What follows belongs to an exercise in optimizing a design on an open flow for a short achievable clock period and few clock cycles; a production flow would make more cautious choices.
RTL that was checked went through simulation tests only; none was proved equivalent to the original.
The series may have gaps, and a smaller design here may also do less where the tests do not look.
Only the layout flow was run in runs 2 and 3; the RTL was not checked for function there.
Power is estimated from default activity; no workload was simulated.

==> flow/design.v <==
`timescale 1ns / 1ps
module ALU_OP(clk,rst,en,aluopcode,immed,data_A,data_B,data_result,shldBranch);
	input en,clk,rst;
	input      [15:0]data_A,data_B;       
	input      [8:0] immed;
	input      [4:0] aluopcode;
	output reg shldBranch;
	output     [17:0]data_result;         
	wire [3:0]opcode;
	reg  [17:0]result;                    
	wire op_lsb;                          
	assign opcode = aluopcode[4:1];
	assign op_lsb = aluopcode[0];
	localparam ADD = 0, 
	           OR = 1, 
	           AND = 2, 
	           XOR = 3, 
	           NOT = 4, 
	           RDMem = 5, 
	           WRMem = 6, 
	           LOAD = 8, 
	           COMP = 9, 
	           ShftL = 10, 
	           ShftR = 11, 
	           JumpA = 12, 
	           JumpR = 13;
	always @(posedge clk)                                  
		begin
			if(rst) begin
				result     <= 0;
				shldBranch <= 0;
			end
			else if(en) begin
				case(opcode)
					ADD : begin
					   result <= (op_lsb ? ($signed(data_A)+$signed(data_B)) : (data_A + data_B));
					   shldBranch <= 0;
					end
					OR  : begin
					   result <= data_A | data_B;
					   shldBranch <=0;
					end
					AND : begin
					   result <= data_A & data_B;
					   shldBranch <= 0;
					end
					XOR : begin
					   result <= data_A ^ data_B;
					   shldBranch <= 0;
					end
					NOT : begin
					   result <= ~data_A;
					   shldBranch <= 0;
					end
					LOAD: begin
					   result <= (op_lsb ? ({immed, 8'h00}) : ({8'h00, immed}));
					   shldBranch <= 0;
					end
					COMP: begin
						if(op_lsb)begin
							result[0] <= ($signed(data_A) == $signed(data_B)) ? 1 : 0;
							result[1] <= ($signed(data_A) == 0)               ? 1 : 0;
							result[2] <= ($signed(data_B) == 0)               ? 1 : 0;
							result[3] <= ($signed(data_A) > $signed(data_B))  ? 1 : 0;
							result[4] <= ($signed(data_A) < $signed(data_B))  ? 1 : 0;
						end
						else begin
							result[0] <= (data_A == data_B) ? 1 : 0;
							result[1] <= (data_A == 0)      ? 1 : 0;
							result[2] <= (data_B == 0)      ? 1 : 0;
							result[3] <= (data_A > data_B)  ? 1 : 0;
							result[4] <= (data_A < data_B)  ? 1 : 0;
						end
					end
					ShftL : result <= data_A << (data_B[2:0]);
					ShftR : result <= data_B >> (data_B[2:0]);
					JumpA : begin
						result     <= (op_lsb ? data_A : immed);
						shldBranch <= 1;
					end
					JumpR : begin
						result     <= data_A;
						shldBranch <= data_B [{op_lsb, immed[1:0]}];
					end
				endcase
			end 
		end
	assign data_result = result;
endmodule
`timescale 1ns / 1ps
module Control_Unit(clk, rst,enfetch,endecode,enregrd,enregwr,enalu,enmem);
	input clk,rst;
	output enfetch,endecode,enregrd,enregwr,enalu,enmem;
	reg [2:0] state;
	parameter FETCH  = 3'b000,
		      DECODE = 3'b001,
			  REGRD  = 3'b010,
			  ALU    = 3'b011,
			  REGWR  = 3'b100,
			  MEM    = 3'b101;
	always @(posedge clk)
		begin
			if (rst)
				state <= FETCH;
			else begin
				case(state)
					FETCH : state <= DECODE;
					DECODE: state <= REGRD;
					REGRD : state <= ALU;
					ALU   : state <= REGWR;
					REGWR : state <= MEM;
					MEM   : state <= FETCH;
				endcase
			end
		end
	assign enfetch  = (state == FETCH);
	assign endecode = (state == DECODE);
	assign enregrd  = (state == REGRD | state == REGWR);
	assign enregwr  = (state == REGWR);
	assign enalu    = (state == ALU);
	assign enmem    = (state == MEM);
endmodule
`timescale 1ns / 1ps
module Instruction_decode(clk,rst,en,instr,readreg1,readreg2,writereg,regen,aluopcode,imme);
	input en,clk,rst;
	input      [15:0]instr;
	output reg [2:0]readreg1, readreg2;
	output reg [2:0]writereg;
	output reg [4:0]aluopcode;
	output reg [8:0] imme;
	output reg regen;
	always @(posedge clk)
		begin
			if(rst) begin
				readreg1 <= 0;
				readreg2 <= 0;
				writereg <= 0;
				regen    <= 0;
				imme     <= 0;
				aluopcode<= 0;
			end
			else if(en) begin
				readreg1 <= instr[4:2];
				readreg2 <= instr[7:5];
				aluopcode<= instr[15:11];
				imme     <= instr[7:0];
				writereg <= instr[10:8];
				case(instr[15:12])            
					4'b0111: regen <= 0;
					4'b1100: regen <= 0;
					4'b1101: regen <= 0;
					default: regen <= 1;
				endcase
			end
		end
endmodule
`timescale 1ns / 1ps
module PC_unit(clk, counter, pc_in, pc_out);
	input             clk;
	input      [1:0]  counter;
	input      [15:0] pc_in;
	output reg [15:0] pc_out;
	always@(posedge clk)
		begin
			case(counter)
				2'b00 : pc_out <= pc_out;
				2'b01 : pc_out <= pc_out + 1;     
				2'b10 : pc_out <= pc_in;          
				2'b11 : pc_out <= 0;
			endcase
		end
endmodule
`timescale 1ns / 1ps
module Reg_File(clk,rst,en,regen,readreg1,readreg2, writereg, data_A, data_B, data_result);
	input            clk,rst,en,regen;
	input      [2:0] readreg1,readreg2,writereg;
	input      [15:0] data_result;
	output reg [15:0]data_A, data_B;
	reg [15:0] registers [7:0];
	integer i;                      
	always @(posedge clk) 
		begin
			if(rst) begin
				data_A <= 0;
				data_B <= 0;
				for (i=0; i<8; i=i+1)
					registers[i] <= 0;                   
			end
			else if(en) begin
				data_A <= registers[readreg1];             
				data_B <= registers[readreg2];             
				if(regen)
					registers[writereg] <= data_result;    
			end
		end
endmodule
`timescale 1ns / 1ps
module risc16(clk, rst, imem_addr, imem_data, wb_en, wb_reg, wb_data);
	input         clk, rst;
	output [15:0] imem_addr;
	input  [15:0] imem_data;
	output        wb_en;
	output [2:0]  wb_reg;
	output [15:0] wb_data;
	wire [2:0] readreg1;
	wire [2:0] readreg2;
	wire [2:0] writereg;
	wire [4:0] aluopcode;
	wire [8:0] imme;
	wire [15:0]data_A;
	wire [15:0]data_B;
	wire [17:0]data_result;
	wire [1:0] counter;
	wire [15:0]pc_out;
	wire enfetch,endecode,enregrd,enregwr,enalu,enmem;
	wire shldBranch;
	wire update;
	wire regen;
	Instruction_decode main_instr (clk,rst,endecode,imem_data,readreg1,readreg2,writereg,regen,aluopcode,imme);    
	Control_Unit main_ctrl (clk, rst,enfetch,endecode,enregrd,update,enalu,enmem);
	ALU_OP main_alu (clk,rst,enalu,aluopcode,imme,data_A,data_B,data_result,shldBranch);
	PC_unit main_PC (clk, counter, data_result[15:0], pc_out);
	Reg_File main_reg (clk,rst,enregrd,enregwr,readreg1,readreg2, writereg, data_A, data_B, data_result[15:0]);
	assign enregwr = regen & update ;
	assign counter = (rst) ? 2'b11 : ((shldBranch) ? 2'b10 : ((update) ? 2'b01 : 2'b00));       
	assign imem_addr = pc_out;
	assign wb_en     = enregwr;
	assign wb_reg    = writereg;
	assign wb_data   = data_result[15:0];
endmodule
==> flow/run.sh <==
#!/bin/bash
# synth_recipe.tcl (not shown) runs the flow's synth.tcl, then flattens the netlist and writes it again
# the make line also repeats each setting of config.mk as NAME=value (left out here)
make -C /OpenROAD-flow-scripts/flow DESIGN_CONFIG=/design/flow/config.mk WORK_HOME=/design/flow/orfs CLKGATE_MAP_FILE= SYNTH_SCRIPT=/design/flow/synth_recipe.tcl finish
==> flow/config.mk <==
export PLATFORM = sky130hd
export DESIGN_NAME = risc16
export DESIGN_NICKNAME = risc16
export VERILOG_FILES = /design/flow/design.v
export SDC_FILE = /design/flow/constraint.sdc
export NUM_CORES = 4
export LEC_CHECK = 0
export CAP_MARGIN = 20
export CORE_MARGIN = 2
export CORE_UTILIZATION = 40
export SLEW_MARGIN = 20
==> flow/constraint.sdc <==
create_clock -name core_clock -period 8.0 [get_ports {clk}]
set_input_delay 1.6000 -clock core_clock [delete_from_list [all_inputs] [get_ports {clk}]]
set_output_delay 1.6000 -clock core_clock [all_outputs]
set_load 0.01 [all_outputs]
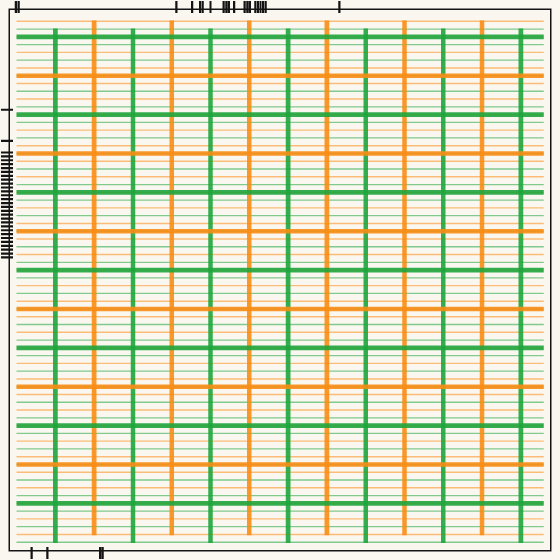
Figure 1: run 1, floorplan with the power grid.
Pins as bars on the die edge.
| net | colour |
|---|---|
| VDD | orange |
| VSS | green |
rows: 67
signal pins: 54
met5 straps: 13
height of the chip: 189 µm
x dimension of the die: 189 µm
area inside the core boundary: 0.0336 mm²
worst supply voltage drop on vdd: 0.134 mV

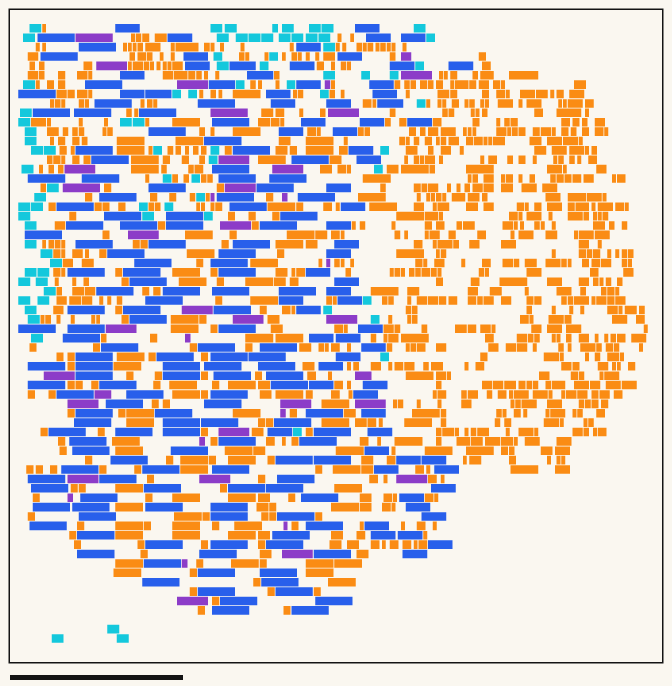
Figure 2: run 1, placed cells, one colour a class.
Scale bar: 50 µm.
| class | colour | cells | share of their area |
|---|---|---|---|
| combinational and other logic | orange | 987 | 51% |
| remaining buffers and delay cells | cyan | 82 | 5.0% |
| sequential cells | blue | 213 | 39% |
| clock drivers and dummy loads | purple | 40 | 5.2% |

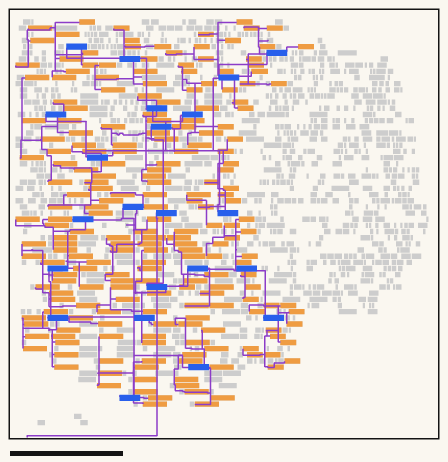
Figure 3: run 1, clock distribution.
Scale bar: 50 µm.
[clock drivers] blue | count: 22
[flip-flops] orange | count: 213
[clock wires] purple | length: 2590 µm
routed clock nets: 23

==> qor.json, run 1 <==
{
  "die": {
    "initial_core_utilization": 0.407,
    "placement_rows": 67,
    "well_tap_count": 448
  },
  "place": {
    "placedCellCount": 1729,
    "place.detailed.hpwl_mm": 29.4,
    "gp_congestion": 0.938
  },
  "timing": {
    "timing.max_slew.rel_slack": 0.293,
    "period_needed_ns": 3.70,
    "final.setup.tns_ns": 0,
    "grt_setup_unrepaired": "no",
    "setup_violators_final": 0,
    "post-route-period-util": 0.462
  },
  "critical_path": {
    "worst-endpoint-arrival_ns": 4.07,
    "critical_path.reg2reg.endpoint": "main_alu.result[15]",
    "timing.critical_path.max_delay_family": "simple AND/OR/NAND/NOR gates",
    "timing.rr.start": "main_reg.data_A[4]",
    "cp_slowest_stage_delay_ns": 0.90,
    "critical_path_cell_count": 5,
    "critical_path.startpoint_type": "input pin",
    "crit_end": "main_reg.registers[3][6]"
  },
  "logic_synthesis": {
    "synth_adder_area_share": 0.0481,
    "netlist_area_mm2": 0.0137,
    "yosys.area_share.xor_xnor": 0.0166,
    "synth.ff_latch_count": 213,
    "main_combinational_cell_family_by_area_after_synthesis": "multiplexers",
    "synth.largest_area_cell": "sky130_fd_sc_hd__edfxtp_1",
    "synth.area.top_cells": "sky130_fd_sc_hd__edfxtp_1 (32%), sky130_fd_sc_hd__mux4_2 (13%), sky130_fd_sc_hd__dfxtp_1 (10%), sky130_fd_sc_hd__and2_1 (5.8%), sky130_fd_sc_hd__ha_1 (4.7%)",
    "proportion_of_synthesized_area_in_mux_cells": 0.180
  },
  "final_layout": {
    "ff_latch_area_mm2": 0.00571,
    "multi_input_comb_area_mm2": 0.00740,
    "fin_cells": 1770,
    "postLayoutCoreUtil": 0.457,
    "inv_count": 47,
    "num-nonclk-buffers": 82,
    "seq-cell-share": 0.372,
    "layout_common_cells": "sky130_fd_sc_hd__edfxtp_1 (144), sky130_fd_sc_hd__and2_1 (126), sky130_fd_sc_hd__nor2_1 (124)",
    "syn_to_final_growth_pct": 12.3
  },
  "global_route": {
    "grt_overall_usage": 0.239,
    "gr-total-overflow": 0,
    "number_of_antenna_violations_at_the_first_check_in_global_routing": 0
  },
  "cts": {
    "cts_resized": 0,
    "postCtsSetupBuffers": 0,
    "cts_made_buffers": 22,
    "post_cts_clock_slew_at_the_launch_and_capture_registers_of_the_worst_setup_and_hold_paths_ns": 0.06
  },
  "power": {
    "finalPower_w": 0.00365,
    "comb_power_w": 0.00113,
    "p_comb_frac": 0.310,
    "p_switching_w": 0.00127
  },
  "drt": {
    "drt_first_iter_violations": 1185,
    "total_wire_length_mm": 42.8,
    "ant_nets": 0,
    "routed_wire_per_std_cell_um": 24.2,
    "drt_drc_violations_left": 0,
    "drt-pass1-iter-count": 6
  },
  "status": {
    "status": "finished clean"
  },
  "min_path": {
    "hold_path_class": "flip-flop to flip-flop",
    "worst_hold_startpoint": "main_instr.aluopcode[3]"
  }
}
Testbench counts for the RTL of run 1, summed over its fixed seeds: cycles 79,624.
==> run 1: worst min-delay path, cell delays in order (launching register included) <==
cell,delay [ns]
sky130_fd_sc_hd__dfxtp_1,0.31
sky130_fd_sc_hd__nand2_1,0.05
sky130_fd_sc_hd__a21oi_1,0.05
==> run 1: state kept, by name, summed over array words and instances (netlist names) <==
| signal | cells |
|---|---|
| main_PC.pc_out | 16 |
| main_alu.result | 16 |
| main_alu.shldBranch | 1 |
| main_ctrl.state | 3 |
| main_instr.aluopcode | 5 |
| main_instr.imme | 4 |
| main_instr.readreg1 | 2 |
| main_instr.readreg2 | 2 |
| main_instr.regen | 1 |
| main_instr.writereg | 3 |
| main_reg.data_A | 16 |
| main_reg.data_B | 16 |
| main_reg.registers | 128 |
==> run 1: routing by layer <==
layer | part of all wire | GRT usage | vias up | wire [µm]
li1 | - | - | 4850 | -
met4 | 0.033 | 0.0868 | 0 | 1390
met1 | 0.44 | 0.337 | 5203 | 18700
met2 | 0.47 | 0.382 | 439 | 19900
met3 | 0.065 | 0.0261 | 81 | 2790
met5 | 0 | 0 | - | 0
Figure 4. Signal wires by layer (run 1).
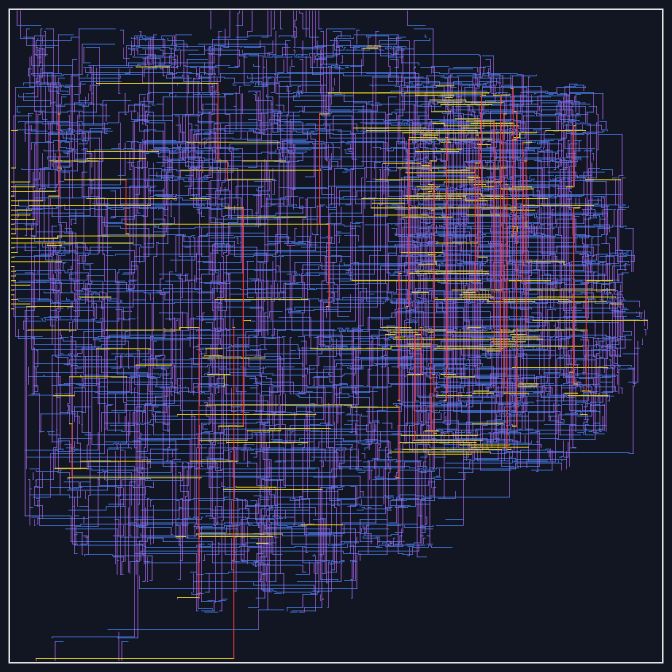

## Run 2: files that changed since run 1, shown whole
==> flow/design.v <==
`timescale 1ns / 1ps
module risc16(clk, rst, imem_addr, imem_data, wb_en, wb_reg, wb_data);
	input         clk, rst;
	output [15:0] imem_addr;
	input  [15:0] imem_data;
	output        wb_en;
	output [2:0]  wb_reg;
	output [15:0] wb_data;
	localparam NBTB = 16;
	reg [15:0] R [0:7];
	reg [15:0] res_q;
	reg        br_q;
	reg [15:0] fpc_q;
	reg        btb_v   [0:NBTB-1];
	reg [15:0] btb_tag [0:NBTB-1];
	reg [15:0] btb_tgt [0:NBTB-1];
	reg [3:0]  btb_ptr;
	wire [15:0] fpc_inc = fpc_q + 16'd1;
	reg  [15:0] btb_pred;
	reg         btb_hit;
	integer i;
	always @(*) begin
		btb_pred = 16'd0;
		btb_hit  = 1'b0;
		for (i = 0; i < NBTB; i = i + 1)
			if (btb_v[i] && btb_tag[i] == fpc_q) begin
				btb_pred = btb_pred | btb_tgt[i];
				btb_hit  = 1'b1;
			end
	end
	wire [15:0] pred_next = btb_hit ? btb_pred : fpc_inc;
	reg        f2_v;
	reg [15:0] f2_pc1;            
	reg [15:0] f2_pred;           
	reg        f2_seq;            
	reg        ex_v;
	reg [15:0] ex_ir;
	reg [15:0] ex_pc1;
	reg [15:0] ex_pred;
	reg        ex_seq;
	reg [15:0] ex_a, ex_b;        
	reg        ex_fa, ex_fb;      
	wire [3:0]  op  = ex_ir[15:12];
	wire        L   = ex_ir[11];
	wire [2:0]  wr  = ex_ir[10:8];
	wire [7:0]  imm = ex_ir[7:0];
	wire [15:0] A   = ex_fa ? res_q : ex_a;
	wire [15:0] B   = ex_fb ? res_q : ex_b;
	wire writes = ~(op == 4'd7 || op == 4'd12 || op == 4'd13);
	wire        a_eq_b = (A == B);
	wire        a_lt_u = (A < B);
	wire        a_gt_u = (A > B);
	wire        a_lt_s = ($signed(A) < $signed(B));
	wire        a_gt_s = ($signed(A) > $signed(B));
	wire [4:0]  cmp = {L ? a_lt_s : a_lt_u, L ? a_gt_s : a_gt_u,
	                   (B == 16'd0), (A == 16'd0), a_eq_b};
	reg [15:0] res_n;
	reg        br_n;
	always @(*) begin
		res_n = res_q;
		br_n  = br_q;
		case (op)
			4'd0:  begin res_n = A + B; br_n = 1'b0; end
			4'd1:  begin res_n = A | B; br_n = 1'b0; end
			4'd2:  begin res_n = A & B; br_n = 1'b0; end
			4'd3:  begin res_n = A ^ B; br_n = 1'b0; end
			4'd4:  begin res_n = ~A;    br_n = 1'b0; end
			4'd8:  begin res_n = L ? {imm, 8'h00} : {8'h00, imm}; br_n = 1'b0; end
			4'd9:  res_n = {res_q[15:5], cmp};
			4'd10: res_n = A << B[2:0];
			4'd11: res_n = B >> B[2:0];
			4'd12: begin res_n = L ? A : {8'h00, imm}; br_n = 1'b1; end
			4'd13: begin res_n = A; br_n = B[{L, ex_ir[1:0]}]; end
			default: ;
		endcase
	end
	wire [15:0] next_pc = br_n ? res_n : ex_pc1;
	wire        mispred = ex_v & (br_n ? (res_n != ex_pred) : ~ex_seq);
	reg        up_v;
	reg [15:0] up_pc;             
	reg [15:0] up_tgt;
	reg        up_seq;
	wire [15:0] up_pcm1 = up_pc - 16'd1;
	reg         up_hit;
	reg  [NBTB-1:0] up_match;
	always @(*) begin
		up_hit = 1'b0;
		for (i = 0; i < NBTB; i = i + 1) begin
			up_match[i] = btb_v[i] && btb_tag[i] == up_pcm1;
			if (up_match[i]) up_hit = 1'b1;
		end
	end
	always @(posedge clk) begin
		if (rst) begin
			fpc_q <= 16'd0;
			f2_v  <= 1'b0;
			ex_v  <= 1'b0;
			up_v  <= 1'b0;
			btb_ptr <= 4'd0;
			for (i = 0; i < NBTB; i = i + 1) btb_v[i] <= 1'b0;
		end else begin
			fpc_q   <= mispred ? next_pc : pred_next;
			f2_v    <= ~mispred;
			f2_pc1  <= fpc_inc;
			f2_pred <= pred_next;
			f2_seq  <= ~btb_hit;
			ex_v    <= f2_v & ~mispred;
			up_v    <= ex_v;
			up_pc   <= ex_pc1;
			up_tgt  <= next_pc;
			up_seq  <= ~br_n | (res_n == ex_pc1);
			if (up_v) begin
				if (up_hit) begin
					for (i = 0; i < NBTB; i = i + 1)
						if (up_match[i]) begin
							btb_tgt[i] <= up_tgt;
							if (up_seq) btb_v[i] <= 1'b0;
						end
				end else if (!up_seq) begin
					btb_v[btb_ptr]   <= 1'b1;
					btb_tag[btb_ptr] <= up_pcm1;
					btb_tgt[btb_ptr] <= up_tgt;
					btb_ptr <= btb_ptr + 4'd1;
				end
			end
		end
	end
	always @(posedge clk) begin
		ex_ir   <= imem_data;
		ex_pc1  <= f2_pc1;
		ex_pred <= f2_pred;
		ex_seq  <= f2_seq;
		ex_a    <= R[imem_data[4:2]];
		ex_b    <= R[imem_data[7:5]];
		ex_fa   <= ex_v & writes & (wr == imem_data[4:2]);
		ex_fb   <= ex_v & writes & (wr == imem_data[7:5]);
	end
	reg        wb_en_q;
	reg [2:0]  wb_reg_q;
	reg [15:0] wb_data_q;
	always @(posedge clk) begin
		if (rst) begin
			res_q   <= 16'd0;
			br_q    <= 1'b0;
			wb_en_q <= 1'b0;
			for (i = 0; i < 8; i = i + 1) R[i] <= 16'd0;
		end else begin
			wb_en_q <= ex_v & writes;
			if (ex_v) begin
				res_q <= res_n;
				br_q  <= br_n;
				if (writes) R[wr] <= res_n;
			end
		end
		wb_reg_q  <= wr;
		wb_data_q <= res_n;
	end
	assign imem_addr = fpc_q;
	assign wb_en     = wb_en_q;
	assign wb_reg    = wb_reg_q;
	assign wb_data   = wb_data_q;
endmodule
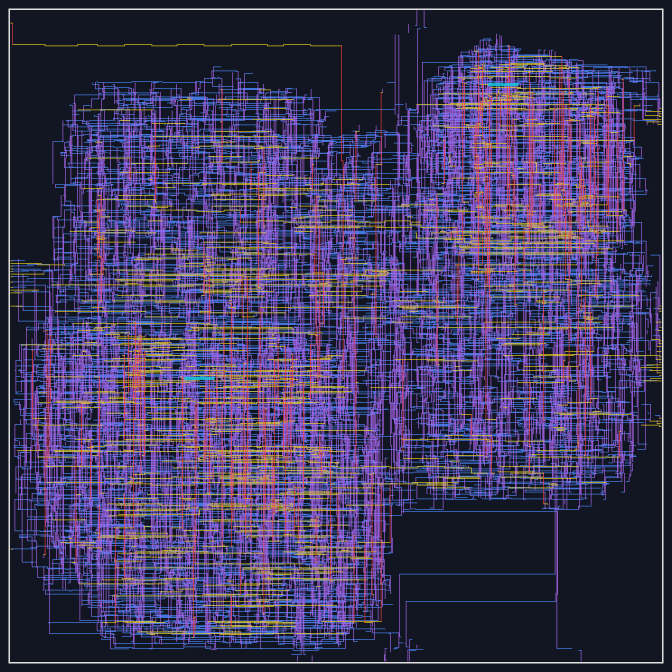
Figure 5: run 2, signal wires by layer.
| layer | colour | wire length |
|---|---|---|
| metal 4 | red | 6960 µm |
| metal 3 | yellow | 14200 µm |
| metal 5 | cyan | 27.6 µm |
| metal 1 | blue | 61.9 mm |
| metal 2 | purple | 69.8 mm |

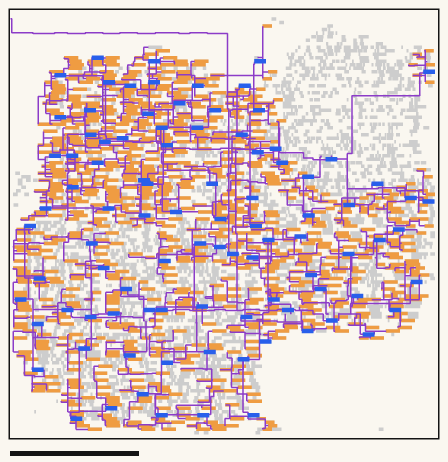
Figure 6: run 2, clock distribution.
Scale bar: 100 µm.
[clock drivers] blue | count: 94
[clock wires] purple | length: 11000 µm
[flip-flops] orange | count: 865
routed clock nets: 95
flops lie: widely spread
Clk power: 0.00432 W
Clock Power Share: 0.402
worst clock skew: 0.0523 ns
later-pin clock latency in the skew report: 0.70 ns

==> qor.json, run 2 <==
{
  "place": {
    "placed_area_mm2": 0.0459,
    "numPortBuffers": 53,
    "placedCellCount": 4731,
    "gp_congestion": 0.981,
    "place.detailed.hpwl_mm": 97.9
  },
  "timing": {
    "worst_pin_slew_ns": 1.23,
    "finalHoldViolations": 0,
    "setup_slack_ns": 1.34,
    "grt_setup_unrepaired": "no",
    "post-route-period-util": 0.833,
    "fin_hold_ws_ns": 0.341,
    "period_needed_ns": 6.66,
    "setup_violators_final": 0,
    "fmax_ghz": 0.150,
    "final.setup.tns_ns": 0,
    "timing.max_slew.rel_slack": 0.181,
    "maxSlewViolCount": 0
  },
  "drt": {
    "total_wire_length_mm": 153,
    "ant_nets": 0,
    "routed-via-count": 30393,
    "drt_first_iter_violations": 4024,
    "routed_wire_per_std_cell_um": 31.1,
    "drt_drc_violations_left": 0,
    "drt-pass1-iter-count": 6
  },
  "final_layout": {
    "syn_to_final_growth_pct": 13.8,
    "postLayoutCoreUtil": 0.459,
    "drive_gt1_frac": 0.149,
    "layout_common_cells": "sky130_fd_sc_hd__edfxtp_1 (706), sky130_fd_sc_hd__xnor2_1 (275), sky130_fd_sc_hd__xor2_1 (248)",
    "most_frequent_standard_cell_in_the_layout_excluding_fill_and_tap_cells": "sky130_fd_sc_hd__edfxtp_1",
    "fin_nets": 3499,
    "fin_cells": 4910,
    "reg.largest.list": "btb_tag x256, btb_tgt x256, R x128"
  },
  "power": {
    "comb_power_w": 0.00129,
    "seq_pwr_w": 0.00514,
    "worst_ir_drop_vdd_mv": 0.171,
    "p_switching_w": 0.00286,
    "p_comb_frac": 0.120,
    "p_seq_frac": 0.478,
    "power.density_cell_area_mw_per_mm2": 219,
    "p_int_w": 0.00789,
    "finalPower_w": 0.0107
  },
  "logic_synthesis": {
    "proportion_of_synthesized_area_in_mux_cells": 0.0768,
    "netlist_area_mm2": 0.0431,
    "synth.largest_area_cell": "sky130_fd_sc_hd__edfxtp_1",
    "synthTopCellsByCount": "sky130_fd_sc_hd__edfxtp_1 (706), sky130_fd_sc_hd__xnor2_1 (284), sky130_fd_sc_hd__xor2_1 (249)",
    "yosys.area_share.xor_xnor": 0.128,
    "synth.area.top_cells": "sky130_fd_sc_hd__edfxtp_1 (49%), sky130_fd_sc_hd__dfxtp_1 (7.4%), sky130_fd_sc_hd__xnor2_1 (5.8%), sky130_fd_sc_hd__xor2_1 (5.1%), sky130_fd_sc_hd__mux4_2 (3.5%)",
    "synth-seq-area-share": 0.566,
    "synth.ff_latch_count": 865,
    "synth_adder_area_share": 0.0164,
    "syn-instance-count": 3345,
    "synth_compound_gate_area_share": 0.0821,
    "synth_nets": 3419,
    "ys_types": 95,
    "main_combinational_cell_family_by_area_after_synthesis": "XOR/XNOR gates",
    "simple_gate_area_share_of_the_yosys_netlist": 0.102,
    "avgSynthCellArea_um2": 12.9,
    "synth_ff_type": "sky130_fd_sc_hd__edfxtp_1"
  },
  "global_route": {
    "grt_overall_usage": 0.271,
    "number_of_antenna_violations_at_the_first_check_in_global_routing": 5,
    "gr-total-overflow": 0,
    "grt_first_pass_wirelength_mm": 216,
    "vias_in_the_first_global_route": 29117
  },
  "critical_path": {
    "timing.critical_path.from": "ex_fb",
    "cp_slowest_stage_delay_ns": 0.86,
    "critical_path.startpoint_type": "flip-flop",
    "crit_fanout": 27,
    "cp_slowest_cell": "sky130_fd_sc_hd__clkinv_1",
    "timing.critical_path.cells": "buf_4, mux2i_2, buf_4, clkinv_1, ha_1, a211o_1, a211oi_1, nor2_1, mux2i_1, or4_1, o21ai_2, inv_2, a222oi_1, and4_1, nand4b_1, a21oi_1, nor3_1",
    "timing.rr.start": "ex_fb",
    "required_time_of_the_critical_path_ns": 8.52,
    "worst-endpoint-arrival_ns": 7.18,
    "timing.critical_path.max_delay_family": "compound AO/OA/AOI/OAI gates",
    "setup.worst_path.end_class": "flip-flop"
  },
  "cts": {
    "cts.path.max_buffers": 3,
    "cts.root.buffer_cell": "sky130_fd_sc_hd__clkbuf_16",
    "cts_made_buffers": 94,
    "cts_resized": 0,
    "postCtsSetupBuffers": 0,
    "post_cts_clock_slew_at_the_launch_and_capture_registers_of_the_worst_setup_and_hold_paths_ns": 0.06,
    "cts.htree.levels": 3
  },
  "die": {
    "placement_rows": 120,
    "die_x_um": 332,
    "die_area_mm2": 0.110,
    "height_of_the_chip_um": 332,
    "initial_core_utilization": 0.403,
    "pin_count": 54
  },
  "min_path": {
    "hold_path_class": "flip-flop to flip-flop",
    "worst_hold_startpoint": "f2_pc1[5]"
  },
  "status": {
    "status": "finished clean"
  }
}
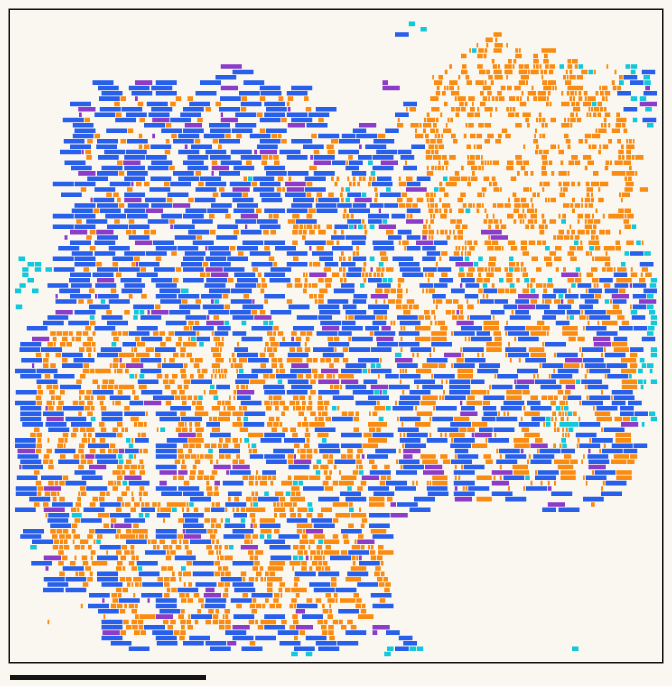
Figure 7: run 2, placed cells, one colour a class.
Scale bar: 100 µm.
| class | colour | cells | share of their area |
|---|---|---|---|
| combinational and other logic | orange | 2273 | 39% |
| clock drivers and dummy loads | purple | 176 | 6.5% |
| sequential cells | blue | 865 | 52% |
| remaining buffers and delay cells | cyan | 191 | 3.3% |
Seq/total area: 0.498
area inside the core boundary: 0.107 mm²

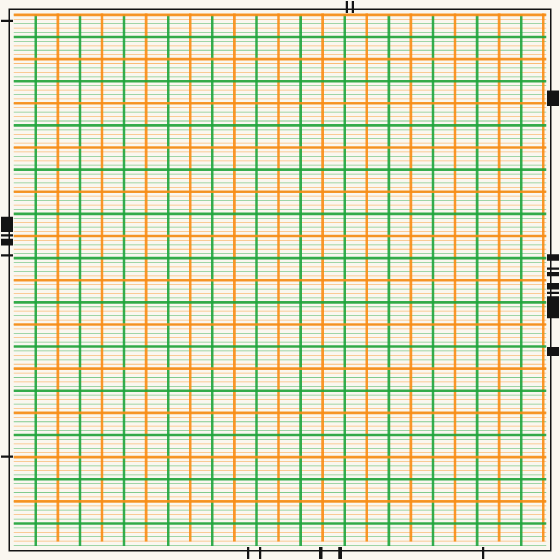
Figure 8: run 2, floorplan with the power grid.
Pins as bars on the die edge.
| net | colour |
|---|---|
| VDD | orange |
| VSS | green |
signal pins: 54
rows: 120
met1 rails: 121
met4 straps: 24
met5 straps: 24

-- run 2: changes by cell type after synthesis, sizes merged, moves of 98 or more --
cell,delta
nor2,+121
nor4,+98
xor2,+240
edfxtp,+562
xnor2,+271
and2,-115
-- run 2: path summary, 6_finish.rpt --
kind	end	slack, ns	cells past startpoint
setup reg to reg	fpc_q[2]	1.34	17
setup / recovery	fpc_q[2]	1.34	17
hold reg to reg	ex_pc1[5]	0.34	0
hold / removal	ex_pc1[5]	0.34	0
-- run 2: logic make-up after synthesis --
logic type               Yosys count
buffers and inverters            312
multiplexers                     237
AND/OR/NAND/NOR                  823
flip-flops                       865
adder cells (fa/ha/maj)           56
XOR/XNOR                         571
AO/OA/AOI/OAI                    481
-- run 2: cell type report --
class	count	area, µm²
repair buffers	191	1570
clock buffers	128	2580
multi-input cells	2168	17800
diodes	2	5.00
clock inverters	48	484
well taps	1403	1760
inverters	105	397
flip-flops and latches	865	24400
fillers	9602	57900
-- run 2: per-layer routing --
metal / wire length, µm / share of wire / GRT usage
met5: 27 / 0.00018 / 0
met4: 6960 / 0.046 / 0.112
met3: 14200 / 0.093 / 0.0466
met2: 69800 / 0.46 / 0.428
met1: 61900 / 0.40 / 0.369
==> run 2 -> run 3 <==
--- a/flow/config.mk
+++ b/flow/config.mk
@@ -5,7 +5,9 @@
 export SDC_FILE = /design/flow/constraint.sdc
 export NUM_CORES = 4
 export LEC_CHECK = 0
+export ABC_CLOCK_PERIOD_IN_PS = 2500
 export CAP_MARGIN = 20
 export CORE_MARGIN = 2
 export CORE_UTILIZATION = 40
+export SETUP_SLACK_MARGIN = 5
 export SLEW_MARGIN = 20
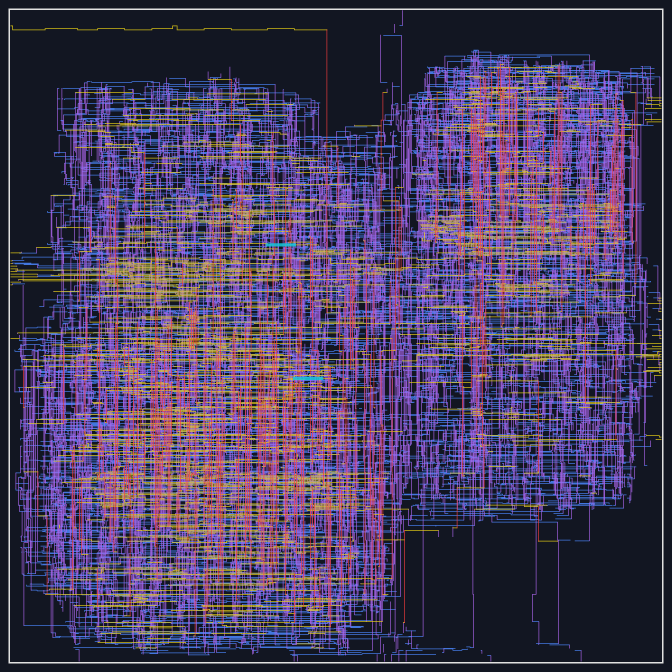
Figure 9: run 3, signal wires by layer.
| layer | colour | wire length |
|---|---|---|
| metal 1 | blue | 66.5 mm |
| metal 2 | purple | 79.7 mm |
| metal 5 | cyan | 27.6 µm |
| metal 3 | yellow | 21.3 mm |
| metal 4 | red | 12700 µm |
Routed wire per std cell: 33.3 µm
GRT Overall Usage: 0.313

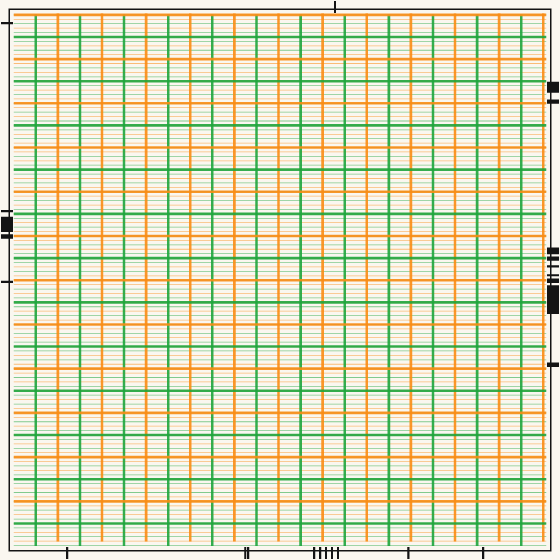
Figure 10: run 3, floorplan with the power grid.
Pins as bars on the die edge.
| net | colour |
|---|---|
| VSS | green |
| VDD | orange |
signal pins: 54
met4 straps: 24

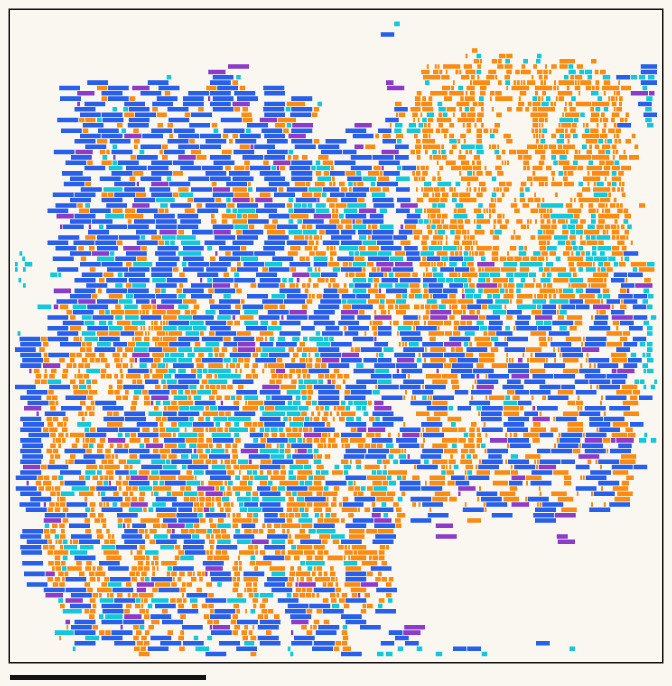
Figure 11: run 3, placed cells, one colour a class.
Scale bar: 100 µm.
| class | colour | cells | share of their area |
|---|---|---|---|
| remaining buffers and delay cells | cyan | 701 | 15% |
| sequential cells | blue | 865 | 43% |
| clock drivers and dummy loads | purple | 168 | 5.3% |
| combinational and other logic | orange | 2279 | 37% |

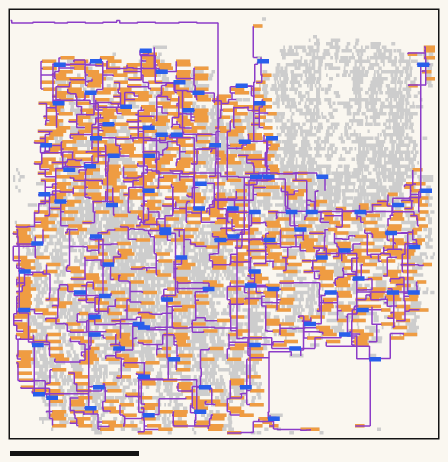
Figure 12: run 3, clock distribution.
Scale bar: 100 µm.
[clock wires] purple | length: 11200 µm
[clock drivers] blue | count: 93
[flip-flops] orange | count: 865
flops lie: widely spread
routed clock nets: 94

==> qor.json, run 3 <==
{
  "timing": {
    "final.setup.tns_ns": 0,
    "timing.max_slew.rel_slack": 0.0751,
    "period_needed_ns": 4.54,
    "worst_pin_slew_ns": 1.39,
    "finalHoldViolations": 0,
    "grt_setup_unrepaired": "yes"
  },
  "place": {
    "gp_congestion": 0.953,
    "place.detailed.hpwl_mm": 99.4
  },
  "critical_path": {
    "critical_path.startpoint_type": "flip-flop",
    "worst-endpoint-arrival_ns": 4.98,
    "cp_slowest_stage_delay_ns": 0.58,
    "setup.worst_path.end_class": "flip-flop",
    "timing.critical_path.max_delay_family": "simple AND/OR/NAND/NOR gates"
  },
  "drt": {
    "wirelength_met1_mm": 66.5,
    "total_wire_length_mm": 180,
    "routed-via-count": 34213,
    "met2_wl_post_dr_mm": 79.7
  },
  "logic_synthesis": {
    "main_combinational_cell_family_by_area_after_synthesis": "XOR/XNOR gates",
    "synth-seq-area-share": 0.566,
    "synth_compound_gate_area_share": 0.0821,
    "synth_nets": 3419,
    "avgSynthCellArea_um2": 12.9,
    "synth.largest_area_cell": "sky130_fd_sc_hd__edfxtp_1",
    "synth_adder_area_share": 0.0164
  },
  "min_path": {
    "hold_path_class": "flip-flop to flip-flop"
  },
  "cts": {
    "cts.root.buffer_cell": "sky130_fd_sc_hd__clkbuf_16",
    "post_cts_clock_slew_at_the_launch_and_capture_registers_of_the_worst_setup_and_hold_paths_ns": 0.06
  },
  "final_layout": {
    "clockBufferCount": 128,
    "antenna_cells": 3,
    "num-nonclk-buffers": 701,
    "layout_common_cells": "sky130_fd_sc_hd__edfxtp_1 (706), sky130_fd_sc_hd__buf_4 (327), sky130_fd_sc_hd__xnor2_1 (270)",
    "fillers": 8455,
    "clockNetworkAreaShare": 0.0511,
    "most_frequent_standard_cell_in_the_layout_excluding_fill_and_tap_cells": "sky130_fd_sc_hd__edfxtp_1",
    "seq-cell-share": 0.413,
    "multi_input_gate_share_of_total_cell_area": 0.353
  },
  "die": {
    "height_of_the_chip_um": 332,
    "initial_core_utilization": 0.403,
    "die_x_um": 332,
    "pin_count": 54,
    "fp.coreArea_mm2": 0.107
  },
  "global_route": {
    "grt_first_pass_wirelength_mm": 247,
    "gr-total-overflow": 0
  },
  "status": {
    "status": "finished clean"
  },
  "power": {
    "p_comb_frac": 0.171,
    "seq_pwr_w": 0.00514
  }
}
run 3: cell counts after synthesis:
No cell type changed its count.
run 3: through the flow:
stage,cell area [µm²],utilization
floorplan,44600,-
global placement,46500,0.435
detailed placement,46600,0.435
CTS,56600,0.529
global route,59200,0.554
finish,59200,0.554
run 3: logic make-up after synthesis:
kind of cell	after synthesis
flip-flops	865
AO/OA/AOI/OAI	481
AND/OR/NAND/NOR	823
multiplexers	237
adder cells (fa/ha/maj)	56
buffers and inverters	312
XOR/XNOR	571
run 3: what timing repair did:
item,CTS,global route
pin swaps,148,124
endpoints found under the setup margin,1147,912
hold buffers,0,0
gates cloned,37,11
buffers inserted,378,127
resized for setup,660,266
run 3: final timing paths:
check / end / slack [ns] / from / cells after the start
hold reg to reg: ex_seq / 0.33 / f2_seq / 0
hold / removal: ex_seq / 0.33 / f2_seq / 0
setup / recovery: btb_tgt[11][12] / 3.46 / up_pc[0] / 18
setup reg to reg: btb_tgt[11][12] / 3.46 / up_pc[0] / 18
run 3: routing by layer:
layer	GRT usage	up-vias
met1	0.406	17102
li1	-	13893
met2	0.485	2531
met3	0.0788	683
met5	0.00434	-
met4	0.160	4
==> run 4: a larger rewrite; changed files in full <==
==> flow/design.v <==
`timescale 1ns / 1ps
module risc16(clk, rst, imem_addr, imem_data, wb_en, wb_reg, wb_data);
	input         clk, rst;
	output [15:0] imem_addr;
	input  [15:0] imem_data;
	output        wb_en;
	output [2:0]  wb_reg;
	output [15:0] wb_data;
	localparam NB = 16;    
	localparam PW = 4;     
	integer i;
	function [17:0] exec1;
		input [15:0] ins;
		input [15:0] A, B;
		input [15:0] rin;
		input        bin;
		reg   [15:0] r;
		reg          b;
		reg   [4:0]  cmp;
		reg          l;
		begin
			l   = ins[11];
			cmp = {l ? ($signed(A) < $signed(B)) : (A < B),
			       l ? ($signed(A) > $signed(B)) : (A > B),
			       (B == 16'd0), (A == 16'd0), (A == B)};
			r = rin;
			b = bin;
			case (ins[15:12])
				4'd0:  begin r = A + B; b = 1'b0; end
				4'd1:  begin r = A | B; b = 1'b0; end
				4'd2:  begin r = A & B; b = 1'b0; end
				4'd3:  begin r = A ^ B; b = 1'b0; end
				4'd4:  begin r = ~A;    b = 1'b0; end
				4'd8:  begin r = l ? {ins[7:0], 8'h00} : {8'h00, ins[7:0]}; b = 1'b0; end
				4'd9:  r = {rin[15:5], cmp};
				4'd10: r = A << B[2:0];
				4'd11: r = B >> B[2:0];
				4'd12: begin r = l ? A : {8'h00, ins[7:0]}; b = 1'b1; end
				4'd13: begin r = A; b = B[{l, ins[1:0]}]; end
				default: ;
			endcase
			exec1 = {~(ins[15:12] == 4'd7 || ins[15:12] == 4'd12 || ins[15:12] == 4'd13), b, r};
		end
	endfunction
	function [16:0] jump1;
		input [15:0] ins;
		input [15:0] A, B;
		input [15:0] rin;
		input        bin;
		reg   [15:0] r;
		reg          b;
		reg   [4:0]  cmp;
		reg          l;
		begin
			l   = ins[11];
			cmp = {l ? ($signed(A) < $signed(B)) : (A < B),
			       l ? ($signed(A) > $signed(B)) : (A > B),
			       (B == 16'd0), (A == 16'd0), (A == B)};
			r = rin;
			b = bin;
			case (ins[15:12])
				4'd0, 4'd1, 4'd2, 4'd3, 4'd4, 4'd8: b = 1'b0;
				4'd9:  r = {rin[15:5], cmp};
				4'd10: r = A << B[2:0];
				4'd11: r = B >> B[2:0];
				4'd12: begin r = l ? A : {8'h00, ins[7:0]}; b = 1'b1; end
				4'd13: begin r = A; b = B[{l, ins[1:0]}]; end
				default: ;
			endcase
			jump1 = {b, r};
		end
	endfunction
	reg [15:0] R [0:7];
	reg [15:0] res_q;
	reg        br_q;
	reg        bv   [0:NB-1];    
	reg [15:0] btag [0:NB-1];    
	reg [15:0] btgt [0:NB-1];    
	reg        bfz  [0:NB-1];    
	reg [15:0] bwin [0:NB-1];    
	reg [15:0] bwpc [0:NB-1];    
	reg [PW-1:0] bptr;
	reg  [15:0] fpc_q;
	wire [15:0] fpc_inc = fpc_q + 16'd1;
	reg  [15:0] l_tgt, l_win, l_wpc;
	reg         l_hit, l_fz;
	always @(*) begin
		l_tgt = 16'd0; l_win = 16'd0; l_wpc = 16'd0;
		l_hit = 1'b0;  l_fz = 1'b0;
		for (i = 0; i < NB; i = i + 1)
			if (bv[i] && btag[i] == fpc_q) begin
				l_tgt = l_tgt | btgt[i];
				l_win = l_win | bwin[i];
				l_wpc = l_wpc | bwpc[i];
				l_fz  = l_fz  | bfz[i];
				l_hit = 1'b1;
			end
	end
	wire [15:0] pred_next = l_hit ? l_tgt : fpc_inc;
	reg        f2_v;
	reg [15:0] f2_pc, f2_pc1, f2_pred;
	reg        f2_fz;
	reg [15:0] f2_win, f2_wpc;
	wire [15:0] f2_wpc1 = f2_wpc + 16'd1;
	reg        ex_v;
	reg [15:0] ex_ir, ex_pc, ex_pc1, ex_pred;
	reg        ex_seq0, ex_seq1;    
	reg        ex_fz;
	reg        ex_pc1_is_wpc;
	reg [15:0] ex_win, ex_wpc, ex_wpc1;
	reg [15:0] ex_a0, ex_b0, ex_a1, ex_b1;
	reg        ex_fa0, ex_fb0, ex_fa1, ex_fb1;
	wire [15:0] A0 = ex_fa0 ? res_q : ex_a0;
	wire [15:0] B0 = ex_fb0 ? res_q : ex_b0;
	wire [15:0] A1 = ex_fa1 ? res_q : ex_a1;
	wire [15:0] B1 = ex_fb1 ? res_q : ex_b1;
	wire [17:0] x0 = exec1(ex_ir, A0, B0, res_q, br_q);
	wire        w0 = x0[17];
	wire [15:0] res0 = x0[15:0];
	wire [3:0]  op0 = ex_ir[15:12];
	wire [15:0] imm0 = {8'h00, ex_ir[7:0]};
	wire [15:0] res0j = (op0 == 4'd12) ? (ex_ir[11] ? A0 : imm0) :
	                    (op0 == 4'd13) ? A0 : res_q;
	wire        br0j  = (op0 == 4'd12) ? 1'b1 :
	                    (op0 == 4'd13) ? B0[{ex_ir[11], ex_ir[1:0]}] : br_q;
	wire [17:0] x1 = exec1(ex_win, A1, B1, res0j, br0j);
	wire        w1 = x1[17];
	wire [15:0] res1 = x1[15:0];
	wire [16:0] j0 = jump1(ex_ir, A0, B0, res_q, br_q);
	wire [16:0] j1 = jump1(ex_win, A1, B1, res0j, br0j);
	wire        br0 = j0[16], br1 = j1[16];
	wire [15:0] next0 = br0 ? j0[15:0] : ex_pc1;
	wire [15:0] next1 = br1 ? j1[15:0] : ex_wpc1;
	wire        use1 = ex_fz & ~w0 & (br0j ? (res0j == ex_wpc) : ex_pc1_is_wpc);
	wire [15:0] res_f  = use1 ? res1 : res0;
	wire        br_f   = use1 ? br1 : br0;
	wire        wen_f  = ex_v & (use1 ? w1 : w0);
	wire [2:0]  wreg_f = use1 ? ex_win[10:8] : ex_ir[10:8];
	wire [15:0] next_f = use1 ? next1 : next0;
	wire m0 = br0 ? (j0[15:0] != ex_pred) : ~ex_seq0;
	wire m1 = br1 ? (j1[15:0] != ex_pred) : ~ex_seq1;
	wire mispred = ex_v & (use1 ? m1 : m0);
	reg        lj_v;
	reg [15:0] lj_pc;
	reg        ua_v;
	reg [15:0] ua_key, ua_win, ua_wpc, ua_tgt;
	reg        ub_v;
	reg [15:0] ub_key, ub_tgt, ub_lpc1;
	reg        ub_fz;       
	reg        ub_jfail;    
	reg [NB-1:0] ma, mb;
	reg          ha, hb, hb_fz;
	always @(*) begin
		ha = 1'b0; hb = 1'b0; hb_fz = 1'b0;
		for (i = 0; i < NB; i = i + 1) begin
			ma[i] = bv[i] && btag[i] == ua_key;
			mb[i] = bv[i] && btag[i] == ub_key;
			if (ma[i]) ha = 1'b1;
			if (mb[i]) begin hb = 1'b1; hb_fz = hb_fz | bfz[i]; end
		end
	end
	wire ub_seq  = (ub_tgt == ub_lpc1);
	wire a_do    = ua_v;
	wire b_do    = ub_v & ~(ua_v && ua_key == ub_key);
	wire a_alloc = a_do & ~ha;
	wire b_skip  = ~ub_fz & ~ub_jfail & hb & hb_fz;
	wire b_alloc = b_do & ~hb & ~ub_seq;
	wire [PW-1:0] pa = bptr;
	wire [PW-1:0] pb = a_alloc ? bptr + 1'b1 : bptr;
	always @(posedge clk) begin
		if (rst) begin
			fpc_q <= 16'd0;
			f2_v  <= 1'b0;
			ex_v  <= 1'b0;
			ua_v  <= 1'b0;
			ub_v  <= 1'b0;
			lj_v  <= 1'b0;
			bptr  <= {PW{1'b0}};
			for (i = 0; i < NB; i = i + 1) bv[i] <= 1'b0;
		end else begin
			fpc_q   <= mispred ? next_f : pred_next;
			f2_v    <= ~mispred;
			ex_v    <= f2_v & ~mispred;
			if (ex_v) begin
				lj_v  <= use1 ? ~w1 : ~w0;
				lj_pc <= use1 ? ex_wpc : ex_pc;
			end
			ua_v <= ex_v & lj_v & ~ex_fz;
			ub_v <= ex_v;
			for (i = 0; i < NB; i = i + 1) begin
				if ((a_do && ma[i]) || (a_alloc && pa == i)) begin
					bv[i]   <= 1'b1;
					btag[i] <= ua_key;
					bfz[i]  <= 1'b1;
					bwin[i] <= ua_win;
					bwpc[i] <= ua_wpc;
					btgt[i] <= ua_tgt;
				end else if (b_do && mb[i] && !b_skip) begin
					btgt[i] <= ub_tgt;
					if (!ub_fz) begin
						bfz[i] <= 1'b0;
						if (ub_seq) bv[i] <= 1'b0;
					end
				end else if (b_alloc && pb == i) begin
					bv[i]   <= 1'b1;
					btag[i] <= ub_key;
					bfz[i]  <= 1'b0;
					btgt[i] <= ub_tgt;
				end
			end
			bptr <= bptr + a_alloc + b_alloc;
		end
	end
	always @(posedge clk) begin
		f2_pc   <= fpc_q;
		f2_pc1  <= fpc_inc;
		f2_pred <= pred_next;
		f2_fz   <= l_hit & l_fz;
		f2_win  <= l_win;
		f2_wpc  <= l_wpc;
		ex_ir   <= imem_data;
		ex_pc   <= f2_pc;
		ex_pc1  <= f2_pc1;
		ex_pred <= f2_pred;
		ex_seq0 <= (f2_pc1 == f2_pred);
		ex_seq1 <= (f2_wpc1 == f2_pred);
		ex_fz   <= f2_fz;
		ex_win  <= f2_win;
		ex_wpc  <= f2_wpc;
		ex_wpc1 <= f2_wpc1;
		ex_pc1_is_wpc <= (f2_pc1 == f2_wpc);
		ex_a0   <= R[imem_data[4:2]];
		ex_b0   <= R[imem_data[7:5]];
		ex_a1   <= R[f2_win[4:2]];
		ex_b1   <= R[f2_win[7:5]];
		ex_fa0  <= wen_f & (wreg_f == imem_data[4:2]);
		ex_fb0  <= wen_f & (wreg_f == imem_data[7:5]);
		ex_fa1  <= wen_f & (wreg_f == f2_win[4:2]);
		ex_fb1  <= wen_f & (wreg_f == f2_win[7:5]);
		ua_key  <= lj_pc;
		ua_win  <= ex_ir;
		ua_wpc  <= ex_pc;
		ua_tgt  <= next0;
		ub_key  <= ex_pc;
		ub_tgt  <= next_f;
		ub_lpc1 <= use1 ? ex_wpc1 : ex_pc1;
		ub_fz   <= use1;
		ub_jfail <= ex_fz & ~use1;
	end
	reg        wb_en_q;
	reg [2:0]  wb_reg_q;
	reg [15:0] wb_data_q;
	always @(posedge clk) begin
		if (rst) begin
			res_q   <= 16'd0;
			br_q    <= 1'b0;
			wb_en_q <= 1'b0;
			for (i = 0; i < 8; i = i + 1) R[i] <= 16'd0;
		end else begin
			wb_en_q <= wen_f;
			if (ex_v) begin
				res_q <= res_f;
				br_q  <= br_f;
			end
			if (wen_f) R[wreg_f] <= res_f;
		end
		wb_reg_q  <= wreg_f;
		wb_data_q <= res_f;
	end
	assign imem_addr = fpc_q;
	assign wb_en     = wb_en_q;
	assign wb_reg    = wb_reg_q;
	assign wb_data   = wb_data_q;
endmodule
==> flow/config.mk <==
export PLATFORM = sky130hd
export DESIGN_NAME = risc16
export DESIGN_NICKNAME = risc16
export VERILOG_FILES = /design/flow/design.v
export SDC_FILE = /design/flow/constraint.sdc
export NUM_CORES = 4
export LEC_CHECK = 0
export ABC_CLOCK_PERIOD_IN_PS = 2000
export CAP_MARGIN = 20
export CORE_MARGIN = 2
export CORE_UTILIZATION = 60
export CTS_CLUSTER_SIZE = 30
export SETUP_SLACK_MARGIN = 5
export SLEW_MARGIN = 20
==> qor.json, run 4 <==
{
  "status": {
    "status": "aborted with a tool error",
    "haltStage": "global routing (5_1_grt)",
    "toolErrorMsg": "[ERROR GRT-0232] Routing congestion too high. Check the congestion heatmap in the GUI."
  },
  "logic_synthesis": {
    "synth.ff_latch_count": 1625,
    "synthTopCellsByCount": "sky130_fd_sc_hd__edfxtp_1 (1184), sky130_fd_sc_hd__mux2_2 (643), sky130_fd_sc_hd__xnor2_1 (509)",
    "yosys.cell_count.top_type": "sky130_fd_sc_hd__edfxtp_1",
    "synth_nets": 6838,
    "synth-edff-count": 1184,
    "netlist_area_mm2": 0.0840,
    "yosys_warnings": 7,
    "avgSynthCellArea_um2": 12.5,
    "synth.area.top_cells": "sky130_fd_sc_hd__edfxtp_1 (42%), sky130_fd_sc_hd__dfxtp_1 (11%), sky130_fd_sc_hd__mux2_2 (8.6%), sky130_fd_sc_hd__xnor2_1 (5.3%), sky130_fd_sc_hd__xor2_1 (4.5%)",
    "ys_types": 104,
    "synth.largest_area_cell": "sky130_fd_sc_hd__edfxtp_1",
    "synth_ff_type": "sky130_fd_sc_hd__edfxtp_1",
    "synth-seq-area-share": 0.528,
    "ys_async_sr_fraction": 0,
    "synthDominantCellAreaShare": 0.423,
    "syn-instance-count": 6712
  },
  "cts": {
    "cts.htree.levels": 4,
    "cts_num_sinks": 1625,
    "cts_made_buffers": 167,
    "cts.path.max_buffers": 3,
    "cts.root.buffer_cell": "sky130_fd_sc_hd__clkbuf_16"
  },
  "global_route": {
    "grt_overall_usage": 0.720,
    "gr-total-overflow": 106,
    "grt_start_max_net_pins": 82
  },
  "die": {
    "die_x_um": 378,
    "height_of_the_chip_um": 378,
    "initial_core_utilization": 0.604,
    "pin_count": 54,
    "placement_rows": 137
  },
  "place": {
    "placedCellCount": 8264,
    "pre_cts_ws_ns": 2.49,
    "placed_area_mm2": 0.0886,
    "numPortBuffers": 53,
    "gp_congestion": 1.05,
    "place.detailed.hpwl_mm": 202
  }
}
Testbench counts for the RTL of run 4, summed over its fixed seeds: cycles 11,168.
[run 4: cell types whose count changed after synthesis, moves of 120 or more]
cell and delta:
sky130_fd_sc_hd__edfxtp_1 +478, sky130_fd_sc_hd__a22o_1 +128, sky130_fd_sc_hd__xor2_1 +182, sky130_fd_sc_hd__dfxtp_1 +282
sky130_fd_sc_hd__xnor2_1 +225, sky130_fd_sc_hd__a221oi_1 +153, sky130_fd_sc_hd__mux2_2 +569, sky130_fd_sc_hd__clkbuf_1 +160
sky130_fd_sc_hd__nand2_1 +120
[run 4: kinds of logic after synthesis]
| family | after synthesis | share of synthesized area |
|---|---|---|
| DFF | 1625 | 0.528 |
| and+or+nand+nor | 1314 | 0.0798 |
| AOI/OAI and AO/OA | 1046 | 0.0945 |
| muxes | 972 | 0.147 |
| xor gates and xnor gates | 940 | 0.0980 |
| buffers and inverters | 707 | 0.0359 |
| adders and majority gates | 108 | 0.0163 |
[run 4: metal layers]
metal  overflow  global-route usage
met1          7               0.770
met2         56               0.876
met3          4               0.547
met4         39               0.625
met5          0               0.343
[run 4: what timing repair did]
action / 4_1_cts
gates resized for setup: 1341
gates cloned: 158
setup buffers: 749
endpoints found under the setup margin: 2071
pin swaps: 262
hold buffers: 0
==> run 4 -> run 5 <==
==> flow/config.mk (replaced) <==
export PLATFORM = sky130hd
export DESIGN_NAME = risc16
export DESIGN_NICKNAME = risc16
export VERILOG_FILES = /design/flow/design.v
export SDC_FILE = /design/flow/constraint.sdc
export NUM_CORES = 4
export LEC_CHECK = 0
export ABC_CLOCK_PERIOD_IN_PS = 2500
export CAP_MARGIN = 20
export CORE_MARGIN = 2
export CORE_UTILIZATION = 40
export SETUP_SLACK_MARGIN = 5
export SLEW_MARGIN = 20
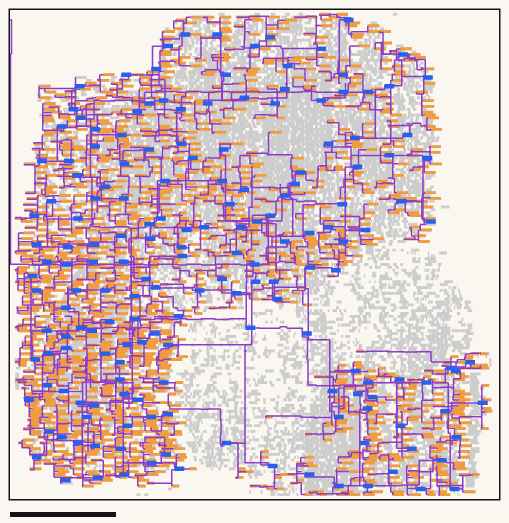
Figure 13: run 5, clock distribution.
Scale bar: 100 µm.
[flip-flops] orange | count: 1625
[clock drivers] blue | count: 174
[clock wires] purple | length: 21.8 mm
flops lie: widely spread

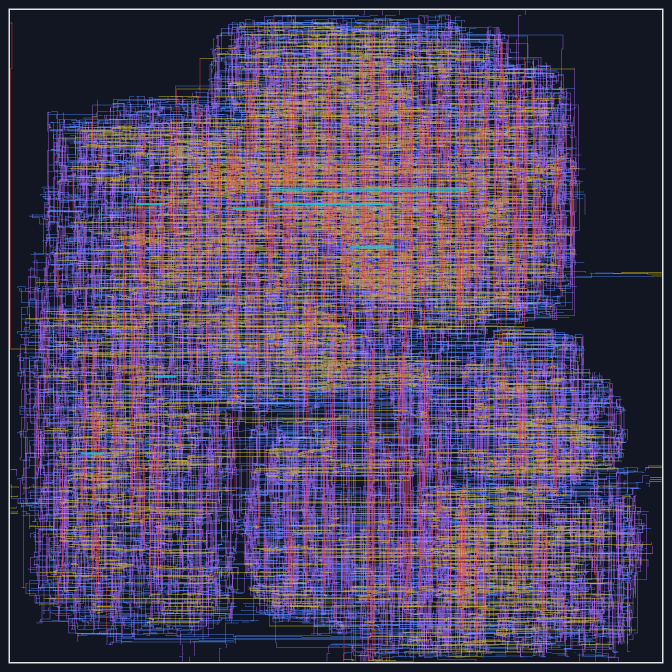
Figure 14: run 5, signal wires by layer.
| layer | colour | wire length |
|---|---|---|
| metal 1 | blue | 157 mm |
| metal 5 | cyan | 318 µm |
| metal 2 | purple | 176 mm |
| metal 3 | yellow | 66.2 mm |
| metal 4 | red | 33.6 mm |
Routed wire per std cell: 39.8 µm
via count of the routed design: 72784

==> qor.json, run 5 <==
{
  "drt": {
    "met2_wl_post_dr_mm": 176,
    "drt_drc_violations_left": 0,
    "drt-pass1-iter-count": 9,
    "ant_nets": 0,
    "met3WireLength_mm": 66.2,
    "drt_first_iter_violations": 12639,
    "wirelength_met1_mm": 157,
    "top_signal_layer_used": "met5",
    "total_wire_length_mm": 433
  },
  "die": {
    "die_area_mm2": 0.214,
    "placement_rows": 168,
    "initial_core_utilization": 0.402,
    "height_of_the_chip_um": 462,
    "pin_count": 54,
    "fp.coreArea_mm2": 0.209,
    "die_x_um": 462
  },
  "timing": {
    "period_needed_ns": 4.32,
    "setup_violators_final": 0,
    "timing.max_slew.rel_slack": 0.213,
    "worst_clock_skew_ns": 0.0651,
    "worst_pin_slew_ns": 1.18,
    "fin_hold_ws_ns": 0.323,
    "maxSlewViolCount": 0,
    "post-route-period-util": 0.540,
    "finalHoldViolations": 0,
    "setup_slack_ns": 3.68,
    "grt_setup_unrepaired": "yes",
    "fmax_ghz": 0.232
  },
  "cts": {
    "cts_num_sinks": 1625,
    "cts_made_buffers": 174,
    "post_cts_clock_slew_at_the_launch_and_capture_registers_of_the_worst_setup_and_hold_paths_ns": 0.06,
    "cts.path.max_buffers": 3,
    "cts.htree.levels": 4,
    "later_pin_clock_latency_in_the_skew_report_ns": 0.90
  },
  "critical_path": {
    "worst-r2r-setup-slack_ns": 3.68,
    "crit_fanout": 26,
    "timing.rr.start": "ex_ir[13]",
    "cp_slowest_cell": "sky130_fd_sc_hd__nand4_1",
    "setup.worst_path.end_class": "flip-flop",
    "critical_path.startpoint_type": "flip-flop",
    "cp_slowest_stage_delay_ns": 0.41,
    "worst-endpoint-arrival_ns": 5.04,
    "timing.critical_path.max_delay_family": "simple AND/OR/NAND/NOR gates",
    "required_time_of_the_critical_path_ns": 8.73,
    "timing.critical_path.from": "ex_ir[13]"
  },
  "final_layout": {
    "drive_gt1_frac": 0.433,
    "postLayoutCoreUtil": 0.576,
    "fin_nets": 8032,
    "most_frequent_standard_cell_in_the_layout_excluding_fill_and_tap_cells": "sky130_fd_sc_hd__edfxtp_1"
  },
  "logic_synthesis": {
    "synth.largest_area_cell": "sky130_fd_sc_hd__edfxtp_1",
    "yosys.area_share.xor_xnor": 0.0980,
    "synth.area.top_cells": "sky130_fd_sc_hd__edfxtp_1 (42%), sky130_fd_sc_hd__dfxtp_1 (11%), sky130_fd_sc_hd__mux2_2 (8.6%), sky130_fd_sc_hd__xnor2_1 (5.3%), sky130_fd_sc_hd__xor2_1 (4.5%)",
    "synthDominantCellAreaShare": 0.423,
    "avgSynthCellArea_um2": 12.5,
    "proportion_of_synthesized_area_in_mux_cells": 0.147,
    "synthTopCellsByCount": "sky130_fd_sc_hd__edfxtp_1 (1184), sky130_fd_sc_hd__mux2_2 (643), sky130_fd_sc_hd__xnor2_1 (509)",
    "main_combinational_cell_family_by_area_after_synthesis": "multiplexers",
    "synth_compound_gate_area_share": 0.0945,
    "synth.ff_latch_count": 1625,
    "netlist_area_mm2": 0.0840,
    "yosys.cell_count.top_type": "sky130_fd_sc_hd__edfxtp_1",
    "simple_gate_area_share_of_the_yosys_netlist": 0.0798,
    "synth_adder_area_share": 0.0163,
    "syn-instance-count": 6712,
    "synth_ff_type": "sky130_fd_sc_hd__edfxtp_1"
  },
  "power": {
    "p_switching_w": 0.00613,
    "comb_power_w": 0.00351,
    "p_clk_frac": 0.399,
    "seq_pwr_w": 0.00959,
    "clk_power_w": 0.00872,
    "p_comb_frac": 0.161,
    "power.density_cell_area_mw_per_mm2": 181,
    "p_int_w": 0.0157
  },
  "status": {
    "status": "finished clean"
  },
  "global_route": {
    "grt_use_met1": 0.500,
    "number_of_antenna_violations_at_the_first_check_in_global_routing": 19,
    "gr-total-overflow": 0,
    "grt_first_pass_wirelength_mm": 559,
    "grt_overall_usage": 0.372,
    "grt_start_max_net_pins": 46,
    "grtUsageMet2": 0.528,
    "met3_usage": 0.117
  },
  "place": {
    "pre_cts_ws_ns": 1.98,
    "placedCellCount": 9229,
    "numPortBuffers": 53,
    "place.detailed.hpwl_mm": 226
  },
  "min_path": {
    "hold_path_class": "flip-flop to flip-flop"
  }
}
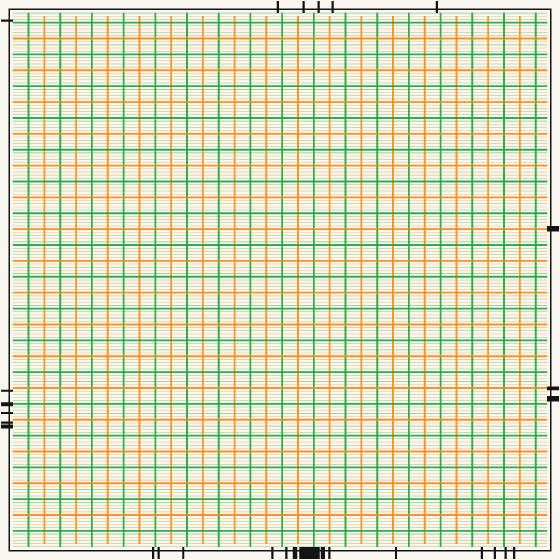
Figure 15: run 5, floorplan with the power grid.
Pins as bars on the die edge.
| net | colour |
|---|---|
| VDD | orange |
| VSS | green |
met1 rails: 169
signal pins: 54
rows: 168
met5 straps: 33
met4 straps: 33

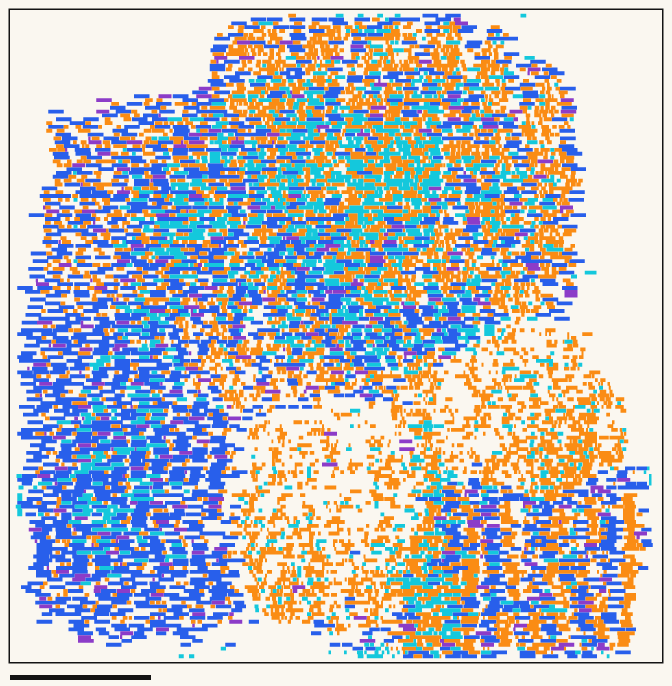
Figure 16: run 5, placed cells, one colour a class.
Scale bar: 100 µm.
| class | colour | cells | share of their area |
|---|---|---|---|
| combinational and other logic | orange | 4579 | 38% |
| sequential cells | blue | 1625 | 38% |
| remaining buffers and delay cells | cyan | 1526 | 18% |
| clock drivers and dummy loads | purple | 327 | 5.2% |

==> run 5: cell counts after synthesis <==
No cell type changed its count.
==> run 5: through the flow <==
stage	total power (W)	area, µm²
2_1_floorplan	0.0111	87800
3_5_place_dp	0.0120	90100
4_1_cts	0.0213	114000
6_report	0.0218	121000
3_3_place_gp	0.0120	90000
5_1_grt	0.0222	120000
==> run 5: area by class of cell <==
type,count,area (µm²)
Antenna cell,17,42.5
Clock buffer,234,4830
Clock inverter,93,1290
Fill cell,15680,88600
Inverter,161,722
Multi-Input combinational cell,4416,44200
Sequential cell,1625,44600
Tap cell,2805,3510
Timing Repair Buffer,1526,21300
Timing Repair inverter,2,17.5
==> run 5: final timing paths <==
| path | cells past startpoint | endpoint |
|---|---|---|
| max | 14 | ex_v |
| min | 0 | ex_pc[3] |
| max reg2reg | 14 | ex_v |
| min reg2reg | 0 | ex_pc[3] |
==> run 5: timing repair <==
| item | 4_1_cts | 5_1_grt |
|---|---|---|
| gates resized for setup | 1532 | 646 |
| pin swaps | 253 | 185 |
| hold buffers | 0 | 0 |
| buffers inserted | 824 | 306 |
| cloned | 137 | 39 |
| endpoints found under the setup margin | 2071 | 2046 |
--- run 6 (changed files replaced; the others as in run 5) ---
==> flow/design.v <==
`timescale 1ns / 1ps
module risc16(clk, rst, imem_addr, imem_data, wb_en, wb_reg, wb_data);
	input         clk, rst;
	output [15:0] imem_addr;
	input  [15:0] imem_data;
	output        wb_en;
	output [2:0]  wb_reg;
	output [15:0] wb_data;
	localparam NB = 16;    
	localparam PW = 4;     
	localparam TW = 12;    
	integer i, il, iv, iu;    
	function [15:0] add16;
		input [15:0] a, b;
		reg   [15:0] g, p, gn, pn;
		integer k, d;
		begin
			g = a & b;
			p = a ^ b;
			for (d = 1; d < 16; d = d * 2) begin
				gn = g; pn = p;
				for (k = d; k < 16; k = k + 1) begin
					gn[k] = g[k] | (p[k] & g[k-d]);
					pn[k] = p[k] & p[k-d];
				end
				g = gn; p = pn;
			end
			add16 = (a ^ b) ^ {g[14:0], 1'b0};
		end
	endfunction
	function [15:0] inc16;
		input [15:0] a;
		reg   [15:0] c;    
		integer k;
		begin
			c[0] = 1'b1;
			for (k = 1; k < 16; k = k + 1)
				c[k] = c[k-1] & a[k-1];
			inc16 = a ^ c;
		end
	endfunction
	function lt16;
		input [15:0] a, b;
		reg   [15:0] e, l;
		integer k, d;
		begin
			e = ~(a ^ b);
			l = ~a & b;
			for (d = 1; d < 16; d = d * 2)
				for (k = 0; k + d < 16; k = k + 2 * d) begin
					l[k] = l[k+d] | (e[k+d] & l[k]);
					e[k] = e[k+d] & e[k];
				end
			lt16 = l[0];
		end
	endfunction
	function writes;
		input [15:0] ins;
		writes = ~(ins[15:12] == 4'd7 || ins[15:12] == 4'd12 || ins[15:12] == 4'd13);
	endfunction
	function [4:0] comp;
		input        l;
		input [15:0] A, B;
		comp = {lt16({A[15] ^ l, A[14:0]}, {B[15] ^ l, B[14:0]}),
		        lt16({B[15] ^ l, B[14:0]}, {A[15] ^ l, A[14:0]}),
		        (B == 16'd0), (A == 16'd0), (A == B)};
	endfunction
	function [15:0] alu;
		input [15:0] ins;
		input [15:0] A, B;
		input [15:0] rin;
		begin
			case (ins[15:12])
				4'd0:    alu = 16'd0;    
				4'd1:    alu = A | B;
				4'd2:    alu = A & B;
				4'd3:    alu = A ^ B;
				4'd4:    alu = ~A;
				4'd8:    alu = ins[11] ? {ins[7:0], 8'h00} : {8'h00, ins[7:0]};
				4'd9:    alu = {rin[15:5], comp(ins[11], A, B)};
				4'd10:   alu = A << B[2:0];
				4'd11:   alu = B >> B[2:0];
				4'd12:   alu = ins[11] ? A : {8'h00, ins[7:0]};
				4'd13:   alu = A;
				default: alu = rin;
			endcase
		end
	endfunction
	function [15:0] jval;
		input [15:0] ins;
		input [15:0] A, B;
		input [15:0] rin;
		begin
			case (ins[15:12])
				4'd9:    jval = {rin[15:5], comp(ins[11], A, B)};
				4'd10:   jval = A << B[2:0];
				4'd11:   jval = B >> B[2:0];
				4'd12:   jval = ins[11] ? A : {8'h00, ins[7:0]};
				4'd13:   jval = A;
				default: jval = rin;
			endcase
		end
	endfunction
	function jbr;
		input [15:0] ins;
		input [15:0] B;
		input        bin;
		begin
			case (ins[15:12])
				4'd0, 4'd1, 4'd2, 4'd3, 4'd4, 4'd8: jbr = 1'b0;
				4'd12:   jbr = 1'b1;
				4'd13:   jbr = B[{ins[11], ins[1:0]}];
				default: jbr = bin;
			endcase
		end
	endfunction
	reg [15:0] R [0:7];
	reg [15:0] res_q;
	reg        br_q;
	reg        wb_en_q;               
	reg [2:0]  wb_reg_q;
	reg [15:0] wb_data_q;
	reg        wi_enn_q;              
	reg [2:0]  wi_reg_q;
	reg [15:0] wi_data_q;
	reg        bv   [0:NB-1];    
	reg [TW-1:0] btag [0:NB-1];    
	reg [15:0] btgt [0:NB-1];    
	reg [1:0]  bn   [0:NB-1];    
	reg [15:0] bi1  [0:NB-1];    
	reg [15:0] bp1  [0:NB-1];
	reg [15:0] bi2  [0:NB-1];    
	reg [15:0] bp2  [0:NB-1];
	reg [PW-1:0] bptr;
	reg  [15:0] fpo_q;     
	reg  [15:0] fpcn_q;    
	wire [15:0] fpc = ~fpcn_q;
	wire [15:0] fpc_inc = inc16(fpc);
	reg  [15:0] l_tgt, l_i1, l_p1, l_i2, l_p2;
	reg  [1:0]  l_n;
	reg         l_hit;
	always @(*) begin
		l_tgt = 16'd0; l_i1 = 16'd0; l_p1 = 16'd0; l_i2 = 16'd0; l_p2 = 16'd0;
		l_n = 2'd0; l_hit = 1'b0;
		for (il = 0; il < NB; il = il + 1)
			if (bv[il] && btag[il] == fpc[TW-1:0]) begin
				l_tgt = l_tgt | btgt[il];
				l_i1  = l_i1  | bi1[il];
				l_p1  = l_p1  | bp1[il];
				l_i2  = l_i2  | bi2[il];
				l_p2  = l_p2  | bp2[il];
				l_n   = l_n   | bn[il];
				l_hit = 1'b1;
			end
	end
	wire [15:0] pred_next = l_hit ? l_tgt : fpc_inc;
	reg        f2_v;
	reg [15:0] f2_pc, f2_pc1, f2_pred;
	reg [1:0]  f2_n;
	reg [15:0] f2_i1, f2_p1, f2_i2, f2_p2;
	wire [15:0] f2_p1i = inc16(f2_p1);
	wire [15:0] f2_p2i = inc16(f2_p2);
	wire        wi_en = ~wi_enn_q;
	reg  [15:0] Rv [0:7];
	always @(*)
		for (iv = 0; iv < 8; iv = iv + 1)
			Rv[iv] = (wi_en && wi_reg_q == iv) ? wi_data_q : R[iv];
	function [15:0] rd;
		input [2:0] idx;
		rd = Rv[idx];
	endfunction
	wire [15:0] f2_a0 = rd(imem_data[4:2]), f2_b0 = rd(imem_data[7:5]);
	wire [15:0] f2_a1 = rd(f2_i1[4:2]),     f2_b1 = rd(f2_i1[7:5]);
	wire [15:0] f2_a2 = rd(f2_i2[4:2]),     f2_b2 = rd(f2_i2[7:5]);
	wire [15:0] f2_m0 = {8'h00, imem_data[7:0]};
	wire [15:0] f2_m1 = {8'h00, f2_i1[7:0]};
	wire [15:0] f2_m2 = {8'h00, f2_i2[7:0]};
	reg        ex_v;
	reg [15:0] ex_ir, ex_pc, ex_pc1, ex_pred;
	reg [1:0]  ex_n;
	reg [15:0] ex_i1, ex_p1, ex_p1i, ex_i2, ex_p2, ex_p2i;
	reg        ex_seq0, ex_seq1, ex_seq2;   
	reg        ex_s01, ex_s12;              
	reg [15:0] ex_a0, ex_b0, ex_a1, ex_b1, ex_a2, ex_b2;
	reg        ex_fa0, ex_fb0, ex_fa1, ex_fb1, ex_fa2, ex_fb2;
	reg        ex_add0, ex_add1, ex_add2;       
	reg        q_a0p1, q_i0p1, q_a0p2, q_i0p2, q_a1p2, q_i1p2;
	reg        q_a0pd, q_i0pd, q_a1pd, q_i1pd, q_a2pd, q_i2pd;
	reg        q_a0ph, q_i0ph, q_a1ph, q_i1ph;
	wire [15:0] rq = res_q;
	wire [15:0] A0 = ex_fa0 ? rq : ex_a0;
	wire [15:0] B0 = ex_fb0 ? rq : ex_b0;
	wire [15:0] A1 = ex_fa1 ? rq : ex_a1;
	wire [15:0] B1 = ex_fb1 ? rq : ex_b1;
	wire [15:0] A2 = ex_fa2 ? rq : ex_a2;
	wire [15:0] B2 = ex_fb2 ? rq : ex_b2;
	wire w0 = writes(ex_ir), w1 = writes(ex_i1), w2 = writes(ex_i2);
	wire [3:0]  op0 = ex_ir[15:12], op1 = ex_i1[15:12];
	wire [15:0] jr0 = (op0 == 4'd12) ? (ex_ir[11] ? A0 : {8'h00, ex_ir[7:0]}) :
	                  (op0 == 4'd13) ? A0 : rq;
	wire        jb0 = jbr(ex_ir, B0, br_q);
	wire [15:0] jr1 = (op1 == 4'd12) ? (ex_i1[11] ? A1 : {8'h00, ex_i1[7:0]}) :
	                  (op1 == 4'd13) ? A1 : jr0;
	wire        jb1 = jbr(ex_i1, B1, jb0);
	wire rq_p1  = (rq == ex_p1);
	wire rq_p2  = (rq == ex_p2);
	wire rq_pd  = (rq == ex_pred);
	wire rq_pdh = (rq[15:5] == ex_pred[15:5]);
	wire a0_p1 = ex_fa0 ? rq_p1 : q_a0p1;
	wire a0_p2 = ex_fa0 ? rq_p2 : q_a0p2;
	wire a0_pd = ex_fa0 ? rq_pd : q_a0pd;
	wire a0_ph = ex_fa0 ? rq_pdh : q_a0ph;
	wire a1_p2 = ex_fa1 ? rq_p2 : q_a1p2;
	wire a1_pd = ex_fa1 ? rq_pd : q_a1pd;
	wire a1_ph = ex_fa1 ? rq_pdh : q_a1ph;
	wire a2_pd = ex_fa2 ? rq_pd : q_a2pd;
	function jeq;    
		input [2:0] k;
		input ea, ei, er;
		jeq = k[2] ? (k[0] ? ea : ei) : k[1] ? ea : er;
	endfunction
	wire [2:0] k0 = {op0 == 4'd12, op0 == 4'd13, ex_ir[11]};
	wire [2:0] k1 = {op1 == 4'd12, op1 == 4'd13, ex_i1[11]};
	wire jr0_p1 = jeq(k0, a0_p1, q_i0p1, rq_p1);
	wire jr0_p2 = jeq(k0, a0_p2, q_i0p2, rq_p2);
	wire jr0_pd = jeq(k0, a0_pd, q_i0pd, rq_pd);
	wire jr0_ph = jeq(k0, a0_ph, q_i0ph, rq_pdh);
	wire jr1_p2 = jeq(k1, a1_p2, q_i1p2, jr0_p2);
	wire jr1_pd = jeq(k1, a1_pd, q_i1pd, jr0_pd);
	wire jr1_ph = jeq(k1, a1_ph, q_i1ph, jr0_ph);
	wire use1 = (ex_n != 2'd0) & ~w0 & (jb0 ? jr0_p1 : ex_s01);
	wire use2 = use1 & ex_n[1] & ~w1 & (jb1 ? jr1_p2 : ex_s12);
	wire [15:0] s0 = add16(A0, B0);
	wire [15:0] s1 = add16(A1, B1);
	wire [15:0] s2 = add16(A2, B2);
	wire [15:0] o0 = alu(ex_ir, A0, B0, rq);
	wire [15:0] o1 = alu(ex_i1, A1, B1, jr0);
	wire [15:0] o2 = alu(ex_i2, A2, B2, jr1);
	wire        br0 = jb0;
	wire        br1 = jb1;
	wire        br2 = jbr(ex_i2, B2, jb1);
	wire [15:0] j0 = jval(ex_ir, A0, B0, rq);
	wire [15:0] j1 = jval(ex_i1, A1, B1, jr0);
	wire [15:0] j2 = jval(ex_i2, A2, B2, jr1);
	wire [15:0] next0 = br0 ? j0 : ex_pc1;
	wire [15:0] next1 = br1 ? j1 : ex_p1i;
	wire [15:0] next2 = br2 ? j2 : ex_p2i;
	wire sl0 = ((A0 << B0[2:0]) == ex_pred);
	wire sl1 = ((A1 << B1[2:0]) == ex_pred);
	wire sl2 = ((A2 << B2[2:0]) == ex_pred);
	wire sr0 = ((B0 >> B0[2:0]) == ex_pred);
	wire sr1 = ((B1 >> B1[2:0]) == ex_pred);
	wire sr2 = ((B2 >> B2[2:0]) == ex_pred);
	function jvq;
		input [15:0] ins;
		input ai, ii, ri, rh;
		input [4:0] cm;
		input [4:0] p;
		input sl, sr;
		begin
			case (ins[15:12])
				4'd9:    jvq = rh & (cm == p);
				4'd10:   jvq = sl;
				4'd11:   jvq = sr;
				4'd12:   jvq = ins[11] ? ai : ii;
				4'd13:   jvq = ai;
				default: jvq = ri;
			endcase
		end
	endfunction
	wire [4:0] c0 = comp(ex_ir[11], A0, B0);
	wire [4:0] c1 = comp(ex_i1[11], A1, B1);
	wire [4:0] c2 = comp(ex_i2[11], A2, B2);
	wire m0 = br0 ? ~jvq(ex_ir, a0_pd, q_i0pd, rq_pd, rq_pdh, c0, ex_pred[4:0],
	                     sl0, sr0)
	              : ~ex_seq0;
	wire m1 = br1 ? ~jvq(ex_i1, a1_pd, q_i1pd, jr0_pd, jr0_ph, c1, ex_pred[4:0],
	                     sl1, sr1)
	              : ~ex_seq1;
	wire m2 = br2 ? ~jvq(ex_i2, a2_pd, q_i2pd, jr1_pd, jr1_ph, c2, ex_pred[4:0],
	                     sl2, sr2)
	              : ~ex_seq2;
	wire        ad0 = ~use1 & ex_add0;
	wire        ad1 = use1 & ~use2 & ex_add1;
	wire        ad2 = use2 & ex_add2;
	wire [15:0] res_f  = ({16{ad0}} & s0) | ({16{ad1}} & s1) | ({16{ad2}} & s2) |
	                     ({16{~(ad0 | ad1 | ad2)}} & (use2 ? o2 : use1 ? o1 : o0));
	wire        br_f   = use2 ? br2 : use1 ? br1 : br0;
	wire        wl_f   = use2 ? w2 : use1 ? w1 : w0;
	wire        wen_f  = ex_v & wl_f;
	wire [2:0]  wreg_f = use2 ? ex_i2[10:8] : use1 ? ex_i1[10:8] : ex_ir[10:8];
	wire [15:0] next_f = use2 ? next2 : use1 ? next1 : next0;
	wire        mispred = ex_v & (use2 ? m2 : use1 ? m1 : m0);
	reg         rd_v;
	reg  [15:0] rd_pc;
	wire [15:0] fpc_d   = rd_v ? rd_pc : pred_next;
	reg        lj_v;
	reg [15:0] lj_pc;
	reg        ua_v;
	reg [15:0] ua_key, ua_tgt, ua_i1, ua_p1, ua_i2, ua_p2;
	reg [1:0]  ua_n;
	reg        ub_v;
	reg [15:0] ub_key, ub_tgt, ub_lpc1;
	reg [1:0]  ub_n;        
	reg        ub_full;     
	reg [NB-1:0] ma, mb;
	reg          ha, hb, hb_n;
	always @(*) begin
		ha = 1'b0; hb = 1'b0; hb_n = 1'b0;
		for (iu = 0; iu < NB; iu = iu + 1) begin
			ma[iu] = bv[iu] && btag[iu] == ua_key[TW-1:0];
			mb[iu] = bv[iu] && btag[iu] == ub_key[TW-1:0];
			if (ma[iu]) ha = 1'b1;
			if (mb[iu]) begin hb = 1'b1; hb_n = hb_n | (bn[iu] != 2'd0); end
		end
	end
	wire ub_seq  = (ub_tgt == ub_lpc1);
	wire a_do    = ua_v;
	wire b_do    = ub_v & ~(ua_v && ua_key[TW-1:0] == ub_key[TW-1:0]);
	wire a_alloc = a_do & ~ha;
	wire b_skip  = (ub_n == 2'd0) & ub_full & hb_n;
	wire b_alloc = b_do & ~hb & ~ub_seq & (ub_n == 2'd0);
	wire [PW-1:0] pa = bptr;
	wire [PW-1:0] pb = a_alloc ? bptr + 1'b1 : bptr;
	always @(posedge clk) begin
		if (rst) begin
			fpo_q  <= 16'd0;
			rd_v   <= 1'b0;
			fpcn_q <= 16'hffff;
			f2_v   <= 1'b0;
			ex_v   <= 1'b0;
			ua_v   <= 1'b0;
			ub_v   <= 1'b0;
			lj_v   <= 1'b0;
			bptr   <= {PW{1'b0}};
			for (i = 0; i < NB; i = i + 1) bv[i] <= 1'b0;
		end else begin
			fpo_q   <= fpc_d;
			fpcn_q  <= ~fpc_d;
			f2_v    <= ~mispred & ~rd_v;
			rd_v    <= mispred;
			ex_v    <= f2_v & ~mispred;
			if (ex_v) begin
				lj_v  <= ~wl_f;
				lj_pc <= use2 ? ex_p2 : use1 ? ex_p1 : ex_pc;
			end
			ua_v <= ex_v & lj_v;
			ub_v <= ex_v;
			for (i = 0; i < NB; i = i + 1) begin
				if ((a_do && ma[i]) || (a_alloc && pa == i)) begin
					bv[i]   <= 1'b1;
					btag[i] <= ua_key[TW-1:0];
					btgt[i] <= ua_tgt;
					bn[i]   <= ua_n;
					bi1[i]  <= ua_i1;
					bp1[i]  <= ua_p1;
					bi2[i]  <= ua_i2;
					bp2[i]  <= ua_p2;
				end else if (b_do && mb[i] && !b_skip) begin
					btgt[i] <= ub_tgt;
					bn[i]   <= ub_n;
					if (ub_n == 2'd0 && ub_seq) bv[i] <= 1'b0;
				end else if (b_alloc && pb == i) begin
					bv[i]   <= 1'b1;
					btag[i] <= ub_key[TW-1:0];
					btgt[i] <= ub_tgt;
					bn[i]   <= 2'd0;
				end
			end
			bptr <= bptr + a_alloc + b_alloc;
		end
	end
	always @(posedge clk) begin
		f2_pc   <= fpc;
		f2_pc1  <= fpc_inc;
		f2_pred <= pred_next;
		f2_n    <= l_hit ? l_n : 2'd0;
		f2_i1   <= l_i1;
		f2_p1   <= l_p1;
		f2_i2   <= l_i2;
		f2_p2   <= l_p2;
		ex_ir   <= imem_data;
		ex_add0 <= (imem_data[15:12] == 4'd0);
		ex_add1 <= (f2_i1[15:12] == 4'd0);
		ex_add2 <= (f2_i2[15:12] == 4'd0);
		ex_pc   <= f2_pc;
		ex_pc1  <= f2_pc1;
		ex_pred <= f2_pred;
		ex_n    <= f2_n;
		ex_i1   <= f2_i1;
		ex_p1   <= f2_p1;
		ex_p1i  <= f2_p1i;
		ex_i2   <= f2_i2;
		ex_p2   <= f2_p2;
		ex_p2i  <= f2_p2i;
		ex_seq0 <= (f2_pc1 == f2_pred);
		ex_seq1 <= (f2_p1i == f2_pred);
		ex_seq2 <= (f2_p2i == f2_pred);
		ex_s01  <= (f2_pc1 == f2_p1);
		ex_s12  <= (f2_p1i == f2_p2);
		ex_a0   <= f2_a0;
		ex_b0   <= f2_b0;
		ex_a1   <= f2_a1;
		ex_b1   <= f2_b1;
		ex_a2   <= f2_a2;
		ex_b2   <= f2_b2;
		q_a0p1  <= (f2_a0 == f2_p1);
		q_i0p1  <= (f2_m0 == f2_p1);
		q_a0p2  <= (f2_a0 == f2_p2);
		q_i0p2  <= (f2_m0 == f2_p2);
		q_a1p2  <= (f2_a1 == f2_p2);
		q_i1p2  <= (f2_m1 == f2_p2);
		q_a0pd  <= (f2_a0 == f2_pred);
		q_i0pd  <= (f2_m0 == f2_pred);
		q_a1pd  <= (f2_a1 == f2_pred);
		q_i1pd  <= (f2_m1 == f2_pred);
		q_a2pd  <= (f2_a2 == f2_pred);
		q_i2pd  <= (f2_m2 == f2_pred);
		q_a0ph  <= (f2_a0[15:5] == f2_pred[15:5]);
		q_i0ph  <= (f2_m0[15:5] == f2_pred[15:5]);
		q_a1ph  <= (f2_a1[15:5] == f2_pred[15:5]);
		q_i1ph  <= (f2_m1[15:5] == f2_pred[15:5]);
		ex_fa0  <= wen_f & (wreg_f == imem_data[4:2]);
		ex_fb0  <= wen_f & (wreg_f == imem_data[7:5]);
		ex_fa1  <= wen_f & (wreg_f == f2_i1[4:2]);
		ex_fb1  <= wen_f & (wreg_f == f2_i1[7:5]);
		ex_fa2  <= wen_f & (wreg_f == f2_i2[4:2]);
		ex_fb2  <= wen_f & (wreg_f == f2_i2[7:5]);
		rd_pc   <= next_f;
		ua_key  <= lj_pc;
		ua_n    <= use1 ? 2'd2 : 2'd1;
		ua_i1   <= ex_ir;
		ua_p1   <= ex_pc;
		ua_i2   <= ex_i1;
		ua_p2   <= ex_p1;
		ua_tgt  <= use1 ? next1 : next0;
		ub_key  <= ex_pc;
		ub_tgt  <= next_f;
		ub_lpc1 <= use2 ? ex_p2i : use1 ? ex_p1i : ex_pc1;
		ub_n    <= use2 ? 2'd2 : use1 ? 2'd1 : 2'd0;
		ub_full <= use2 ? 1'b1 : use1 ? ~ex_n[1] : (ex_n == 2'd0);
	end
	always @(posedge clk) begin
		if (rst) begin
			res_q    <= 16'd0;
			br_q     <= 1'b0;
			wb_en_q  <= 1'b0;
			wi_enn_q <= 1'b1;
			for (i = 0; i < 8; i = i + 1) R[i] <= 16'd0;
		end else begin
			wb_en_q  <= wen_f;
			wi_enn_q <= ~wen_f;
			if (ex_v) begin
				res_q <= res_f;
				br_q  <= br_f;
			end
			if (wi_en) R[wi_reg_q] <= wi_data_q;
		end
		wb_reg_q  <= wreg_f;
		wb_data_q <= res_f;
		if (wen_f) begin
			wi_reg_q  <= wreg_f;
			wi_data_q <= res_f;
		end
	end
	assign imem_addr = fpo_q;
	assign wb_en     = wb_en_q;
	assign wb_reg    = wb_reg_q;
	assign wb_data   = wb_data_q;
endmodule
==> flow/config.mk <==
export PLATFORM = sky130hd
export DESIGN_NAME = risc16
export DESIGN_NICKNAME = risc16
export VERILOG_FILES = /design/flow/design.v
export SDC_FILE = /design/flow/constraint.sdc
export NUM_CORES = 4
export LEC_CHECK = 0
export ABC_CLOCK_PERIOD_IN_PS = 2000
export CAP_MARGIN = 20
export CORE_MARGIN = 2
export CORE_UTILIZATION = 40
export SETUP_SLACK_MARGIN = 5
export SLEW_MARGIN = 20
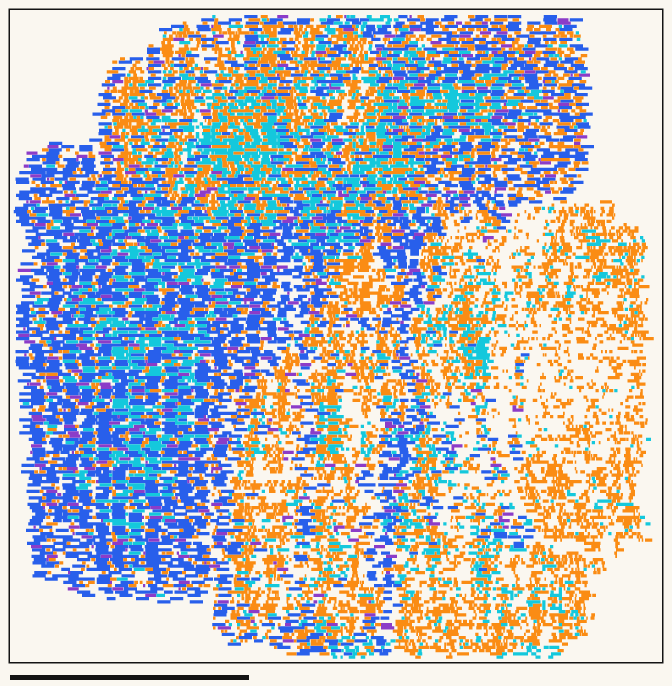
Figure 17: run 6, placed cells, one colour a class.
Scale bar: 200 µm.
| class | colour | cells | share of their area |
|---|---|---|---|
| sequential cells | blue | 2290 | 38% |
| clock drivers and dummy loads | purple | 437 | 4.7% |
| remaining buffers and delay cells | cyan | 2294 | 19% |
| combinational and other logic | orange | 6771 | 38% |

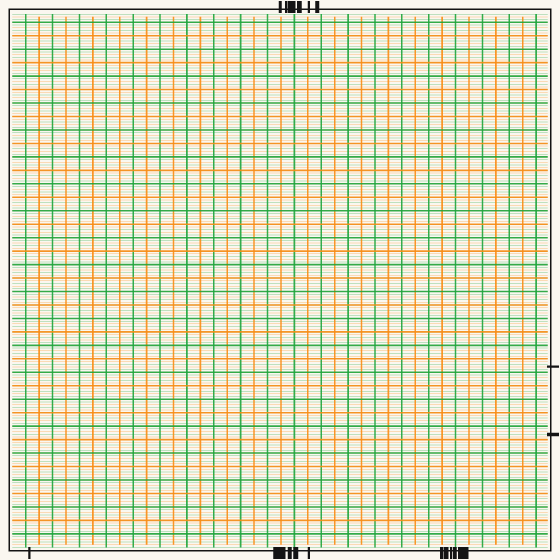
Figure 18: run 6, floorplan with the power grid.
Pins as bars on the die edge.
| net | colour |
|---|---|
| VSS | green |
| VDD | orange |
met4 straps: 39
signal pins: 54
met5 straps: 39

==> qor.json, run 6 <==
{
  "die": {
    "height_of_the_chip_um": 546,
    "fp.coreArea_mm2": 0.291,
    "die_x_um": 546,
    "die_area_mm2": 0.298,
    "pin_count": 54
  },
  "timing": {
    "fmax_ghz": 0.228,
    "maxSlewViolCount": 0,
    "finalHoldViolations": 0,
    "final.setup.tns_ns": 0,
    "post-route-period-util": 0.549,
    "grt_setup_unrepaired": "yes"
  },
  "place": {
    "placedCellCount": 13368,
    "place.detailed.hpwl_mm": 365,
    "gp_congestion": 1.06,
    "numPortBuffers": 53,
    "pre_cts_ws_ns": 2.06
  },
  "min_path": {
    "holdPathStages": 0,
    "min_delay_worst_endpoint": "ex_i2[9]",
    "worst_hold_startpoint": "f2_i2[9]"
  },
  "drt": {
    "routed-via-count": 109497,
    "met2_wl_post_dr_mm": 274,
    "met3WireLength_mm": 107,
    "total_wire_length_mm": 685,
    "wirelength_met1_mm": 235,
    "routed_wire_per_std_cell_um": 43.5,
    "ant_nets": 0
  },
  "power": {
    "p_seq_frac": 0.449,
    "power.density_cell_area_mw_per_mm2": 174,
    "finalPower_w": 0.0297,
    "p_clk_frac": 0.392,
    "p_switching_w": 0.00840,
    "worst_ir_drop_vdd_mv": 0.189,
    "p_comb_frac": 0.160
  },
  "final_layout": {
    "seq-cell-share": 0.368,
    "stdcell_area_mm2": 0.171,
    "multi_input_gate_share_of_total_cell_area": 0.363,
    "fillers": 22057,
    "design.seq.count": 2290,
    "dominant_cells": "sequential cells",
    "inv_count": 222,
    "syn_to_final_growth_pct": 45.7,
    "clockNetworkAreaShare": 0.0460,
    "most_frequent_standard_cell_in_the_layout_excluding_fill_and_tap_cells": "sky130_fd_sc_hd__edfxtp_1",
    "bufAreaShareNonClock": 0.188,
    "drive_gt1_frac": 0.400,
    "layout_common_cells": "sky130_fd_sc_hd__edfxtp_1 (1663), sky130_fd_sc_hd__buf_4 (921), sky130_fd_sc_hd__xnor2_1 (606)",
    "fin_nets": 11859
  },
  "logic_synthesis": {
    "yosys.cell_count.top_type": "sky130_fd_sc_hd__edfxtp_1",
    "synth_ff_type": "sky130_fd_sc_hd__edfxtp_1",
    "synth_adder_area_share": 0.0265,
    "ys_types": 102,
    "avgSynthCellArea_um2": 11.9,
    "netlist_area_mm2": 0.117,
    "yosys.area_share.xor_xnor": 0.0748,
    "syn-instance-count": 9890,
    "synth-seq-area-share": 0.533,
    "synth_compound_gate_area_share": 0.139,
    "yosys_warnings": 10
  },
  "critical_path": {
    "worst-r2r-setup-slack_ns": 3.61,
    "timing.rr.start": "ua_key[4]",
    "crit_fanout": 6,
    "required_time_of_the_critical_path_ns": 8.65,
    "reg2regPathDepth": 16,
    "timing.critical_path.cells": "buf_8, buf_4, xor2_1, nor4_1, nand3_1, o21ai_1, or4_1, nor4_4, buf_6, buf_6, buf_6, and2_4, a21boi_4, a21oi_4, buf_12, buf_8",
    "setup.worst_path.end_class": "flip-flop",
    "cp_slowest_stage_delay_ns": 0.64,
    "timing.critical_path.max_delay_family": "simple AND/OR/NAND/NOR gates"
  },
  "status": {
    "status": "finished clean"
  },
  "global_route": {
    "met3_usage": 0.148,
    "grt_start_max_net_pins": 53,
    "grt_overall_usage": 0.418,
    "grt_first_pass_wirelength_mm": 862,
    "gr-total-overflow": 0,
    "number_of_antenna_violations_at_the_first_check_in_global_routing": 72,
    "vias_in_the_first_global_route": 98164
  },
  "cts": {
    "post_cts_clock_slew_at_the_launch_and_capture_registers_of_the_worst_setup_and_hold_paths_ns": 0.07,
    "cts.hold.buffers_added": 0,
    "later_pin_clock_latency_in_the_skew_report_ns": 1.02,
    "cts_num_sinks": 2290,
    "cts.htree.levels": 4,
    "cts.path.max_buffers": 4
  }
}
Testbench counts for the RTL of run 6, summed over its fixed seeds: cycles 10,452.
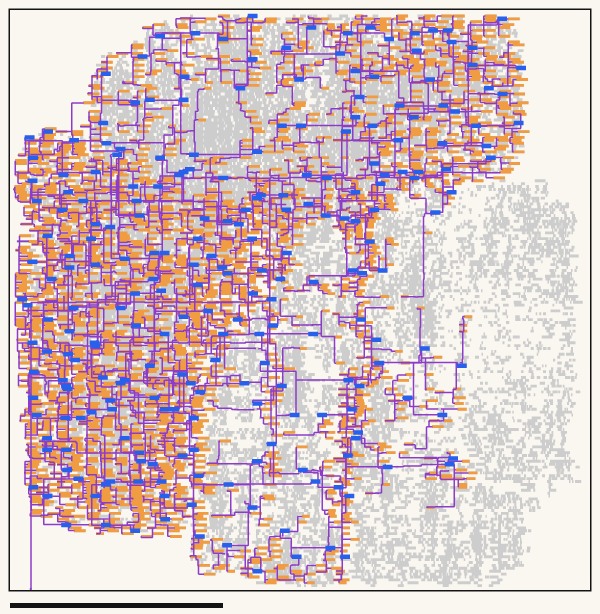
Figure 19: run 6, clock distribution.
Scale bar: 200 µm.
[clock wires] purple | length: 30.7 mm
[clock drivers] blue | count: 238
[flip-flops] orange | count: 2290
flops lie: widely spread
routed clock nets: 239

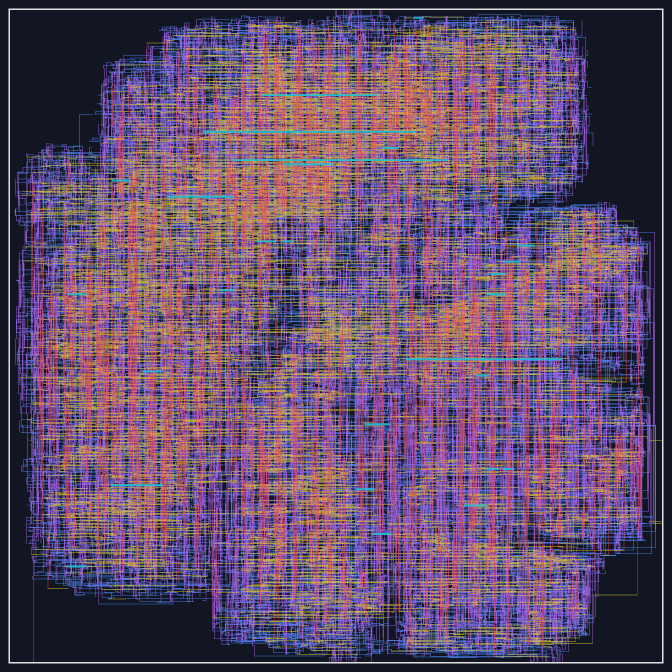
Figure 20: run 6, signal wires by layer.
| layer | colour | wire length |
|---|---|---|
| metal 4 | red | 68.2 mm |
| metal 1 | blue | 235 mm |
| metal 3 | yellow | 107 mm |
| metal 2 | purple | 274 mm |
| metal 5 | cyan | 968 µm |

[run 6: power groups by stage]
stage               clock (W)  sequential (W)  combinational [W]
finish                 0.0116          0.0133            0.00474
global route           0.0120          0.0133            0.00478
CTS                    0.0114          0.0133            0.00400
detailed placement          0          0.0136            0.00303
global placement            0          0.0136            0.00303
floorplan                   0          0.0132            0.00204
[run 6: worst max-delay path by stage]
stage | from | end | cells past startpoint
final | ua_key[4] | btgt[11][13] | 16
after global routing | ua_key[4] | btgt[11][13] | 16
after CTS | res_q[1] | ex_v | 15
after detailed placement | ex_fb0 | ex_v | 14
after global placement | ex_fb0 | f2_v | 14
after floorplan | ua_key[10] | bi1[2][0] | 13
[run 6: what timing repair did]
| item | CTS | global route |
|---|---|---|
| gates cloned | 233 | 63 |
| setup buffers | 1052 | 538 |
| resized for setup | 2445 | 1051 |
| setup endpoints to repair | 2415 | 2321 |
| pin swaps | 364 | 408 |
[run 6: logic make-up (layout without fill, tap and decap cells)]
family	Yosys count	count (layout)
buffers and inverters	1055	2953
other	0	41
and+or+nand+nor	2041	2045
muxes	1057	1057
AOI/OAI and AO/OA	2199	2199
adders and majority gates	246	246
xor gates and xnor gates	1002	1002
DFF	2290	2290
==> run 6 -> run 7 <==
--- a/flow/design.v
+++ b/flow/design.v
@@ -320,6 +320,24 @@
 	wire a_alloc = a_do & ~ha;
 	wire b_skip  = (ub_n == 2'd0) & ub_full & hb_n;
 	wire b_alloc = b_do & ~hb & ~ub_seq & (ub_n == 2'd0);
+	reg [NB-1:0] w_a, w_b, w_c;
+	reg [TW-1:0] wa_key, wb_key;
+	reg [15:0]   wa_tgt, wa_i1, wa_p1, wa_i2, wa_p2, wb_tgt;
+	reg [1:0]    wa_n, wb_n;
+	reg          wb_inv;
+	always @(posedge clk) begin
+		wa_key <= ua_key[TW-1:0];
+		wa_tgt <= ua_tgt;
+		wa_n   <= ua_n;
+		wa_i1  <= ua_i1;
+		wa_p1  <= ua_p1;
+		wa_i2  <= ua_i2;
+		wa_p2  <= ua_p2;
+		wb_key <= ub_key[TW-1:0];
+		wb_tgt <= ub_tgt;
+		wb_n   <= ub_n;
+		wb_inv <= (ub_n == 2'd0) && ub_seq;
+	end
 	wire [PW-1:0] pa = bptr;
 	wire [PW-1:0] pb = a_alloc ? bptr + 1'b1 : bptr;
 	always @(posedge clk) begin
@@ -334,6 +352,9 @@
 			lj_v   <= 1'b0;
 			bptr   <= {PW{1'b0}};
 			for (i = 0; i < NB; i = i + 1) bv[i] <= 1'b0;
+			w_a <= {NB{1'b0}};
+			w_b <= {NB{1'b0}};
+			w_c <= {NB{1'b0}};
 		end else begin
 			fpo_q   <= fpc_d;
 			fpcn_q  <= ~fpc_d;
@@ -347,23 +368,28 @@
 			ua_v <= ex_v & lj_v;
 			ub_v <= ex_v;
 			for (i = 0; i < NB; i = i + 1) begin
-				if ((a_do && ma[i]) || (a_alloc && pa == i)) begin
+				w_a[i] <= (a_do && ma[i]) || (a_alloc && pa == i);
+				w_b[i] <= b_do && mb[i] && !b_skip;
+				w_c[i] <= b_alloc && pb == i;
+			end
+			for (i = 0; i < NB; i = i + 1) begin
+				if (w_a[i]) begin
 					bv[i]   <= 1'b1;
-					btag[i] <= ua_key[TW-1:0];
-					btgt[i] <= ua_tgt;
-					bn[i]   <= ua_n;
-					bi1[i]  <= ua_i1;
-					bp1[i]  <= ua_p1;
-					bi2[i]  <= ua_i2;
-					bp2[i]  <= ua_p2;
-				end else if (b_do && mb[i] && !b_skip) begin
-					btgt[i] <= ub_tgt;
-					bn[i]   <= ub_n;
-					if (ub_n == 2'd0 && ub_seq) bv[i] <= 1'b0;
-				end else if (b_alloc && pb == i) begin
+					btag[i] <= wa_key;
+					btgt[i] <= wa_tgt;
+					bn[i]   <= wa_n;
+					bi1[i]  <= wa_i1;
+					bp1[i]  <= wa_p1;
+					bi2[i]  <= wa_i2;
+					bp2[i]  <= wa_p2;
+				end else if (w_b[i]) begin
+					btgt[i] <= wb_tgt;
+					bn[i]   <= wb_n;
+					if (wb_inv) bv[i] <= 1'b0;
+				end else if (w_c[i]) begin
 					bv[i]   <= 1'b1;
-					btag[i] <= ub_key[TW-1:0];
-					btgt[i] <= ub_tgt;
+					btag[i] <= wb_key;
+					btgt[i] <= wb_tgt;
 					bn[i]   <= 2'd0;
 				end
 			end
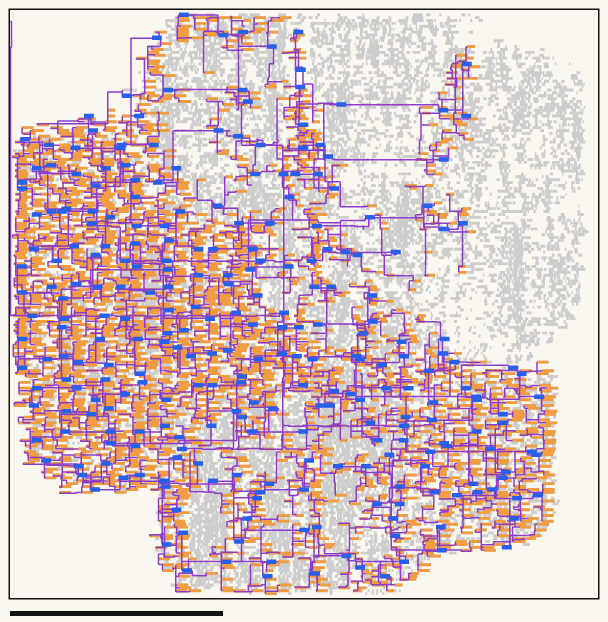
Figure 21: run 7, clock distribution.
Scale bar: 200 µm.
[flip-flops] orange | count: 2451
[clock drivers] blue | count: 270
[clock wires] purple | length: 30.4 mm
routed clock nets: 271

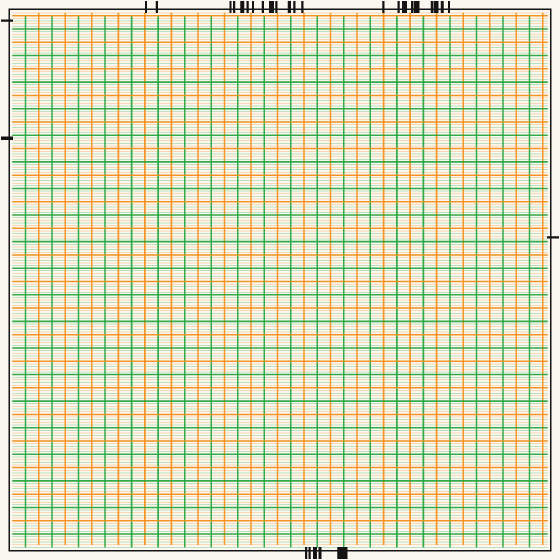
Figure 22: run 7, floorplan with the power grid.
Pins as bars on the die edge.
| net | colour |
|---|---|
| VDD | orange |
| VSS | green |
signal pins: 54
met5 straps: 40
met1 rails: 202
worst supply voltage drop on vdd: 0.231 mV
x dimension of the die: 553 µm

==> qor.json, run 7 <==
{
  "cts": {
    "cts_made_buffers": 270,
    "cts_num_sinks": 2451,
    "cts.htree.levels": 5,
    "cts.path.max_buffers": 4,
    "later_pin_clock_latency_in_the_skew_report_ns": 0.88,
    "cts.root.buffer_cell": "sky130_fd_sc_hd__clkbuf_16",
    "post_cts_clock_slew_at_the_launch_and_capture_registers_of_the_worst_setup_and_hold_paths_ns": 0.06
  },
  "critical_path": {
    "cp_slowest_cell": "sky130_fd_sc_hd__nand4b_1",
    "timing.critical_path.max_delay_family": "simple AND/OR/NAND/NOR gates",
    "cp_slowest_stage_delay_ns": 0.59,
    "worst-endpoint-arrival_ns": 4.94,
    "crit_fanout": 26,
    "timing.critical_path.cells": "buf_12, mux2i_4, buf_12, inv_4, buf_12, nand2_1, o22ai_1, o31ai_2, o32ai_1, nor3_1, and4_1, nand4b_1, o2111a_2, and3b_1",
    "critical_path.startpoint_type": "flip-flop",
    "required_time_of_the_critical_path_ns": 8.75,
    "setup.worst_path.end_class": "flip-flop"
  },
  "power": {
    "largestPowerGroup": "sequential cells",
    "p_clk_frac": 0.417,
    "p_switching_w": 0.00821,
    "p_seq_frac": 0.454,
    "comb_power_w": 0.00400,
    "p_comb_frac": 0.129,
    "power.density_cell_area_mw_per_mm2": 198,
    "finalPower_w": 0.0311,
    "p_int_w": 0.0229,
    "seq_pwr_w": 0.0141,
    "clk_power_w": 0.0130
  },
  "final_layout": {
    "most_frequent_standard_cell_in_the_layout_excluding_fill_and_tap_cells": "sky130_fd_sc_hd__edfxtp_1",
    "syn_to_final_growth_pct": 30.5,
    "layout_common_cells": "sky130_fd_sc_hd__edfxtp_1 (1663), sky130_fd_sc_hd__buf_4 (842), sky130_fd_sc_hd__dfxtp_1 (671)",
    "drive_gt1_frac": 0.338,
    "fin_nets": 11192,
    "fin_cells": 15127
  },
  "drt": {
    "met3WireLength_mm": 90.0,
    "met2_wl_post_dr_mm": 256,
    "top_signal_layer_used": "met5",
    "drt_drc_violations_left": 0,
    "wirelength_met1_mm": 226,
    "routed_wire_per_std_cell_um": 41.0,
    "routed-via-count": 102162,
    "drt_first_iter_violations": 18122,
    "total_wire_length_mm": 620
  },
  "logic_synthesis": {
    "avgSynthCellArea_um2": 12.0,
    "yosys_warnings": 10,
    "synth-edff-count": 1663,
    "synth.largest_area_cell": "sky130_fd_sc_hd__edfxtp_1",
    "synthTopCellsByCount": "sky130_fd_sc_hd__edfxtp_1 (1663), sky130_fd_sc_hd__dfxtp_1 (788), sky130_fd_sc_hd__xnor2_1 (595)",
    "netlist_area_mm2": 0.120,
    "synth.area.top_cells": "sky130_fd_sc_hd__edfxtp_1 (41%), sky130_fd_sc_hd__dfxtp_1 (13%), sky130_fd_sc_hd__mux2_2 (5.2%), sky130_fd_sc_hd__xnor2_1 (4.3%), sky130_fd_sc_hd__mux2i_1 (3.4%)",
    "ys_async_sr_fraction": 0,
    "synth.ff_latch_count": 2451,
    "synth-seq-area-share": 0.546,
    "synth_ff_type": "sky130_fd_sc_hd__edfxtp_1",
    "syn-instance-count": 10022,
    "synthDominantCellAreaShare": 0.415,
    "ys_types": 97
  },
  "timing": {
    "timing.max_slew.rel_slack": 0.0663,
    "setup_violators_final": 0,
    "period_needed_ns": 4.20,
    "final.setup.tns_ns": 0,
    "worst_clock_skew_ns": 0.0754,
    "post-route-period-util": 0.525,
    "finalHoldViolations": 0,
    "maxSlewViolCount": 0,
    "fmax_ghz": 0.238,
    "worst_pin_slew_ns": 1.39,
    "fin_hold_ws_ns": 0.295
  },
  "place": {
    "pre_cts_ws_ns": 2.31,
    "placed_area_mm2": 0.127,
    "gp_congestion": 1.09,
    "numPortBuffers": 53,
    "placedCellCount": 13555,
    "place.detailed.hpwl_mm": 367
  },
  "global_route": {
    "grt_start_max_net_pins": 58,
    "vias_in_the_first_global_route": 92513,
    "top_usage_layer": "met2",
    "number_of_antenna_violations_at_the_first_check_in_global_routing": 56,
    "grtUsageMet2": 0.539,
    "grt_overall_usage": 0.376,
    "gr-total-overflow": 0,
    "grt_first_pass_wirelength_mm": 801,
    "met3_usage": 0.130
  },
  "die": {
    "pin_count": 54,
    "initial_core_utilization": 0.402
  },
  "status": {
    "status": "finished clean"
  },
  "min_path": {
    "hold_path_class": "flip-flop to flip-flop"
  }
}
Testbench counts for the RTL of run 7, summed over its fixed seeds: cycles 10,495.
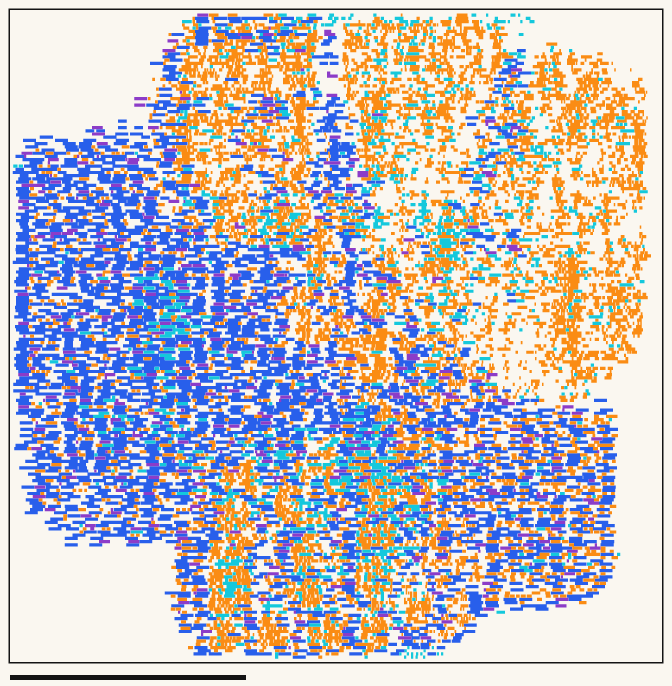
Figure 23: run 7, placed cells, one colour a class.
Scale bar: 200 µm.
| class | colour | cells | share of their area |
|---|---|---|---|
| clock drivers and dummy loads | purple | 485 | 6.0% |
| remaining buffers and delay cells | cyan | 1436 | 11% |
| sequential cells | blue | 2451 | 43% |
| combinational and other logic | orange | 6769 | 40% |
Rows: 201
design area: 0.157 mm²
area inside the core boundary: 0.300 mm²
fraction of the core area covered by cells at the end of the flow: 0.524

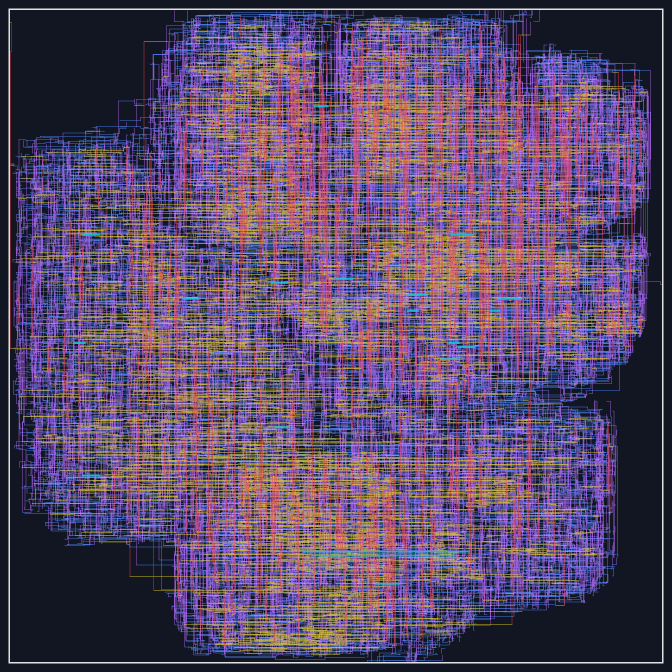
Figure 24: run 7, signal wires by layer.
| layer | colour | wire length |
|---|---|---|
| metal 4 | red | 47.4 mm |
| metal 3 | yellow | 90.0 mm |
| metal 2 | purple | 256 mm |
| metal 5 | cyan | 481 µm |
| metal 1 | blue | 226 mm |

run 7: layout make-up:
class                      instances  area (µm²)
fill                           25033      142000
antenna                           28        70.1
clock buffer                     362        7540
multi-input combinational       6552       59200
sequential                      2451       66000
timing repair inverter             2        25.0
inverter                         215         963
timing repair buffer            1436       16800
tap                             3958        4950
clock inverter                   123        1510
run 7: timing repair:
item | CTS | global route
resized for setup | 1526 | 723
endpoints found under the setup margin | 890 | 358
hold buffers | 0 | 0
pin swaps | 211 | 282
setup buffers | 536 | 413
cloned | 58 | 52
run 7: worst paths after layout:
path                            slack [ns]      from  depth (start not counted)        to
worst max-delay path                  3.80    ex_fb0                         14      rd_v
worst min-delay path                  0.29  ua_i2[1]                          0  wa_i2[1]
worst max register to register        3.80    ex_fb0                         14      rd_v
worst min register to register        0.29  ua_i2[1]                          0  wa_i2[1]
run 7: cell families (layout without fill, tap and decap cells):
group	count (synthesis)	in the layout	synth area share
flip-flops	2451	2451	0.546
AO/OA/AOI/OAI	2125	2126	0.132
AND/OR/NAND/NOR	2124	2133	0.0877
multiplexers	1054	1055	0.102
buffers and inverters	1030	2138	0.0339
XOR/XNOR	992	992	0.0722
adder cells (fa/ha/maj)	246	246	0.0258
other	0	28	0
==> run 7 -> run 8 <==
--- a/flow/design.v
+++ b/flow/design.v
@@ -187,6 +187,8 @@
 	reg        q_a0p1, q_i0p1, q_a0p2, q_i0p2, q_a1p2, q_i1p2;
 	reg        q_a0pd, q_i0pd, q_a1pd, q_i1pd, q_a2pd, q_i2pd;
 	reg        q_a0ph, q_i0ph, q_a1ph, q_i1ph;
+	reg [15:0] q_sl0, q_sl1, q_sl2;         
+	reg [15:0] q_sr0, q_sr1, q_sr2;
 	wire [15:0] rq = res_q;
 	wire [15:0] A0 = ex_fa0 ? rq : ex_a0;
 	wire [15:0] B0 = ex_fb0 ? rq : ex_b0;
@@ -245,12 +247,19 @@
 	wire [15:0] next0 = br0 ? j0 : ex_pc1;
 	wire [15:0] next1 = br1 ? j1 : ex_p1i;
 	wire [15:0] next2 = br2 ? j2 : ex_p2i;
-	wire sl0 = ((A0 << B0[2:0]) == ex_pred);
-	wire sl1 = ((A1 << B1[2:0]) == ex_pred);
-	wire sl2 = ((A2 << B2[2:0]) == ex_pred);
-	wire sr0 = ((B0 >> B0[2:0]) == ex_pred);
-	wire sr1 = ((B1 >> B1[2:0]) == ex_pred);
-	wire sr2 = ((B2 >> B2[2:0]) == ex_pred);
+	function shleq;
+		input        fa, fb;
+		input [15:0] a, b, r, q, pd;
+		shleq = fa ? (fb ? ((r << r[2:0]) == pd) : ((r << b[2:0]) == pd))
+		           : (fb ? ((a << r[2:0]) == pd) : (q == pd));
+	endfunction
+	wire sl0 = shleq(ex_fa0, ex_fb0, ex_a0, ex_b0, rq, q_sl0, ex_pred);
+	wire sl1 = shleq(ex_fa1, ex_fb1, ex_a1, ex_b1, rq, q_sl1, ex_pred);
+	wire sl2 = shleq(ex_fa2, ex_fb2, ex_a2, ex_b2, rq, q_sl2, ex_pred);
+	wire rq_shr = ((rq >> rq[2:0]) == ex_pred);
+	wire sr0 = ex_fb0 ? rq_shr : (q_sr0 == ex_pred);
+	wire sr1 = ex_fb1 ? rq_shr : (q_sr1 == ex_pred);
+	wire sr2 = ex_fb2 ? rq_shr : (q_sr2 == ex_pred);
 	function jvq;
 		input [15:0] ins;
 		input ai, ii, ri, rh;
@@ -268,9 +277,14 @@
 			endcase
 		end
 	endfunction
-	wire [4:0] c0 = comp(ex_ir[11], A0, B0);
-	wire [4:0] c1 = comp(ex_i1[11], A1, B1);
-	wire [4:0] c2 = comp(ex_i2[11], A2, B2);
+	function [4:0] comp4;
+		input        l, fa, fb;
+		input [15:0] a, b, r;
+		comp4 = fa ? (fb ? comp(l, r, r) : comp(l, r, b)) : (fb ? comp(l, a, r) : comp(l, a, b));
+	endfunction
+	wire [4:0] c0 = comp4(ex_ir[11], ex_fa0, ex_fb0, ex_a0, ex_b0, rq);
+	wire [4:0] c1 = comp4(ex_i1[11], ex_fa1, ex_fb1, ex_a1, ex_b1, rq);
+	wire [4:0] c2 = comp4(ex_i2[11], ex_fa2, ex_fb2, ex_a2, ex_b2, rq);
 	wire m0 = br0 ? ~jvq(ex_ir, a0_pd, q_i0pd, rq_pd, rq_pdh, c0, ex_pred[4:0],
 	                     sl0, sr0)
 	              : ~ex_seq0;
@@ -446,6 +460,12 @@
 		q_i0ph  <= (f2_m0[15:5] == f2_pred[15:5]);
 		q_a1ph  <= (f2_a1[15:5] == f2_pred[15:5]);
 		q_i1ph  <= (f2_m1[15:5] == f2_pred[15:5]);
+		q_sl0   <= f2_a0 << f2_b0[2:0];
+		q_sl1   <= f2_a1 << f2_b1[2:0];
+		q_sl2   <= f2_a2 << f2_b2[2:0];
+		q_sr0   <= f2_b0 >> f2_b0[2:0];
+		q_sr1   <= f2_b1 >> f2_b1[2:0];
+		q_sr2   <= f2_b2 >> f2_b2[2:0];
 		ex_fa0  <= wen_f & (wreg_f == imem_data[4:2]);
 		ex_fb0  <= wen_f & (wreg_f == imem_data[7:5]);
 		ex_fa1  <= wen_f & (wreg_f == f2_i1[4:2]);
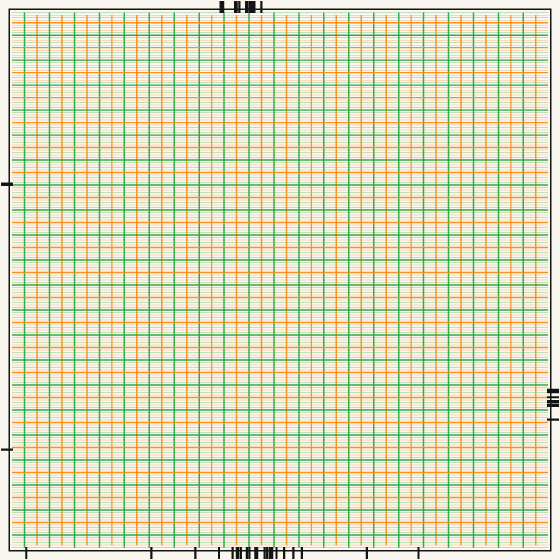
Figure 25: run 8, floorplan with the power grid.
Pins as bars on the die edge.
| net | colour |
|---|---|
| VSS | green |
| VDD | orange |
met4 straps: 42
rows: 214
x dimension of the die: 588 µm
area inside the core boundary: 0.340 mm²

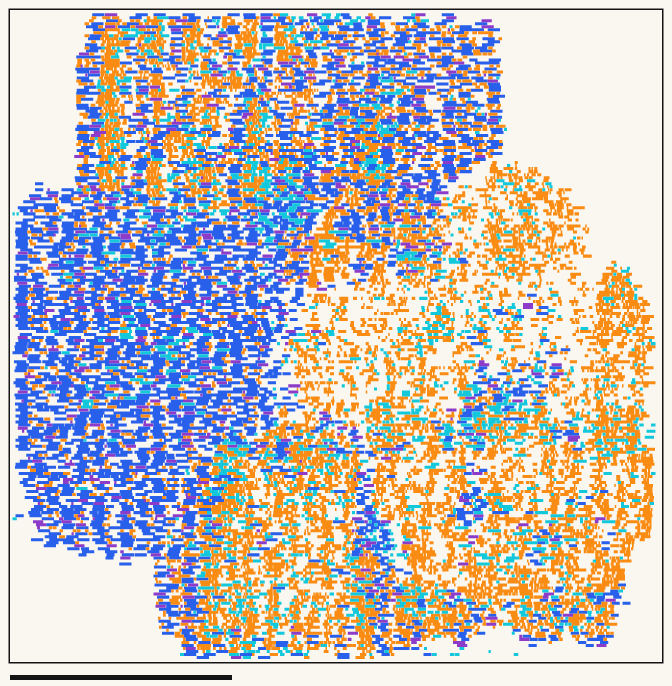
Figure 26: run 8, placed cells, one colour a class.
Scale bar: 200 µm.
| class | colour | cells | share of their area |
|---|---|---|---|
| sequential cells | blue | 2547 | 39% |
| remaining buffers and delay cells | cyan | 1853 | 13% |
| combinational and other logic | orange | 8471 | 43% |
| clock drivers and dummy loads | purple | 514 | 5.4% |
Rows: 214
fraction of the core area covered by cells at the end of the flow: 0.535

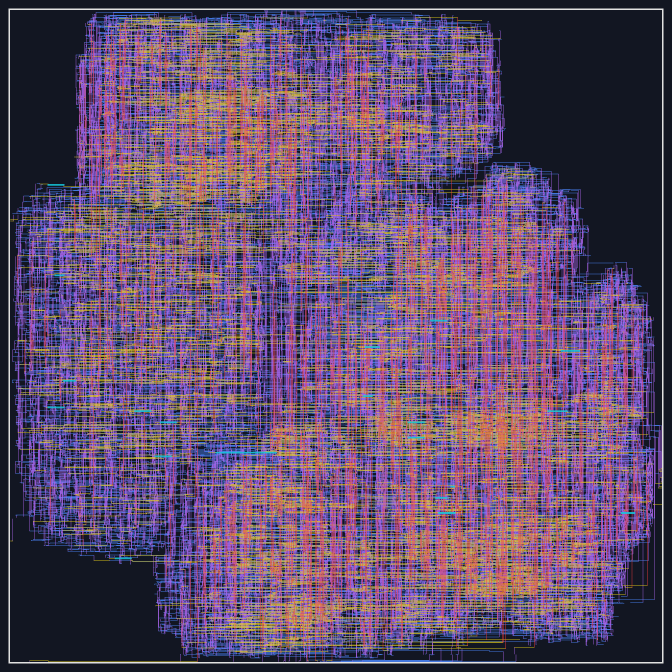
Figure 27: run 8, signal wires by layer.
| layer | colour | wire length |
|---|---|---|
| metal 5 | cyan | 283 µm |
| metal 1 | blue | 261 mm |
| metal 2 | purple | 295 mm |
| metal 3 | yellow | 104 mm |
| metal 4 | red | 60.7 mm |

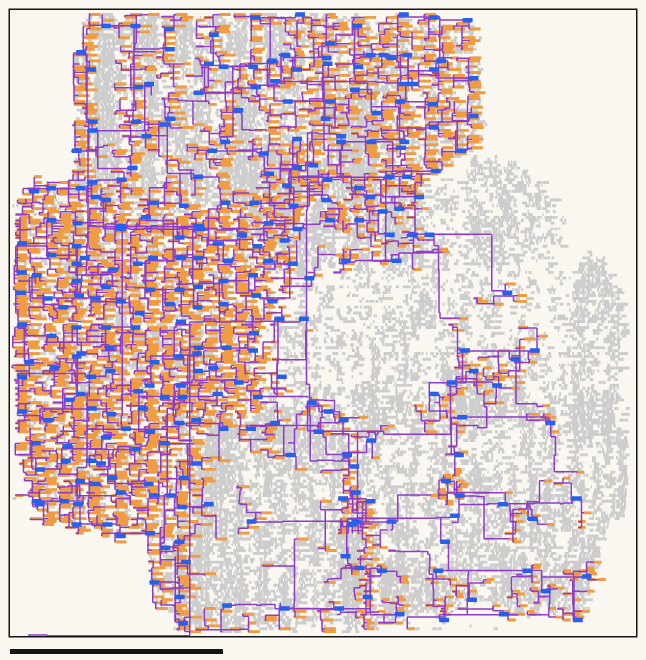
Figure 28: run 8, clock distribution.
Scale bar: 200 µm.
[clock wires] purple | length: 32.6 mm
[clock drivers] blue | count: 279
[flip-flops] orange | count: 2547
routed clock nets: 280
Clk power: 0.0135 W
Clock Power Share: 0.391
later-pin clock latency in the skew report: 0.96 ns
worst clock skew: 0.0722 ns

==> qor.json, run 8 <==
{
  "global_route": {
    "number_of_antenna_violations_at_the_first_check_in_global_routing": 59
  },
  "cts": {
    "cts_made_buffers": 279,
    "cts.path.max_buffers": 4
  },
  "critical_path": {
    "worst-r2r-setup-slack_ns": 3.92,
    "required_time_of_the_critical_path_ns": 8.74
  },
  "logic_synthesis": {
    "synth-seq-area-share": 0.496,
    "yosys.cell_count.top_type": "sky130_fd_sc_hd__edfxtp_1",
    "simple_gate_area_share_of_the_yosys_netlist": 0.0933
  },
  "timing": {
    "timing.max_slew.rel_slack": 0.114
  },
  "status": {
    "status": "finished clean"
  },
  "final_layout": {
    "fillers": 28135
  }
}
Testbench counts for the RTL of run 8, summed over its fixed seeds: cycles 10,495.
run 8: changes by cell type after synthesis, moves of 87 or more:
cell,previous run,this run
sky130_fd_sc_hd__o21ai_0,237,360
sky130_fd_sc_hd__nor2_1,510,607
sky130_fd_sc_hd__dfxtp_1,788,884
sky130_fd_sc_hd__a21oi_1,286,429
sky130_fd_sc_hd__xnor2_1,595,742
sky130_fd_sc_hd__ha_1,242,518
sky130_fd_sc_hd__nand2_1,522,609
sky130_fd_sc_hd__mux2i_1,413,631
sky130_fd_sc_hd__inv_1,201,350
run 8: layout make-up:
type,count,share of cell area
Timing Repair inverter,11,0.000565
Clock buffer,376,0.0427
Inverter,376,0.00937
Clock inverter,138,0.00927
Timing Repair Buffer,1853,0.122
Tap cell,4536,0.0313
Antenna cell,33,0.000455
Sequential cell,2547,0.374
Multi-Input combinational cell,8084,0.410

[afterwards: timing with drivers on the ports]
The results above use ideal ports. As a check the final layouts listed here were re-extracted and re-timed, cells and wires unchanged.
Step 1 sets driving cells, clkbuf_16 on the clock port and buf_2 on the other inputs (assumed; they add their load-dependent delay and slew).
Step 2 adds t to the input delays and takes it off the output delays; t is the mean of the earliest and latest rising clock arrival at the registers after step 1. Input paths then give back, and output paths get back, about the clock's delay inside the block.
Slacks: ideal ports / drivers / drivers and shift; pairs: ideal ports / drivers.
| run | shift t [ns] | setup slack, ns | worst setup path after step 2 | worst data-port slew with drivers (ns) | cell pins on the clock port's net |
|---|---|---|---|---|---|
| run 1 | 0.550 | 4.302 / 4.328 / 3.778 | input to register | 0.07 | 1 |
| run 2 | 0.744 | 1.338 / 1.338 / 1.338 | register to register | 0.04 | 1 |
| run 3 | 0.742 | 3.462 / 3.462 / 3.462 | register to register | 0.04 | 1 |
| run 5 | 0.952 | 3.683 / 3.683 / 3.683 | register to register | 0.05 | 1 |
| run 6 | 1.055 | 3.611 / 3.611 / 3.611 | register to register | 0.05 | 1 |
| run 7 | 0.945 | 3.803 / 3.803 / 3.803 | register to register | 0.06 | 1 |
| run 8 | 1.033 | 3.918 / 3.918 / 3.651 | input to register | 0.21 | 1 |
After both steps every run listed still meets setup and hold. For run 1, which loses most, drivers alone change the setup slack by +0.026 ns; drivers and shift together by -0.524 ns.
